Background: an optimization exercise with open tools, aiming at small area. Do not read the settings as production practice.
Where RTL was checked, it was by simulation tests only, not by an equivalence proof against the original.
The series may have gaps, and a smaller design here may also do less where the tests do not look.
Function not checked in runs 2 to 4, 8 and 9: the RTL went through the layout flow alone.
No activity file was given, so power comes from the tool's default toggle rates.

==> flow/design.v <==
module LTC1668_Driver(input Refin_Clk,
					input SYS_START,
					input [15:0]AD_AMP,
					input [15:0]AD_BIAS,
					output reg signed [15:0]Wave,
					output reg deCurrent,
					output reg deTemper,
					output reg signed [15:0]vStep
					);
localparam
          DEFAULT_AMP = 16'h902d, 
          DEFAULT_BIAS = 16'h7fff,	 
          ZERO = 16'h7fff;
localparam
          on = 1'b1,
          off = 1'b0;
wire Amp_Ctrl_Flag;
wire Bias_Ctrl_Flag;
reg [2:0] State;
reg signed [15:0] SquWave;
assign Bias_Ctrl_Flag = (AD_BIAS==ZERO)?off:on;
always@(posedge Refin_Clk)
begin
	if(!SYS_START)
	begin
		State<=3'b0;
		SquWave<= ZERO;
	end
	else
	begin
		case(State)
		3'd0:
		begin
			SquWave               <= DEFAULT_AMP;
			State                 <= State+1'b1;
			deCurrent     <= on;
			deTemper <= off;
		end
		3'd1:
		begin
			SquWave               <= DEFAULT_AMP;
			State                 <= State+1'b1;
			deCurrent     <= off;
			deTemper <= on;
		end
		3'd2:
		begin
			if(!Bias_Ctrl_Flag)
				SquWave <=DEFAULT_BIAS;
			else
				SquWave <= AD_BIAS;
			State                 <= State+1'b1;
			deCurrent     <= off;
			deTemper <= off;
		end
		3'd3:
		begin
			SquWave               <= ~DEFAULT_AMP;
			State                 <= State+1'b1;
			deCurrent     <= off;
			deTemper <= off;
		end
		3'd4:
		begin
			SquWave               <= ~DEFAULT_AMP;
			State                 <= State+1'b1;
			deCurrent     <= off;
			deTemper <= on;
		end
		3'd5:
		begin
			if(!Bias_Ctrl_Flag)
				SquWave <= DEFAULT_BIAS;
			else
				SquWave <= AD_BIAS;
			State                 <= 3'b0;
			deCurrent     <= on;
			deTemper <= off;
		end
		default:
		begin
			State<=3'b0;
		end
		endcase
	end
end
reg [31:0] cntDelay;
reg Flag;
always @ (posedge Refin_Clk)
begin
	if(!SYS_START)
		begin
		Flag <= 1'b0;
		cntDelay <= 32'd0;
		end
	else
		if(cntDelay == 32'd2999)
			Flag <=1'b1;
		else
			cntDelay <= cntDelay +1'b1;
end
reg [15:0] cnt;
localparam FRE_COMP = 16'd511;
always @ (posedge Refin_Clk)
begin
	if(!Flag)
		cnt <= 16'd0;
	else
		if(cnt==FRE_COMP)
			cnt <= 16'd0;
		else
			cnt <= cnt +1'b1;
end
reg [1:0] cnt1;
always @ (posedge Refin_Clk)
begin
	if(!Flag)
		cnt1 <= 2'd0;
	else
		if(cnt1==2'd2)
			cnt1 <= 2'd0;
		else
			cnt1 <= cnt1 +1'b1;
end
wire [15:0] maxCenter = 16'd23000;
wire [15:0] minCenter = 16'd22000;
wire [15:0] meanCenter = 16'd13960; 
wire signed [15:0]  Index = 16'd10;
reg [24:0] ad_average;
reg signed [15:0] vReal;
always @ (posedge Refin_Clk)
begin
	if(!Flag)
		begin
		vReal <= 16'b0;
		vStep <= 16'b0;
		ad_average <= AD_AMP;
		end
	else
		begin
		ad_average <= ad_average + AD_AMP;
		if(cnt == FRE_COMP)
			ad_average <= ad_average>>9;
		if(cnt == 20'd0)
			begin
			vReal <= (ad_average - meanCenter);
			vStep <= vReal/Index;
			end
		end
end
reg signed [15:0] upBoundary;
reg signed [15:0] downBoundary;
reg signed [15:0] StepWave;
reg [15:0] vReset;
reg signed [15:0] realzero;
always @ (posedge Refin_Clk)
begin
	if(!Flag)
		begin
		StepWave <= 16'd0;
		upBoundary <= 16'h6fd2; 
		downBoundary <= -16'h6fd2; 
		vReset <= 16'h8170;
		realzero <= 16'd0;
		end
	else
		if(cnt1 == 2'd2)
			begin
				if((((StepWave+vStep) >= upBoundary)&&(StepWave>realzero))
					||((StepWave>realzero)&&((StepWave+vStep)<realzero)&&(vStep>realzero)))
					StepWave <= StepWave - vReset + vStep;
				else
					if((((StepWave+vStep) <= downBoundary)&&(StepWave<realzero))
						||((StepWave<realzero)&&((StepWave+vStep)>realzero)&&(vStep<realzero)))
						StepWave <= StepWave + vReset + vStep;
					else
						StepWave <= StepWave + vStep;
			end 
		else
			StepWave <= StepWave;
end
always @ (posedge Refin_Clk)
begin
	if(!SYS_START)
		begin
		Wave <= ZERO;
		end
	else
			Wave <= SquWave + StepWave;
end
endmodule
==> flow/run.sh <==
#!/bin/bash
# synth_recipe.tcl (not shown) runs the flow's synth.tcl, then flattens the netlist and writes it again
# the make line also repeats each setting of config.mk as NAME=value (left out here)
make -C /OpenROAD-flow-scripts/flow DESIGN_CONFIG=/design/flow/config.mk WORK_HOME=/design/flow/orfs CLKGATE_MAP_FILE= SYNTH_SCRIPT=/design/flow/synth_recipe.tcl finish
==> flow/config.mk <==
export PLATFORM = sky130hd
export DESIGN_NAME = LTC1668_Driver
export DESIGN_NICKNAME = LTC1668_Driver
export VERILOG_FILES = /design/flow/design.v
export SDC_FILE = /design/flow/constraint.sdc
export NUM_CORES = 4
export LEC_CHECK = 0
export CAP_MARGIN = 20
export CORE_MARGIN = 2
export CORE_UTILIZATION = 40
export SLEW_MARGIN = 20
==> flow/constraint.sdc <==
create_clock -name core_clock -period 10.0 [get_ports {Refin_Clk}]
set_input_delay 2.0000 -clock core_clock [delete_from_list [all_inputs] [get_ports {Refin_Clk}]]
set_output_delay 2.0000 -clock core_clock [all_outputs]
set_load 0.01 [all_outputs]
Figure 1. The worst timing path (run 1).
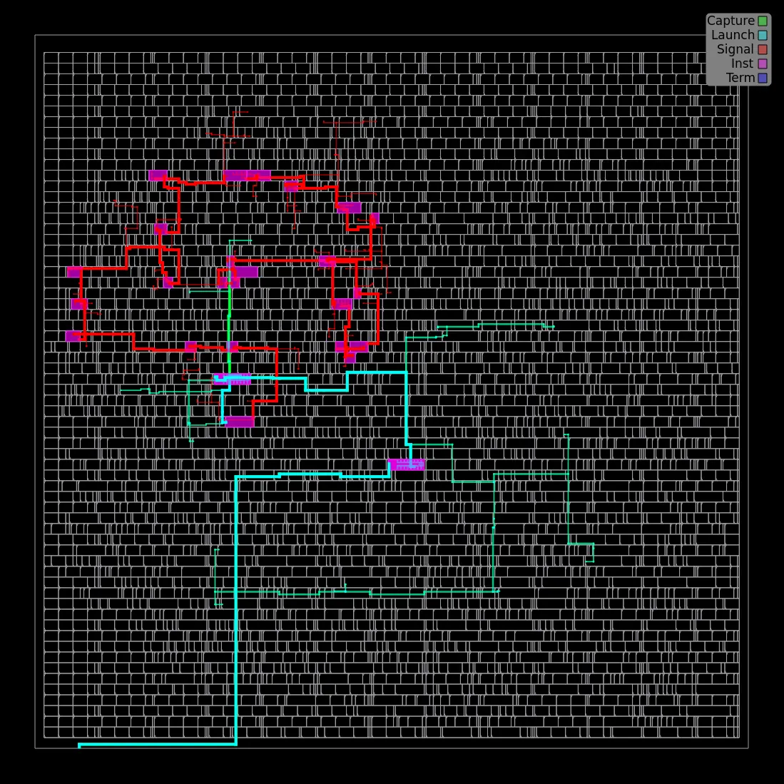
crit path time final: 7.972 ns
Final Util: 0.4598
post-route insts no fill: 2011
Final WS setup: 2.028 ns

Figure 2. Routed metal per tile (run 1).
The die is cut into 36 by 36 equal tiles; black is low, pale yellow is high, scaled to the fullest tile. Values are wire area over tile area, all layers added.
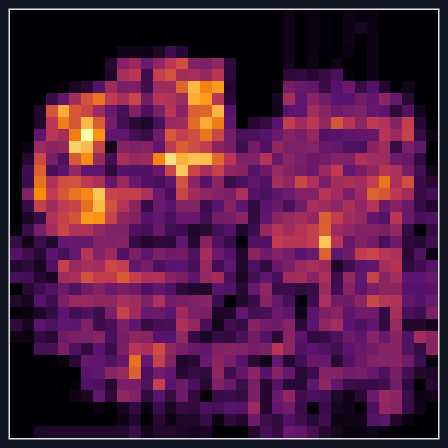
The fullest tile reaches 0.65. 9.4% of the tiles are over half the peak. The mean over all tiles is 0.16. The emptiest ninth of the die: top right.

Figure 3. Cell sizes after repair (run 1).
The bar under the picture is 50 um long.
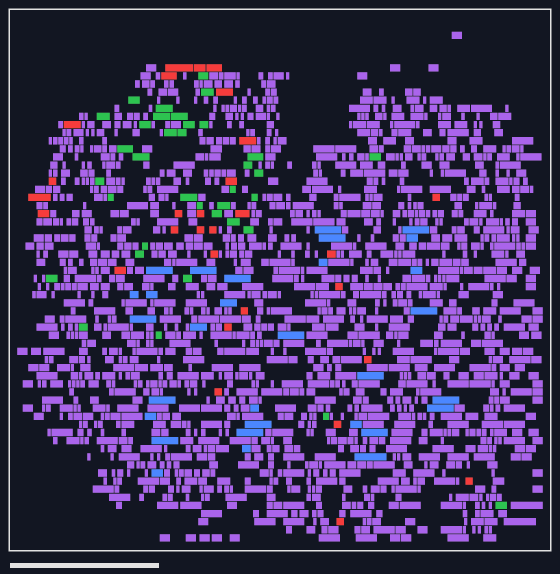
Key: drive 2 = green [cells 36, share 2.2%]; drive 1 or less = purple [cells 1520, share 94%, most used dfxtp_1]; drive 3 to 4 = red [cells 29, share 1.8%, most used buf_4]; drive 6 and up = blue [cells 30, share 1.9%, most used clkbuf_16]

==> flow_summary.yaml, run 1 <==
logic_synthesis:
  synth-seq-cells: 161
  ys.flop_type: "dfxtp_1"
  postSynthAreaPerCell_sq_um: 7.999
  synthTopCellsByCount: "dfxtp_1, nor2_1, nand2_1"
  synth_cell_types: 97
  synth_area_leaders: "dfxtp_1, ha_1, xnor2_1"
  yosysWarnings: 1
routing:
  wl_mm: 32.55
  wl_per_cell_um: 16.19
die:
  die_height_um: 181.2
  start_util: 0.4087
  core_region_area_sq_mm: 0.03075
  rows: 64
  pin_count: 68
timing:
  fmax_mhz: 125.4
  fin_worst_skew_ns: 0.01651
  rsz0062_at_grt: "false"
  max_slew_margin: 0.2899
  tightest_slew_ns: 1.062
  setup_violations: 0
  hold_ws_ns: 0.4159
  hold_viol: 0
global_routing:
  antenna_found_initial: 0
  grt_pass1_wl_mm: 53.72
  grt_pass1_vias: 10540
  grt_max_degree: 60
  grtUsageTotal: 0.1978
  overflow: 0
worst_setup_path:
  r2r_slack_ns: 2.03
  worstPathMaxFanout: 12
  critical-path-slowest-cell: "a211oi_2"
  crit_start: "vReal[3]"
  critPathKind: "flop to flop"
  cp_slowest_stage_delay_ns: 0.77
clock_network:
  postCtsSetupBuffers: 0
  cts_inserted_buffers: 17
  cts_root_buf: "clkbuf_16"
  cts_buffer_depth: 2
  hold_buffers: 0
  cts_resized: 0
  worstSkewPairLatency_ns: 0.43
  clk_pin_slew_worst_paths_ns: 0.08
power_and_ir_drop:
  p_leak_nw: 5.935
  pwr_density_cell_mw_per_mm2: 115.0
outcome:
  status: "complete, no violations"
flow_run:
  maxCapViolCount: 0
hold_path:
  hold_class: "flop to flop"
layout:
  diodes: 0
  areaGrowthSynthToFinish_pct: 12.52
place:
  pre_cts_ws_ns: 2.124
[run 1: registers in the layout, summed over array words and instances, names as in the netlist]
name / count
SquWave: 16
deTemper: 1
ad_average: 25
Wave: 16
vReal: 16
cnt: 16
vStep: 16
deCurrent: 1
State: 3
cntDelay: 32
Flag: 1
StepWave: 16
cnt1: 2
[run 1: placed cells by master (no fill, tap or decap), types with 31 or more instances in the layout]
| cell type | n |
|---|---|
| and2_1 | 40 |
| xor2_1 | 52 |
| inv_1 | 109 |
| a21o_1 | 31 |
| a21oi_1 | 108 |
| nand2_1 | 135 |
| nand3_1 | 51 |
| nor2_1 | 151 |
| ha_1 | 93 |
| xnor2_1 | 100 |
| o21ai_0 | 67 |
| mux2i_1 | 36 |
| dfxtp_1 | 159 |
| clkdlybuf4s50_1 | 67 |
[run 1: per-layer routing]
layer	vias up	track usage	wire length [um]	part of all wire
met4	0	0.03805	293	0.0090
met5	-	0	0	0
met2	292	0.3287	15090	0.46
met3	29	0.03326	1572	0.048
li1	5616	-	-	-
met1	5237	0.2705	15590	0.48
[run 1: area by class of cell]
type	instances	area, sq um
Tap cell	396	495.5
Clock buffer	17	425.4
Fill cell	3150	16610
Sequential cell	161	3243
Inverter	109	409.1
Clock inverter	15	177.7
Multi-Input combinational cell	1230	8597
Timing Repair Buffer	83	790.8
[run 1: path summary, 6_finish.rpt]
kind                                   to  cells after the start
worst max register to register  vStep[10]                     22
worst min-delay path              cnt1[0]                      1
worst max-delay path            vStep[10]                     22
worst min register to register    cnt1[0]                      1
[run 1: report_power, final]
group	leakage (nW)	internal, W	switching, W
logic	4.32	0.000118	0.000119
registers	1.31	0.000687	0.0000295
clock network	0.298	0.000360	0.000313
[run 1: kinds of logic after synthesis]
family,share of synthesized area
compound gates,0.2155
xor+xnor,0.1072
flops,0.2581
fa+ha+maj,0.1189
buf+inv,0.05775
mux,0.03525
simple gates,0.2073
[run 1: critical path: cells and delay by family (launching register included)]
kind / cells / cell delay [ns]
simple gates: 8 / 3.20
fa+ha+maj: 1 / 0.24
compound gates: 13 / 4.01
flops: 1 / 0.44
[run 1: stage by stage]
stage | std cells | area, sq um | util
after global routing | 2011 | 14140 | 0.4598
after CTS | 2011 | 14140 | 0.4598
after floorplan | 1571 | 12570 | -
after global placement | 1979 | 13540 | 0.4402
final | 2011 | 14140 | 0.4598
after detailed placement | 1979 | 13540 | 0.4402
==> run 1 -> run 2 <==
==> flow/design.v (replaced) <==
module LTC1668_Driver(input Refin_Clk,
                      input SYS_START,
                      input [15:0] AD_AMP,
                      input [15:0] AD_BIAS,
                      output reg signed [15:0] Wave,
                      output deCurrent,
                      output deTemper,
                      output signed [15:0] vStep
                      );
localparam [15:0] AMP  = 16'h902d;
localparam [15:0] ZERO = 16'h7fff;
function [16:0] radd;
    input [15:0] a, b;
    input ci;
    integer i;
    reg c;
    begin
        c = ci;
        for (i = 0; i < 16; i = i + 1) begin
            radd[i] = a[i] ^ b[i] ^ c;
            c = (a[i] & b[i]) | (c & (a[i] ^ b[i]));
        end
        radd[16] = c;
    end
endfunction
reg [2:0] J;
always @(posedge Refin_Clk)
    if (!SYS_START) J <= 3'b000;
    else            J <= {J[1:0], ~J[2]};
wire ph = J[2] ^ J[1];
assign deCurrent = ~(J[2] | J[1]);    
assign deTemper  = ph;                
reg [15:0] SquWave;
always @(posedge Refin_Clk)
    if (!SYS_START) SquWave <= ZERO;
    else if (ph)    SquWave <= AD_BIAS;
    else            SquWave <= J[2] ? ~AMP : AMP;
reg [8:0] cnt;
reg [3:0] hi;
wire Flag = hi[3];
wire wrap = &cnt;
always @(posedge Refin_Clk)
    if (!SYS_START) begin
        cnt <= 9'd72;
        hi  <= 4'd2;
    end else begin
        cnt <= cnt + 1'b1;
        if (wrap && !Flag) hi <= hi + 1'b1;
    end
wire e0 = (cnt == 9'd0);
reg [24:0] acc;
wire [16:0] lo = radd(acc[15:0], AD_AMP, 1'b0);
always @(posedge Refin_Clk)
    if (!Flag)     acc <= {9'd0, AD_AMP};
    else if (wrap) acc <= {9'd0, acc[24:9]};
    else           acc <= {acc[24:16] + lo[16], lo[15:0]};
wire [15:0] vr = radd(acc[15:0], 16'hc978, 1'b0);
reg  [15:0] R;
reg  [3:0]  rem;
wire div   = &cnt[8:4];
wire first = div & (cnt[3:0] == 4'd0);
wire [3:0] rin = first ? {1'b0, R[15], 2'b00} : rem;    
wire [4:0] t   = {rin, R[15]};
wire       qb  = (t >= 5'd10);
wire [4:0] tr  = qb ? t - 5'd10 : t;
always @(posedge Refin_Clk) begin
    rem <= tr[3:0];
    if (Flag && e0) R <= {vr[14:0], vr[15]};
    else            R <= {R[14:0], Flag & (div ? qb : R[15])};
end
wire [12:0] q    = R[12:0];
wire        inc  = q[12] & (rem != 4'd0);
wire [12:0] qn   = q + inc;
reg [12:0] vs;
always @(posedge Refin_Clk)
    if (!Flag)   vs <= 13'd0;
    else if (e0) vs <= qn;
assign vStep = {{3{vs[12]}}, vs};
reg  signed [15:0] StepWave;
wire signed [15:0] sum = radd(StepWave, vStep, 1'b0);
wire up = !sum[15] && (sum >= 16'sh6fd2);
wire dn =  sum[15] && (sum <= -16'sh6fd2);
wire [15:0] kk  = up ? 16'h7e90 : dn ? 16'h8170 : 16'h0000;
wire [15:0] nsw = radd(sum, kk, 1'b0);
always @(posedge Refin_Clk)
    if (!Flag)   StepWave <= 16'd0;
    else if (ph) StepWave <= nsw;
always @(posedge Refin_Clk)
    if (!SYS_START) Wave <= ZERO;
    else            Wave <= radd(SquWave, StepWave, 1'b0);
endmodule
--- a/flow/config.mk
+++ b/flow/config.mk
@@ -6,4 +6,5 @@
 export NUM_CORES = 4
 export LEC_CHECK = 0
+export ABC_AREA = 1
 export CAP_MARGIN = 20
 export CORE_MARGIN = 2
==> flow_summary.yaml, run 2 <==
clock_network:
  clk_pin_slew_worst_paths_ns: 0.06
  worstSkewPairLatency_ns: 0.42
  cts_buffer_depth: 2
  cts_inserted_buffers: 17
outcome:
  status: "complete, no violations"
global_routing:
  gr-usage-met1: 0.2198
  antenna_found_initial: 0
  grt_max_degree: 42
  overflow: 0
  grt_pass1_wl_mm: 22.29
  grt_use_met2: 0.2907
layout:
  areaGrowthSynthToFinish_pct: 23.05
  layout_commonest_cell: "nand2_1"
  final_area_sq_mm: 0.007501
  regMostFlops: "acc"
  diodes: 0
routing:
  wl_met3_um: 569
  wl_met2_mm: 6.348
  dr.max_layer_used: "met4"
  wl_mm: 12.99
  wl_per_cell_um: 13.51
logic_synthesis:
  synth_area_leaders: "dfxtp_1, fa_1, nand2_1"
  synth_cell_types: 33
  postSynthAreaPerCell_sq_um: 8.758
  ys.flop_type: "dfxtp_1"
power_and_ir_drop:
  swShare: 0.2385
  combPwrFrac: 0.090
  p_int_w: 0.0009461
  pwr-share-seq: 0.420
  pwr_density_cell_mw_per_mm2: 165.6
worst_setup_path:
  cp_slowest_stage_delay_ns: 0.54
  critPathBufInv: 8
  worstPathMaxFanout: 3
  critical-path-slowest-cell: "fa_2"
  critPathKind: "flop to flop"
die:
  die_height_um: 127.5
  rows: 45
timing:
  max_slew_margin: 0.4340
  fmax_mhz: 106.0
  fin_worst_skew_ns: 0.006981
  finalCriticalPeriod_ns: 9.433
  tightest_slew_ns: 0.8490
flow_run:
  maxCapViolCount: 0
run 2: changes by cell type in the layout (fill, tap and decap cells not counted), moves of 31 or more:
cell     before  now
nor2_1      151   52
xnor2_1     100    3
a21oi_1     108   28
ha_1         93   25
xor2_1       52    9
and2_1       40    0
dfxtp_1     159  121
mux2i_1      36    0
a21o_1       31    0
fa_1         16   47
run 2: area by class of cell:
class / count / area (sq um)
tap: 188 / 235.2
timing repair buffer: 70 / 693.2
sequential: 122 / 2444
clock inverter: 10 / 117.6
fill: 1381 / 7532
clock buffer: 22 / 474.2
inverter: 96 / 365.4
multi-input combinational: 453 / 3172
run 2: what timing repair did:
action | 4_1_cts | 5_1_grt
hold buffers | 0 | 0
endpoints found under the setup margin | 0 | 2
resized for setup | 0 | 9
run 2: logic make-up (layout without fill, tap and decap cells):
group	count (synthesis)	in the layout	synth area share
AO/OA/AOI/OAI	115	115	0.09811
XOR/XNOR	12	12	0.01724
adder cells (fa/ha/maj)	78	78	0.2254
buffers and inverters	121	198	0.08148
flip-flops	122	122	0.4007
AND/OR/NAND/NOR	248	248	0.1771
run 2: path summary, 6_finish.rpt:
check,startpoint,to,slack [ns],cells past startpoint
max,vs[0],StepWave[14],0.57,41
max reg2reg,vs[0],StepWave[14],0.57,41
min,R[15],rem[0],0.39,0
min reg2reg,R[15],rem[0],0.39,0
run 2: worst register-to-register path, delay by kind of cell (launching register included):
family | cells | cell delay, ns
buffers and inverters | 8 | 0.47
DFF | 1 | 0.35
xor gates and xnor gates | 1 | 0.14
and+or+nand+nor | 4 | 0.37
AOI/OAI and AO/OA | 2 | 0.17
adders and majority gates | 26 | 7.81
run 2: per-stage QoR:
step | instances | hold slack [ns] | utilization | setup slack, ns
after global routing | 961 | 0.4027 | 0.4990 | 0.02350
after detailed placement | 929 | 0.3822 | 0.4585 | 0.3144
after floorplan | 696 | 0.3651 | - | 0.2007
after CTS | 961 | 0.3924 | 0.4979 | 0.2907
after global placement | 929 | 0.3845 | 0.4585 | 0.4480
final | 961 | 0.3900 | 0.4990 | 0.5671
run 2: power by group through the flow:
stage | combinational [W] | sequential [W] | clock [W]
finish | 0.000112 | 0.000522 | 0.000608
global route | 0.000129 | 0.000525 | 0.000643
CTS | 0.000114 | 0.000523 | 0.000617
detailed placement | 0.000112 | 0.000533 | 0
global placement | 0.000107 | 0.000531 | 0
floorplan | 0.0000687 | 0.000531 | 0
Figure 4. Cell sizes after repair (run 2).
The bar under the picture is 50 um long.
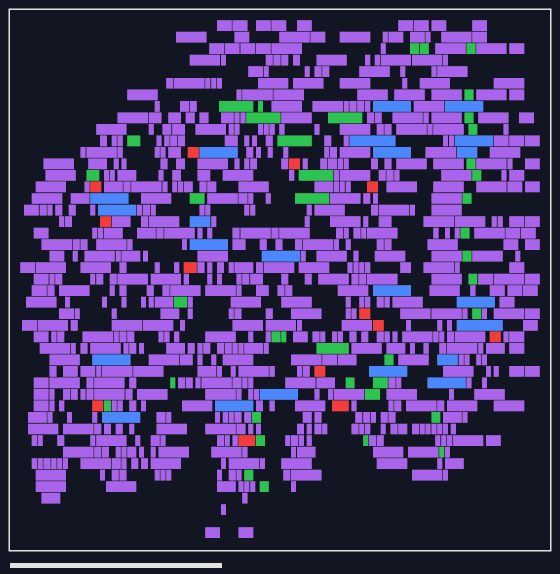
Key: drive 6 and up = blue [cells 22, share 2.8%, most used clkbuf_16]; drive 1 or less = purple [cells 698, share 90%, most used nand2_1]; drive 3 to 4 = red [cells 13, share 1.7%, most used clkinvlp_4]; drive 2 = green [cells 40, share 5.2%, most used or2_2]

Figure 5. Routed metal per tile (run 2).
The die is cut into 25 by 25 equal tiles; black is low, pale yellow is high, scaled to the fullest tile. Values are wire area over tile area, all layers added.
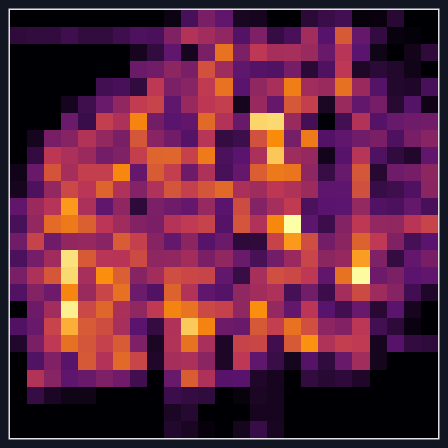
20% of the tiles are over half the peak. The fullest tile reaches 0.42. The mean over all tiles is 0.12. 19% of the tiles are nearly empty.

==> run 2 -> run 3 <==
--- a/flow/config.mk
+++ b/flow/config.mk
@@ -9,4 +9,7 @@
 export CAP_MARGIN = 20
 export CORE_MARGIN = 2
-export CORE_UTILIZATION = 40
+export CORE_UTILIZATION = 60
+export CTS_BUF_LIST = sky130_fd_sc_hd__clkbuf_4
+export CTS_CLUSTER_DIAMETER = 100
+export CTS_CLUSTER_SIZE = 30
 export SLEW_MARGIN = 20
==> flow_summary.yaml, run 3 <==
outcome:
  status: "complete, no violations"
global_routing:
  grt_pass1_wl_mm: 21.63
  grt_pass1_vias: 4606
  grtUsageTotal: 0.2470
  grt_max_degree: 42
clock_network:
  clk_pin_slew_worst_paths_ns: 0.10
  worstSkewPairLatency_ns: 0.53
  cts_inserted_buffers: 17
  cts_root_buf: "clkbuf_4"
  cts_buffer_depth: 2
  postCtsSetupBuffers: 0
timing:
  max_slew_margin: 0.3996
  setup_violations: 0
  hold_viol: 0
  fin_worst_skew_ns: 0.01342
  fin_ws_ns: 0.5138
  tightest_slew_ns: 0.9007
layout:
  final_cell_mix: "nand2_1, dfxtp_1, inv_1"
  seq_area_frac: 0.3448
  largest_reg_flops: 25
  clockBufferCount: 19
  n_fill_cell: 817
  layout_commonest_cell: "nand2_1"
  inv_count: 96
  multi_input_gates: 453
  diodes: 0
  multi_input_area_share: 0.4473
  n_all_buffers: 70
  clock_cell_area_share: 0.03512
  areaGrowthSynthToFinish_pct: 16.32
  buf_share: 0.09776
die:
  taps: 133
  rows: 36
  die_height_um: 104.8
logic_synthesis:
  synthTopCellsByCount: "nand2_1, dfxtp_1, inv_1"
  synth_cell_types: 33
  synth-seq-cells: 122
  yosysWarnings: 1
  postSynthAreaPerCell_sq_um: 8.758
place:
  pre_cts_ws_ns: 0.2640
routing:
  wl_per_cell_um: 13.53
worst_setup_path:
  r2r-end: "StepWave[15]"
  worstReg2RegStart: "vs[0]"
  reg2regPathDepth: 42
  critical-path-slowest-cell: "fa_2"
  worstPathMaxFanout: 4
  cp_slowest_stage_delay_ns: 0.44
power_and_ir_drop:
  pwr_density_cell_mw_per_mm2: 134.1
hold_path:
  hp-start: "R[15]"
  whs_path_depth: 0
run 3: cell counts after synthesis:
Identical to the previous run, type by type.
run 3: cell families (layout without fill, tap and decap cells):
family	Yosys count	after routing	share of synthesized area
AND/OR/NAND/NOR	248	248	0.1771
AO/OA/AOI/OAI	115	115	0.09811
flip-flops	122	122	0.4007
buffers and inverters	121	196	0.08148
adder cells (fa/ha/maj)	78	78	0.2254
XOR/XNOR	12	12	0.01724
run 3: report_power, final:
| part | internal (W) | leakage, nW | total (W) | switching [W] |
|---|---|---|---|---|
| clock network | 0.000146 | 0.128 | 0.000320 | 0.000174 |
| logic | 0.0000520 | 1.88 | 0.000110 | 0.0000582 |
| registers | 0.000507 | 1.00 | 0.000521 | 0.0000135 |
| total | 0.000705 | 3.01 | 0.000951 | 0.000246 |
run 3: metrics by stage:
stage / hold slack (ns) / cell area [sq um] / utilization / power, W / std cells
2_1_floorplan: 0.3651 / 6096 / - / 0.0005998 / 696
3_3_place_gp: 0.3878 / 6824 / 0.6950 / 0.0006363 / 874
3_5_place_dp: 0.3954 / 6824 / 0.6950 / 0.0006432 / 874
4_1_cts: 0.4136 / 7073 / 0.7203 / 0.0009602 / 904
5_1_grt: 0.4210 / 7091 / 0.7221 / 0.0009994 / 904
6_report: 0.4144 / 7091 / 0.7221 / 0.0009509 / 904
run 3: critical path: cells and delay by family (launching register included):
kind	cells	cell delay, ns
adders and majority gates	26	7.86
and+or+nand+nor	7	0.60
buffers and inverters	9	0.54
DFF	1	0.35
run 3: worst max-delay path by stage:
stage                 from           end  slack, ns  cells past startpoint
5_1_grt              vs[0]  StepWave[15]       0.02                     44
3_5_place_dp   StepWave[0]  StepWave[15]       0.26                     42
4_1_cts              vs[0]  StepWave[15]       0.25                     42
3_3_place_gp         vs[0]  StepWave[15]       0.51                     44
2_1_floorplan        vs[0]  StepWave[15]       0.20                     44
6_report             vs[0]  StepWave[15]       0.51                     42
run 3: routing by layer:
metal / vias to the layer above / wire length (um) / GRT usage
li1: 2326 / - / -
met1: 2106 / 5533 / 0.3196
met2: 99 / 5955 / 0.4151
met3: 23 / 544 / 0.05365
met4: 0 / 200 / 0.07714
met5: - / 0 / 0
run 3: what timing repair did:
action	CTS	global route
setup endpoints to repair	0	2
gates resized for setup	0	10
hold buffers	0	0
Figure 6. Clock wires, drivers and flops (run 3).
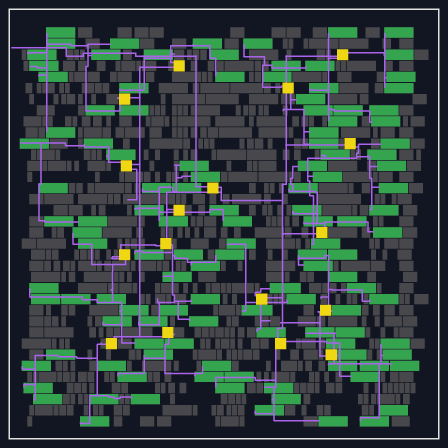
Key: cells driving clock nets = yellow [count 17]; flip-flops = green [count 122]; clock wires = purple [length 1390 um]
Position of the flops: spread over the die.

Figure 7. Routed metal per tile (run 3).
The die is cut into 21 by 21 equal tiles; black is low, pale yellow is high, scaled to the fullest tile. Values are wire area over tile area, all layers added.
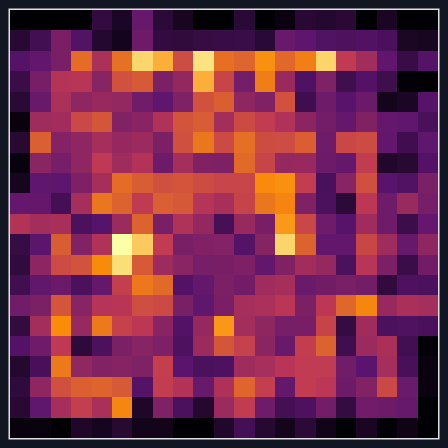
The fullest tile reaches 0.49. The mean over all tiles is 0.18. 25% of the tiles are over half the peak. 4.8% of the tiles are nearly empty.

==> run 3 -> run 4 <==
--- a/flow/config.mk
+++ b/flow/config.mk
@@ -10,6 +10,6 @@
 export CORE_MARGIN = 2
 export CORE_UTILIZATION = 60
-export CTS_BUF_LIST = sky130_fd_sc_hd__clkbuf_4
-export CTS_CLUSTER_DIAMETER = 100
-export CTS_CLUSTER_SIZE = 30
+export CTS_BUF_LIST = sky130_fd_sc_hd__clkbuf_8
+export CTS_CLUSTER_DIAMETER = 200
+export CTS_CLUSTER_SIZE = 60
 export SLEW_MARGIN = 20
==> flow_summary.yaml, run 4 <==
power_and_ir_drop:
  combPwrFrac: 0.103
  p_clk_frac: 0.409
  pwr-share-seq: 0.487
  total_power_w: 0.001069
  p_int_w: 0.0008092
  swShare: 0.2432
  pwr_density_cell_mw_per_mm2: 147.7
timing:
  max_slew_margin: 0.4104
  finalCriticalPeriod_ns: 9.471
  rsz0062_at_grt: "false"
  tightest_slew_ns: 0.8843
  fin_worst_skew_ns: 0.009594
  fmax_mhz: 105.6
layout:
  n_fill_cell: 790
  regArea_sq_mm: 0.002444
  areaGrowthSynthToFinish_pct: 18.78
  largest_reg_flops: 25
  layout_commonest_cell: "nand2_1"
  diodes: 0
logic_synthesis:
  synth_cell_types: 33
  synthTopCellsByCount: "nand2_1, dfxtp_1, inv_1"
  postSynthAreaPerCell_sq_um: 8.758
  yosys.area_share.simple: 0.1771
  ys.flop_type: "dfxtp_1"
  synth_top_family_by_area: "adder cells"
  yosysWarnings: 1
  synth-seq-cells: 122
  synthMuxAreaShare: 0
  synth-compound-area-share: 0.09811
  synth_fa_ha_area_frac: 0.2254
  synth-xor-area-share: 0.01724
die:
  core_region_area_sq_mm: 0.009819
  start_util: 0.6208
  die_height_um: 104.8
  pin_count: 68
worst_setup_path:
  critPathKind: "flop to flop"
global_routing:
  grt_max_degree: 42
  overflow: 0
  grt_pass1_vias: 4617
  antenna_found_initial: 0
outcome:
  status: "complete, no violations"
routing:
  wl_mm: 12.30
  wl_per_cell_um: 13.61
hold_path:
  hold_class: "flop to flop"
clock_network:
  worstSkewPairLatency_ns: 0.44
  postCtsSetupBuffers: 0
  cts_root_buf: "clkbuf_8"
run 4: cell types whose count changed in the layout (fill, tap and decap cells not counted):
cell,previous run,this run
fa_1,47,46
fa_2,6,7
clkbuf_4,19,0
clkinv_1,5,0
clkbuf_8,0,22
inv_1,90,92
dfxtp_1,120,121
dfxtp_2,2,1
run 4: routing by layer:
layer / GRT usage / vias up / share of wire
li1: - / 2321 / -
met3: 0.06488 / 17 / 0.050
met4: 0.06952 / 0 / 0.013
met2: 0.4147 / 105 / 0.49
met5: 0 / - / 0
met1: 0.3186 / 2113 / 0.45
run 4: power by group through the flow:
stage / Sequential (W) / Clock [W] / Combinational (W)
finish: 0.000521 / 0.000438 / 0.000110
global route: 0.000524 / 0.000465 / 0.000128
CTS: 0.000521 / 0.000445 / 0.000112
detailed placement: 0.000532 / 0 / 0.000111
global placement: 0.000531 / 0 / 0.000105
floorplan: 0.000531 / 0 / 0.0000687
run 4: final timing paths:
| check | startpoint | end | slack [ns] | cells past startpoint |
|---|---|---|---|---|
| worst max-delay path | StepWave[0] | StepWave[15] | 0.53 | 42 |
| worst min-delay path | R[15] | rem[0] | 0.41 | 0 |
| worst max register to register | StepWave[0] | StepWave[15] | 0.53 | 42 |
| worst min register to register | R[15] | rem[0] | 0.41 | 0 |
run 4: critical path, delay by kind of cell, from the launching register on:
family / cells / cell delay (ns)
AND/OR/NAND/NOR: 7 / 0.61
buffers and inverters: 9 / 0.54
adder cells (fa/ha/maj): 26 / 7.83
flip-flops: 1 / 0.36
run 4: stage by stage:
step / util / area (sq um) / cells / setup WS (ns) / hold slack (ns)
finish: 0.7374 / 7241 / 904 / 0.5286 / 0.4050
global route: 0.7374 / 7241 / 904 / 0.04800 / 0.4134
CTS: 0.7355 / 7222 / 904 / 0.2482 / 0.4056
detailed placement: 0.6950 / 6824 / 874 / 0.2640 / 0.3954
global placement: 0.6950 / 6824 / 874 / 0.5079 / 0.3878
floorplan: - / 6096 / 696 / 0.2007 / 0.3651
run 4: cell type report:
class | instances | area share
multi-input combinational | 453 | 0.4384
sequential | 122 | 0.3375
timing repair buffer | 70 | 0.09573
inverter | 96 | 0.05046
clock buffer | 22 | 0.04182
tap | 133 | 0.02298
clock inverter | 8 | 0.01313
run 4: timing repair:
item | CTS | global route
endpoints found under the hold margin | 0 | 0
resized for setup | 0 | 10
setup endpoints to repair | 0 | 2
Figure 8. Cell sizes after repair (run 4).
The bar under the picture is 20 um long.
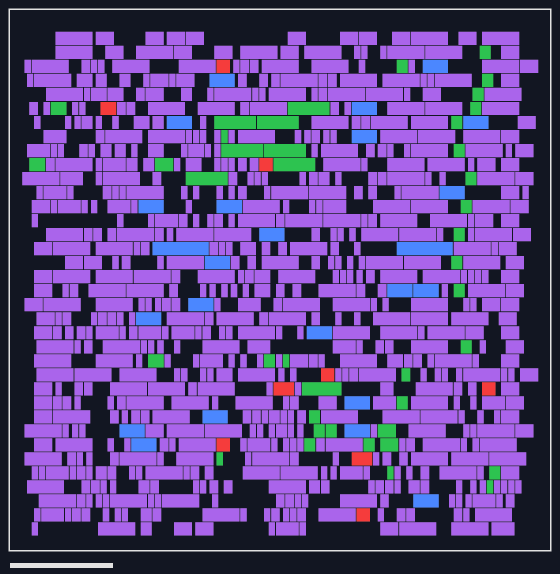
Key: drive 2 = green [cells 41, share 5.3%, most used or2_2]; drive 1 or less = purple [cells 697, share 90%, most used nand2_1]; drive 3 to 4 = red [cells 9, share 1.2%]; drive 6 and up = blue [cells 24, share 3.1%, most used clkbuf_8]

Figure 9. Clock wires, drivers and flops (run 4).
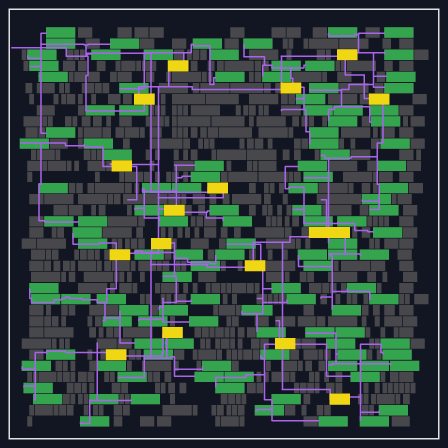
Key: clock wires = purple [length 1480 um]; flip-flops = green [count 122]; cells driving clock nets = yellow [count 17]
There are 18 routed clock nets. Position of the flops: spread over the die.

==> run 4 -> run 5 <==
--- a/flow/design.v
+++ b/flow/design.v
@@ -78,5 +78,6 @@
 assign vStep = {{3{vs[12]}}, vs};
 reg  signed [15:0] StepWave;
-wire signed [15:0] sum = radd(StepWave, vStep, 1'b0);
+wire [15:0] stp = {16{ph}} & vStep;
+wire signed [15:0] sum = radd(StepWave, stp, 1'b0);
 wire up = !sum[15] && (sum >= 16'sh6fd2);
 wire dn =  sum[15] && (sum <= -16'sh6fd2);
@@ -84,6 +85,6 @@
 wire [15:0] nsw = radd(sum, kk, 1'b0);
 always @(posedge Refin_Clk)
-    if (!Flag)   StepWave <= 16'd0;
-    else if (ph) StepWave <= nsw;
+    if (!Flag) StepWave <= 16'd0;
+    else       StepWave <= nsw;
 always @(posedge Refin_Clk)
     if (!SYS_START) Wave <= ZERO;
--- a/flow/config.mk
+++ b/flow/config.mk
@@ -10,6 +10,4 @@
 export CORE_MARGIN = 2
 export CORE_UTILIZATION = 60
-export CTS_BUF_LIST = sky130_fd_sc_hd__clkbuf_8
-export CTS_CLUSTER_DIAMETER = 200
-export CTS_CLUSTER_SIZE = 60
+export CTS_BUF_LIST = sky130_fd_sc_hd__clkbuf_4
 export SLEW_MARGIN = 20
==> flow_summary.yaml, run 5 <==
global_routing:
  grt_max_degree: 29
  gr-usage-met1: 0.3036
  grtUsageTotal: 0.2479
  antenna_found_initial: 0
  grt-busiest-layer: "met2"
  grt_use_met2: 0.4360
hold_path:
  hp-start: "R[15]"
  whs_path_depth: 0
power_and_ir_drop:
  p_leak_nw: 3.137
  total_power_w: 0.0009461
clock_network:
  worstSkewPairLatency_ns: 0.52
  cts_buffer_depth: 2
  clk_pin_slew_worst_paths_ns: 0.10
routing:
  wl_mm: 12.57
  wl_per_cell_um: 13.66
worst_setup_path:
  reg2regPathDepth: 45
  r2r-end: "StepWave[14]"
  critical-path-slowest-cell: "fa_2"
  cp_slowest_stage_delay_ns: 0.52
  worstPathMaxFanout: 3
  critPathKind: "flop to flop"
  worstReg2RegStart: "J[2]"
timing:
  tightest_slew_ns: 0.9330
  setup_violations: 0
  fin_ws_ns: 0.4093
  fin_worst_skew_ns: 0.02176
layout:
  layout_commonest_cell: "nand2_1"
  diodes: 0
  largest_reg_flops: 25
  final_area_sq_mm: 0.007177
  regMostFlops: "acc"
  n_fill_cell: 789
  areaGrowthSynthToFinish_pct: 18.00
die:
  start_util: 0.6194
  die_height_um: 104.7
  core_region_area_sq_mm: 0.009819
logic_synthesis:
  synth_cell_types: 29
  synthTopCellsByCount: "nand2_1, dfxtp_1, inv_1"
  postSynthAreaPerCell_sq_um: 8.615
outcome:
  status: "complete, no violations"
place:
  placedCellCount: 887
## run 5: cell types whose count changed in the layout (fill, tap and decap cells not counted), sizes merged, moves of 3 or more
cell	before	now
a21oi	28	18
buf	3	6
clkinv	2	7
inv	97	104
nand2	138	174
nor2	54	57
nor3	9	6
o21ai	79	66
o22ai	5	0
## run 5: how the worst max path moves through the flow
stage	slack, ns	cells past startpoint	endpoint	startpoint
after CTS	0.003	46	StepWave[15]	J[2]
final	0.41	45	StepWave[14]	J[2]
after floorplan	0.04	50	StepWave[15]	J[2]
after detailed placement	-0.09	46	StepWave[15]	J[2]
after global routing	-0.02	48	StepWave[15]	J[2]
after global placement	0.17	46	StepWave[15]	J[2]
## run 5: critical path: cells and delay by family, from the launching register on
kind	cells	cell delay, ns
compound gates	1	0.08
fa+ha+maj	27	7.80
simple gates	8	0.69
flops	1	0.36
buf+inv	9	0.54
## run 5: routing by layer
layer	routed length, um	vias to the layer above	part of all wire
li1	-	2312	-
met1	5371	2210	0.43
met2	6477	104	0.52
met3	439	29	0.035
met4	282	0	0.022
met5	0	-	0
## run 5: area by class of cell
cell class / instances / area (sq um) / area share
clock buffer: 20 / 150.1 / 0.02092
sequential: 122 / 2444 / 0.3405
timing repair buffer: 73 / 715.7 / 0.09972
tap: 133 / 166.4 / 0.02319
multi-input combinational: 457 / 3206 / 0.4467
clock inverter: 11 / 105.1 / 0.01464
inverter: 104 / 390.4 / 0.05439
## run 5: cells by family (layout without fill, tap and decap cells)
kind of cell             Yosys count  in the layout  synth area share
buffers and inverters            127            208           0.08496
adder cells (fa/ha/maj)           78             78            0.2259
AO/OA/AOI/OAI                     85             85           0.07776
AND/OR/NAND/NOR                  283            283            0.1940
XOR/XNOR                          11             11           0.01584
flip-flops                       122            122            0.4016
## run 5: power by group
group | total, W | switching [W] | internal, W
sequential | 0.000520 | 0.0000126 | 0.000507
combinational | 0.000103 | 0.0000542 | 0.0000490
clock | 0.000323 | 0.000173 | 0.000151
total | 0.000946 | 0.000240 | 0.000707
## run 5: repair_timing
item / in CTS / in global routing
gates resized for setup: 3 / 26
setup buffers: 1 / 1
setup endpoints to repair: 2 / 3
pin swaps: 1 / 2
Figure 10. Routed metal per tile (run 5).
The die is cut into 21 by 21 equal tiles; black is low, pale yellow is high, scaled to the fullest tile. Values are wire area over tile area, all layers added.
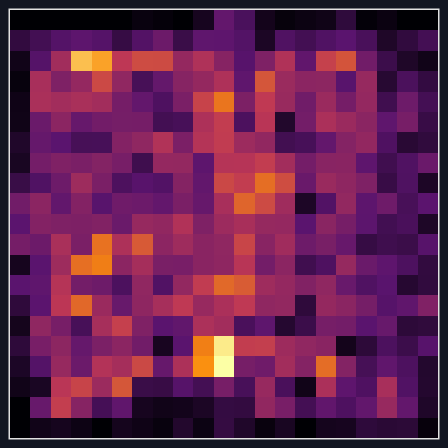
10% of the tiles are over half the peak. The mean over all tiles is 0.18. The fullest tile reaches 0.61. 3.9% of the tiles are nearly empty.

Figure 11. Zoomed window (run 5).
The bar under the picture is 5 um long. Region (69, 69) to (89, 89) um. Cells in grey, sequential cells in the stronger grey; small squares are vias.
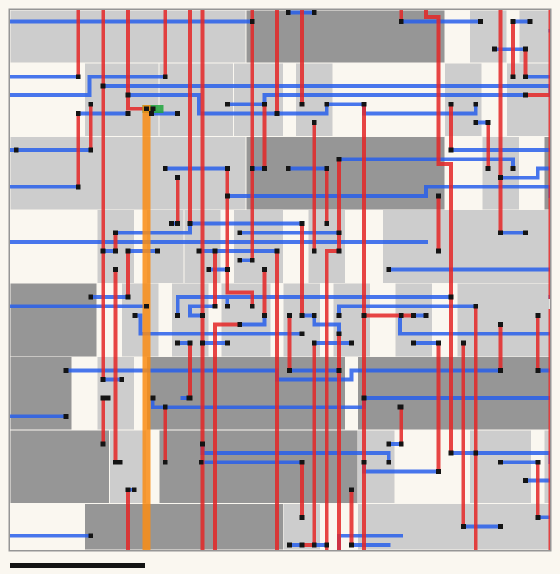
Key: met3 = green; met1 = blue; met4 = orange; met2 = red
35 logic cells have their middle in the window. Netlist names of flops here include SquWave (4), StepWave (2). Sequential cells in the window: 7. Most frequent: nand2_1 (10), dfxtp_1 (7), inv_1 (7).

==> run 5 -> run 6 <==
==> flow/flow/run.sh (new file) <==
#!/bin/bash
set -euo pipefail
export BUFFER_PORTS_ARGS="-buffer_cell sky130_fd_sc_hd__buf_1"
export CTS_ARGS="-sink_clustering_enable -repair_clock_nets -dont_use_dummy_load -buf_list sky130_fd_sc_hd__clkbuf_8 -sink_clustering_size 30 -sink_clustering_max_diameter 150"
bash standard.sh finish > make.log 2>&1
==> flow/standard.sh (new file) <==
#!/bin/bash
# synth_recipe.tcl (not shown) runs the flow's synth.tcl, then flattens the netlist and writes it again
# the make line also repeats each setting of config.mk as NAME=value (left out here)
make -C /OpenROAD-flow-scripts/flow DESIGN_CONFIG=/design/flow/config.mk WORK_HOME=/design/flow/orfs CLKGATE_MAP_FILE= SYNTH_SCRIPT=/design/flow/synth_recipe.tcl "${@:-finish}"
--- a/flow/config.mk
+++ b/flow/config.mk
@@ -10,4 +10,3 @@
 export CORE_MARGIN = 2
 export CORE_UTILIZATION = 60
-export CTS_BUF_LIST = sky130_fd_sc_hd__clkbuf_4
 export SLEW_MARGIN = 20
removed: flow/run.sh
==> flow_summary.yaml, run 6 <==
worst_setup_path:
  worstPathMaxFanout: 3
  worstReg2RegStart: "J[2]"
  reg2regPathDepth: 46
  r2r-end: "StepWave[15]"
  cp_slowest_stage_delay_ns: 0.42
logic_synthesis:
  synth_cell_types: 29
  synthTopCellsByCount: "nand2_1, dfxtp_1, inv_1"
  synth_area_leaders: "dfxtp_1, fa_1, nand2_1"
  yosysWarnings: 1
  postSynthAreaPerCell_sq_um: 8.615
global_routing:
  grt_max_degree: 29
  grt_pass1_vias: 4611
  grtUsageTotal: 0.2400
hold_path:
  whs_path_depth: 0
  hold_path_end: "rem[0]"
  hp-start: "R[15]"
timing:
  hold_viol: 0
  setup_violations: 0
  rsz0062_at_grt: "false"
  fmax_mhz: 103.9
  max_slew_margin: 0.3837
  tightest_slew_ns: 0.9232
  hold_ws_ns: 0.3898
  finalCriticalPeriod_ns: 9.622
die:
  start_util: 0.6194
  die_height_um: 104.7
  pin_count: 68
  core_region_area_sq_mm: 0.009819
power_and_ir_drop:
  p_leak_nw: 2.943
  p_int_w: 0.0006915
  pwr_density_cell_mw_per_mm2: 135.7
  swShare: 0.2427
  p_clk_frac: 0.336
clock_network:
  cts_buffer_depth: 2
layout:
  layout_commonest_cell: "nand2_1"
  final_area_sq_mm: 0.006729
routing:
  wl_mm: 12.11
outcome:
  status: "complete, no violations"
run 6: cell counts after synthesis:
No cell type changed its count.
run 6: what timing repair did:
item	4_1_cts	5_1_grt
gates resized for setup	2	23
setup endpoints to repair	2	3
pin swaps	1	2
buffers inserted	1	0
run 6: cell families after synthesis:
kind of cell,share of synthesized area
flops,0.4016
compound gates,0.07776
buf+inv,0.08496
simple gates,0.1940
xor+xnor,0.01584
fa+ha+maj,0.2259
run 6: metal layers:
metal,up-vias,GRT usage,wire length [um]
met3,15,0.04928,427
met2,86,0.4253,6255
met1,2098,0.2933,5267
li1,2293,-,-
met4,0,0.07714,163
met5,-,0,0
run 6: cell type report:
class,count,area (sq um)
Inverter,104,390.4
Tap cell,133,166.4
Timing Repair Buffer,72,289.0
Multi-Input combinational cell,457,3206
Fill cell,901,3090
Clock buffer,17,234.0
Sequential cell,122,2444
run 6: power by group through the flow:
stage / Combinational [W] / Sequential, W / Clock [W]
2_1_floorplan: 0.0000593 / 0.000530 / 0
3_3_place_gp: 0.0000829 / 0.000530 / 0
3_5_place_dp: 0.0000869 / 0.000531 / 0
4_1_cts: 0.0000874 / 0.000520 / 0.000316
5_1_grt: 0.000104 / 0.000523 / 0.000332
6_report: 0.0000857 / 0.000521 / 0.000307
run 6: stage by stage:
step | util | instances | setup WS (ns) | power (W)
floorplan | - | 706 | 0.03567 | 0.0005893
global placement | 0.6543 | 887 | 0.1446 | 0.0006131
detailed placement | 0.6543 | 887 | -0.08468 | 0.0006178
CTS | 0.6793 | 905 | 0.003279 | 0.0009238
global route | 0.6853 | 905 | 0.01444 | 0.0009590
finish | 0.6853 | 905 | 0.3782 | 0.0009131
run 6: how the worst max path moves through the flow:
stage,start,to,slack [ns],depth (start not counted)
final,J[2],StepWave[15],0.38,46
after detailed placement,J[2],StepWave[15],-0.08,46
after floorplan,J[2],StepWave[15],0.04,50
after global placement,J[2],StepWave[15],0.14,46
after CTS,J[2],StepWave[15],0.003,46
after global routing,J[2],StepWave[15],0.01,48
Figure 12. Routed metal per tile (run 6).
The die is cut into 21 by 21 equal tiles; black is low, pale yellow is high, scaled to the fullest tile. Values are wire area over tile area, all layers added.
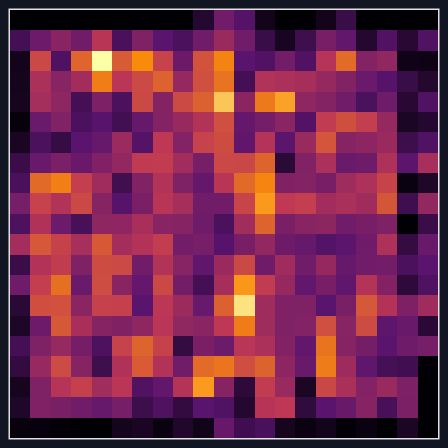
The mean over all tiles is 0.17. 6.1% of the tiles are nearly empty. The fullest tile reaches 0.51. 20% of the tiles are over half the peak.

Figure 13. Cell sizes after repair (run 6).
The bar under the picture is 20 um long.
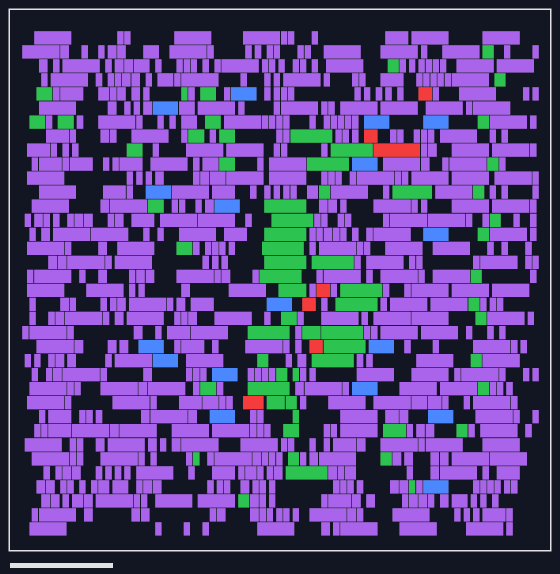
Key: drive 6 and up = blue [cells 17, share 2.2%, most used clkbuf_8]; drive 2 = green [cells 63, share 8.2%, most used fa_2]; drive 3 to 4 = red [cells 7, share 0.91%, most used buf_4]; drive 1 or less = purple [cells 685, share 89%, most used nand2_1]

==> run 6 -> run 7 <==
==> flow/flow/run.sh (replaced) <==
#!/bin/bash
set -euo pipefail
export BUFFER_PORTS_ARGS="-buffer_cell sky130_fd_sc_hd__buf_1"
export CTS_ARGS="-sink_clustering_enable -repair_clock_nets -dont_use_dummy_load -buf_list sky130_fd_sc_hd__clkbuf_4"
bash standard.sh finish > make.log 2>&1
==> flow_summary.yaml, run 7 <==
layout:
  areaGrowthSynthToFinish_pct: 9.052
  regMostFlops: "acc"
  largest_reg_flops: 25
  diodes: 0
  final_core_util: 0.6755
  layout_commonest_cell: "nand2_1"
  final_cell_mix: "nand2_1, dfxtp_1, inv_1"
routing:
  wl_met2_mm: 6.152
  dr.max_layer_used: "met4"
  wl_per_cell_um: 13.32
  wl_met3_um: 499
  wl_mm: 12.07
  routedLengthMet1_mm: 5.262
clock_network:
  hold_buffers: 0
  clk_pin_slew_worst_paths_ns: 0.10
  cts_root_buf: "clkbuf_4"
logic_synthesis:
  synthTopCellsByCount: "nand2_1, dfxtp_1, inv_1"
  synth_area_leaders: "dfxtp_1, fa_1, nand2_1"
  synth_cell_types: 29
  synth-seq-cells: 122
  yosysWarnings: 1
  ys.flop_type: "dfxtp_1"
global_routing:
  grt_pass1_wl_mm: 20.76
  grtUsageTotal: 0.2395
  antenna_found_initial: 0
  overflow: 0
  grt_pass1_vias: 4592
  grt_max_degree: 29
timing:
  finalCriticalPeriod_ns: 9.589
  fin_worst_skew_ns: 0.03011
  fin_ws_ns: 0.4110
  setup_violations: 0
  hold_viol: 0
  tightest_slew_ns: 0.9561
  max_slew_margin: 0.3617
  fmax_mhz: 104.3
  rsz0062_at_grt: "false"
worst_setup_path:
  worstPathMaxFanout: 3
  critPathKind: "flop to flop"
  cp_slowest_stage_delay_ns: 0.43
outcome:
  status: "complete, no violations"
die:
  rows: 36
  die_height_um: 104.7
  core_region_area_sq_mm: 0.009819
  start_util: 0.6194
power_and_ir_drop:
  pwr_density_cell_mw_per_mm2: 125.5
hold_path:
  hold_class: "flop to flop"
==> run 7: cell counts after synthesis <==
No cell type changed its count.
==> run 7: routing by layer <==
metal	GRT usage	up-vias
met5	0	-
met4	0.07619	0
met3	0.05115	15
met2	0.4230	96
met1	0.2930	2067
li1	-	2299
==> run 7: layout make-up <==
class / count / area, sq um
Sequential cell: 122 / 2444
Inverter: 104 / 390.4
Tap cell: 133 / 166.4
Fill cell: 922 / 3187
Clock buffer: 17 / 127.6
Timing Repair Buffer: 73 / 296.5
Multi-Input combinational cell: 457 / 3208
==> run 7: timing repair <==
action | CTS | global route
pin swaps | 1 | 2
gates resized for setup | 3 | 23
endpoints found under the setup margin | 2 | 3
buffers inserted | 1 | 1
==> run 7: cell families after synthesis <==
| family | Yosys count | synth area share |
|---|---|---|
| AOI/OAI and AO/OA | 85 | 0.07776 |
| xor gates and xnor gates | 11 | 0.01584 |
| adders and majority gates | 78 | 0.2259 |
| buffers and inverters | 127 | 0.08496 |
| DFF | 122 | 0.4016 |
| and+or+nand+nor | 283 | 0.1940 |
==> run 7: power breakdown <==
part	switching (W)	leakage [nW]	internal [W]
clock network	0.000149	0.0782	0.0000776
logic	0.0000511	1.83	0.0000348
registers	0.0000125	1.00	0.000507
==> run 7: final timing paths <==
check                           start      endpoint  slack [ns]  cells past startpoint
worst max register to register   J[2]  StepWave[15]        0.41                     46
worst min-delay path            R[15]        rem[0]        0.39                      0
worst min register to register  R[15]        rem[0]        0.39                      0
worst max-delay path             J[2]  StepWave[15]        0.41                     46
==> run 7: metrics by stage <==
| stage | cells | setup TNS (ns) | cell area [sq um] |
|---|---|---|---|
| after floorplan | 706 | 0 | 6110 |
| after global placement | 887 | 0 | 6425 |
| after detailed placement | 887 | -0.09393 | 6425 |
| after CTS | 905 | 0 | 6566 |
| after global routing | 906 | 0 | 6633 |
| final | 906 | 0 | 6633 |
==> run 7: worst max-delay path, delay by kind of cell, from the launching register on <==
| kind | cells | cell delay [ns] |
|---|---|---|
| fa+ha+maj | 27 | 7.85 |
| simple gates | 7 | 0.47 |
| flops | 1 | 0.34 |
| buf+inv | 11 | 0.71 |
| compound gates | 1 | 0.13 |
Figure 14. Clock wires, drivers and flops (run 7).
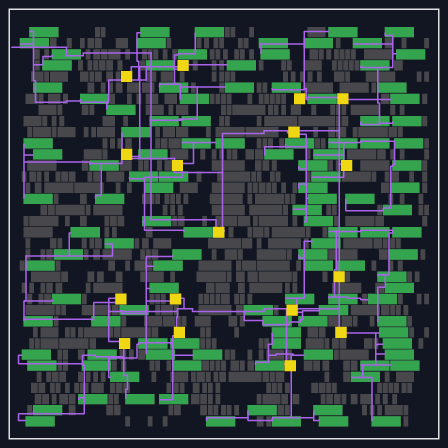
Key: clock wires = purple [length 1400 um]; flip-flops = green [count 122]; cells driving clock nets = yellow [count 17]
There are 18 routed clock nets. Position of the flops: spread over the die.

Figure 15. Routed metal per tile (run 7).
The die is cut into 21 by 21 equal tiles; black is low, pale yellow is high, scaled to the fullest tile. Values are wire area over tile area, all layers added.
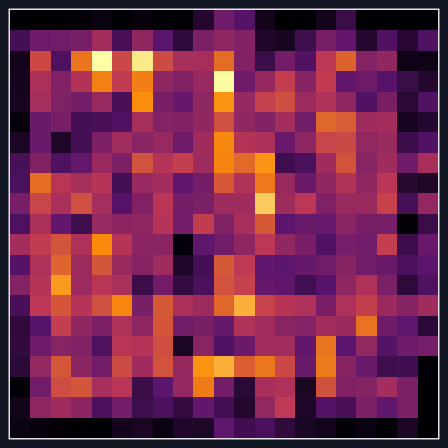
18% of the tiles are over half the peak. 6.3% of the tiles are nearly empty. The fullest tile reaches 0.51.

==> run 7 -> run 8 <==
--- a/flow/design.v
+++ b/flow/design.v
@@ -24,16 +24,22 @@
     end
 endfunction
-reg [2:0] J;
+reg [1:0] m;
+reg       h;
 always @(posedge Refin_Clk)
-    if (!SYS_START) J <= 3'b000;
-    else            J <= {J[1:0], ~J[2]};
-wire ph = J[2] ^ J[1];
-assign deCurrent = ~(J[2] | J[1]);    
-assign deTemper  = ph;                
+    if (!SYS_START) begin
+        m <= 2'b00;
+        h <= 1'b0;
+    end else begin
+        m <= {m[0], ~(m[0] | m[1])};
+        h <= h ^ m[1];
+    end
+wire ph = m[1];
+assign deCurrent = ~(h | m[1]);    
+assign deTemper  = ph;             
 reg [15:0] SquWave;
 always @(posedge Refin_Clk)
     if (!SYS_START) SquWave <= ZERO;
     else if (ph)    SquWave <= AD_BIAS;
-    else            SquWave <= J[2] ? ~AMP : AMP;
+    else            SquWave <= h ? ~AMP : AMP;
 reg [8:0] cnt;
 reg [3:0] hi;
==> flow_summary.yaml, run 8 <==
global_routing:
  grt_pass1_wl_mm: 20.89
  grt_pass1_vias: 4573
  grt_max_degree: 29
  overflow: 0
  antenna_found_initial: 0
clock_network:
  cts_inserted_buffers: 17
  worstSkewPairLatency_ns: 0.50
  hold_buffers: 0
  cts_root_buf: "clkbuf_4"
  clk_pin_slew_worst_paths_ns: 0.08
  cts_buffer_depth: 2
outcome:
  status: "complete, no violations"
logic_synthesis:
  synth-xor-area-share: 0.01278
  synthTopCellsByCount: "nand2_1, dfxtp_1, inv_1"
  postSynthAreaPerCell_sq_um: 8.727
  synth-compound-area-share: 0.08071
  ys.flop_type: "dfxtp_1"
  synth_top_family_by_area: "adder cells"
  synth_cell_types: 34
  synth_area_leaders: "dfxtp_1, fa_1, nand2_1"
timing:
  finalCriticalPeriod_ns: 9.591
  tightest_slew_ns: 0.9640
  hold_viol: 0
  fin_worst_skew_ns: 0.02982
  fmax_mhz: 104.3
  max_slew_margin: 0.3565
  rsz0062_at_grt: "false"
  setup_tns_ns: 0
  setup_violations: 0
layout:
  final_core_util: 0.6533
  largest_reg_flops: 25
  final_cell_mix: "nand2_1, dfxtp_1, inv_1"
  regMostFlops: "acc"
  areaGrowthSynthToFinish_pct: 7.362
die:
  core_region_area_sq_mm: 0.01014
  die_height_um: 105.4
  start_util: 0.6085
  rows: 37
power_and_ir_drop:
  p_clk_frac: 0.269
  pwr_density_cell_mw_per_mm2: 127.5
  p_leak_nw: 2.879
  total_power_w: 0.0008443
  combPwrFrac: 0.114
  pwr-share-seq: 0.617
  swShare: 0.2595
worst_setup_path:
  cp_slowest_stage_delay_ns: 0.43
  worstPathMaxFanout: 4
  critical-path-slowest-cell: "fa_1"
flow_run:
  maxCapViolCount: 0
hold_path:
  hold_class: "flop to flop"
routing:
  wl_mm: 12.22
==> run 8: worst max-delay path, delay by kind of cell, from the launching register on <==
kind,cells,cell delay [ns]
AND/OR/NAND/NOR,7,0.56
buffers and inverters,10,0.63
flip-flops,1,0.36
adder cells (fa/ha/maj),26,7.82
AO/OA/AOI/OAI,1,0.12
==> run 8: power groups by stage <==
stage	clock, W	sequential [W]	combinational, W
floorplan	0	0.000531	0.0000681
global placement	0	0.000532	0.0000909
detailed placement	0	0.000532	0.0000972
CTS	0.000234	0.000521	0.0000973
global route	0.000255	0.000524	0.000113
finish	0.000227	0.000521	0.0000966
==> run 8: cells by family (layout without fill, tap and decap cells) <==
| logic type | after synthesis | in the layout |
|---|---|---|
| AO/OA/AOI/OAI | 86 | 86 |
| AND/OR/NAND/NOR | 282 | 282 |
| XOR/XNOR | 9 | 9 |
| buffers and inverters | 130 | 194 |
| flip-flops | 122 | 122 |
| adder cells (fa/ha/maj) | 78 | 78 |
==> run 8: cell type report <==
class / instances / area, sq um
Sequential cell: 122 / 2445
Fill cell: 905 / 3515
Multi-Input combinational cell: 455 / 3203
Inverter: 107 / 404.1
Timing Repair Buffer: 70 / 274.0
Clock buffer: 17 / 127.6
Tap cell: 136 / 170.2
==> run 8: final timing paths <==
check | startpoint | endpoint | slack, ns | depth (start not counted)
worst min-delay path | R[15] | rem[0] | 0.37 | 0
worst max register to register | m[1] | StepWave[15] | 0.41 | 44
worst max-delay path | m[1] | StepWave[15] | 0.41 | 44
worst min register to register | R[15] | rem[0] | 0.37 | 0
==> run 8: what timing repair did <==
action	4_1_cts	5_1_grt
setup endpoints to repair	0	2
hold endpoints to repair	0	0
resized for setup	0	9
setup buffers	0	1
==> run 8: per-layer routing <==
metal	vias up	part of all wire	global-route usage	wire, um
met5	-	0	0	0
met4	0	0.016	0.08286	197
met3	18	0.049	0.06370	594
met2	98	0.49	0.4083	6035
met1	2101	0.44	0.3014	5395
li1	2300	-	-	-
==> run 8: per-stage QoR <==
stage	cell area [sq um]	hold slack, ns	std cells	setup WS (ns)
6_report	6624	0.3742	907	0.4090
5_1_grt	6624	0.3917	907	0.005088
4_1_cts	6599	0.3765	906	0.09901
3_5_place_dp	6471	0.3668	889	0.1476
3_3_place_gp	6471	0.3715	889	0.3988
2_1_floorplan	6173	0.3511	707	0.04699
Figure 16. Clock wires, drivers and flops (run 8).
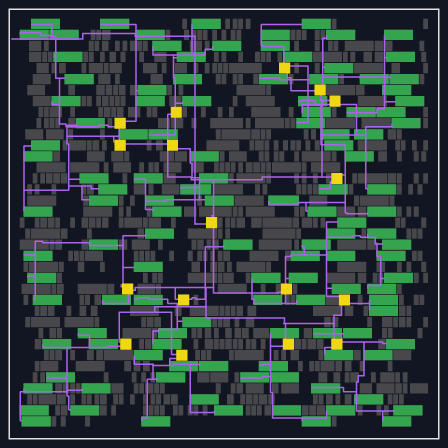
Key: clock wires = purple [length 1430 um]; cells driving clock nets = yellow [count 17]; flip-flops = green [count 122]
There are 18 routed clock nets. Position of the flops: spread over the die.

Figure 17. Zoomed window (run 8).
The bar under the picture is 5 um long. Region (69, 69) to (89, 89) um. Cells in grey, sequential cells in the stronger grey; small squares are vias.
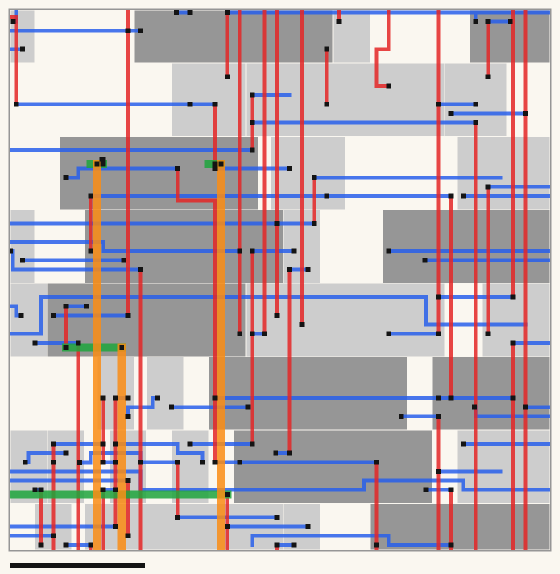
Key: met3 = green; met2 = red; met1 = blue; met4 = orange
Netlist names of flops here include StepWave (5), SquWave (4). Most frequent: dfxtp_1 (9), inv_1 (7), nand2_1 (4). Sequential cells in the window: 9. 28 logic cells have their middle in the window.

==> run 8 -> run 9 <==
--- a/flow/design.v
+++ b/flow/design.v
@@ -37,17 +37,21 @@
 assign deCurrent = ~(h | m[1]);    
 assign deTemper  = ph;             
+localparam [15:0] RST_NEG = ZERO ^ AMP;     
+wire hp = h | ~SYS_START;                   
+wire hn = h & SYS_START;                    
+wire pb = ph & SYS_START;
 reg [15:0] SquWave;
+integer k;
 always @(posedge Refin_Clk)
-    if (!SYS_START) SquWave <= ZERO;
-    else if (ph)    SquWave <= AD_BIAS;
-    else            SquWave <= h ? ~AMP : AMP;
+    for (k = 0; k < 16; k = k + 1)
+        SquWave[k] <= pb ? AD_BIAS[k] : ((RST_NEG[k] ? hp : hn) ^ AMP[k]);
 reg [8:0] cnt;
-reg [3:0] hi;
-wire Flag = hi[3];
+reg [2:0] hi;
+wire Flag = &hi;
 wire wrap = &cnt;
 always @(posedge Refin_Clk)
     if (!SYS_START) begin
         cnt <= 9'd72;
-        hi  <= 4'd2;
+        hi  <= 3'd1;
     end else begin
         cnt <= cnt + 1'b1;
@@ -89,5 +93,6 @@
 wire dn =  sum[15] && (sum <= -16'sh6fd2);
 wire [15:0] kk  = up ? 16'h7e90 : dn ? 16'h8170 : 16'h0000;
-wire [15:0] nsw = radd(sum, kk, 1'b0);
+wire [15:0] cs  = radd(sum, kk, 1'b0);
+wire [15:0] nsw = {(up | dn) ? {3{up}} : sum[15:13], cs[12:0]};
 always @(posedge Refin_Clk)
     if (!Flag) StepWave <= 16'd0;
==> flow_summary.yaml, run 9 <==
outcome:
  status: "complete, no violations"
power_and_ir_drop:
  switchingPower_w: 0.0001896
  p_leak_nw: 2.863
  p_clk_frac: 0.287
  swShare: 0.2408
  pwr-share-seq: 0.643
  total_power_w: 0.0007873
global_routing:
  antenna_found_initial: 0
  grt_pass1_wl_mm: 21.09
  grt_pass1_vias: 4602
layout:
  diodes: 0
  layout_commonest_cell: "nand2_1"
  n_fill_cell: 853
  areaGrowthSynthToFinish_pct: 8.030
die:
  die_height_um: 104.8
logic_synthesis:
  synth-xor-area-share: 0.01725
  synth_cell_types: 38
  synthTopCellsByCount: "nand2_1, dfxtp_1, inv_1"
  synthMuxAreaShare: 0
worst_setup_path:
  critical-path-slowest-cell: "fa_1"
  cp_slowest_stage_delay_ns: 0.40
  critPathKind: "flop to flop"
timing:
  hold_ws_ns: 0.3956
  rsz0062_at_grt: "false"
  setup_violations: 0
  max_slew_margin: 0.4638
clock_network:
  worstSkewPairLatency_ns: 0.51
  cts_buffer_depth: 2
==> run 9: cell count changes after synthesis, moves of 4 or more <==
cell     before  now
inv_1       102   89
nand2_1     163  150
nand3_1      15   29
nor2_1       57   64
o21ai_0      44   50
o21ai_2      15   11
==> run 9: timing repair <==
action	4_1_cts	5_1_grt
endpoints found under the hold margin	0	0
endpoints found under the setup margin	0	2
buffers inserted	0	1
resized for setup	0	8
==> run 9: power by group through the flow <==
stage / Sequential [W] / Clock [W] / Combinational (W)
CTS: 0.000506 / 0.000234 / 0.0000565
finish: 0.000506 / 0.000226 / 0.0000551
detailed placement: 0.000518 / 0 / 0.0000562
global route: 0.000509 / 0.000253 / 0.0000651
global placement: 0.000517 / 0 / 0.0000531
floorplan: 0.000518 / 0 / 0.0000334
==> run 9: cells by family (layout without fill, tap and decap cells) <==
family,after synthesis,after routing
AOI/OAI and AO/OA,89,89
xor gates and xnor gates,12,12
adders and majority gates,76,76
buffers and inverters,116,183
DFF,121,121
and+or+nand+nor,286,286
==> run 9: per-stage QoR <==
step	setup slack (ns)	cell area, sq um	utilization
6_report	0.5040	6581	0.6702
5_1_grt	0.01116	6581	0.6702
4_1_cts	0.2523	6553	0.6673
3_5_place_dp	0.2747	6425	0.6543
3_3_place_gp	0.4930	6425	0.6543
2_1_floorplan	0.09282	6095	-
==> run 9: layout make-up <==
cell class,instances,area share
Clock buffer,17,0.01939
Timing Repair Buffer,72,0.04392
Tap cell,133,0.02529
Multi-Input combinational cell,463,0.4890
Sequential cell,121,0.3684
Inverter,94,0.05399
==> run 9: routing by layer <==
layer / share of wire / wire length, um
met1: 0.45 / 5381
met5: 0 / 0
met4: 0.017 / 210
met3: 0.040 / 487
met2: 0.50 / 5979
==> run 9: final timing paths <==
path,from,endpoint,cells after the start
max,vs[0],StepWave[12],41
min,R[15],rem[0],0
max reg2reg,vs[0],StepWave[12],41
min reg2reg,R[15],rem[0],0
==> run 9: critical path, delay by kind of cell (launching register included) <==
| kind | cells | cell delay [ns] |
|---|---|---|
| xor gates and xnor gates | 2 | 0.34 |
| adders and majority gates | 23 | 7.55 |
| buffers and inverters | 7 | 0.38 |
| DFF | 1 | 0.35 |
| and+or+nand+nor | 9 | 0.76 |
Figure 18. Clock wires, drivers and flops (run 9).
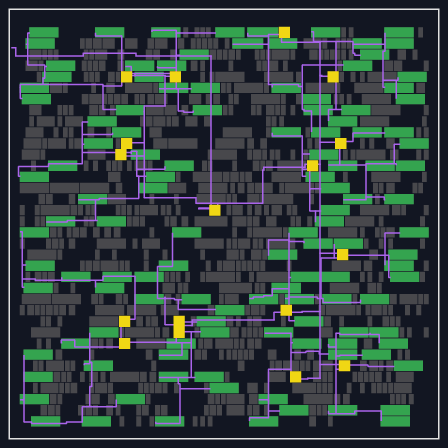
Key: flip-flops = green [count 121]; clock wires = purple [length 1400 um]; cells driving clock nets = yellow [count 17]
There are 18 routed clock nets. Position of the flops: spread over the die.

Figure 19. Routed metal per tile (run 9).
The die is cut into 21 by 21 equal tiles; black is low, pale yellow is high, scaled to the fullest tile. Values are wire area over tile area, all layers added.
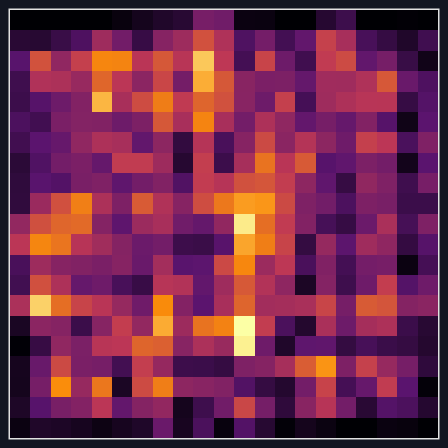
20% of the tiles are over half the peak. The densest ninth of the die: middle. The mean over all tiles is 0.17. The fullest tile reaches 0.50. 3.9% of the tiles are nearly empty.

[what the ideal ports hide]
In the flow no input, the clock included, has a driving cell. The finished layouts below were timed again as built, in two steps.
Step 1 assumes that a clkbuf_16 drives the clock port and a buf_2 every other input.
Step 2 moves the port delays by t, midway between the first and last clock arrival at a register: inputs arrive t later, outputs are due t later. That takes back most of the time a late clock gives input paths.
Slacks: no drivers / after step 1 / after step 2; pairs: no drivers / after step 1.
| run | t (ns) | slack for setup (ns) | hold WS [ns] | worst register clock-pin slew, ns | worst slew at a driven data input, ns |
|---|---|---|---|---|---|
| run 1 | 0.475 | 2.028 / 2.028 / 2.028 | 0.416 / 0.416 / 0.416 | 0.08 / 0.08 | 0.04 |
| run 2 | 0.453 | 0.567 / 0.567 / 0.418 | 0.390 / 0.390 / 0.390 | 0.06 / 0.06 | 0.04 |
| run 3 | 0.556 | 0.514 / 0.514 / 0.412 | 0.414 / 0.414 / 0.414 | 0.11 / 0.11 | 0.04 |
| run 4 | 0.466 | 0.529 / 0.529 / 0.411 | 0.405 / 0.405 / 0.405 | 0.07 / 0.07 | 0.04 |
| run 5 | 0.540 | 0.409 / 0.409 / 0.409 | 0.393 / 0.393 / 0.393 | 0.12 / 0.12 | 0.04 |
| run 6 | 0.448 | 0.378 / 0.378 / 0.378 | 0.390 / 0.390 / 0.390 | 0.07 / 0.07 | 0.03 |
| run 7 | 0.532 | 0.411 / 0.411 / 0.411 | 0.392 / 0.392 / 0.392 | 0.11 / 0.11 | 0.03 |
| run 8 | 0.522 | 0.409 / 0.409 / 0.409 | 0.374 / 0.374 / 0.374 | 0.11 / 0.11 | 0.04 |
| run 9 | 0.532 | 0.504 / 0.504 / 0.504 | 0.396 / 0.396 / 0.396 | 0.10 / 0.10 | 0.03 |
After both steps setup and hold are still met in every run listed. For run 2, which loses most, drivers alone change the setup slack by 0.000 ns; drivers and shift together by -0.149 ns.
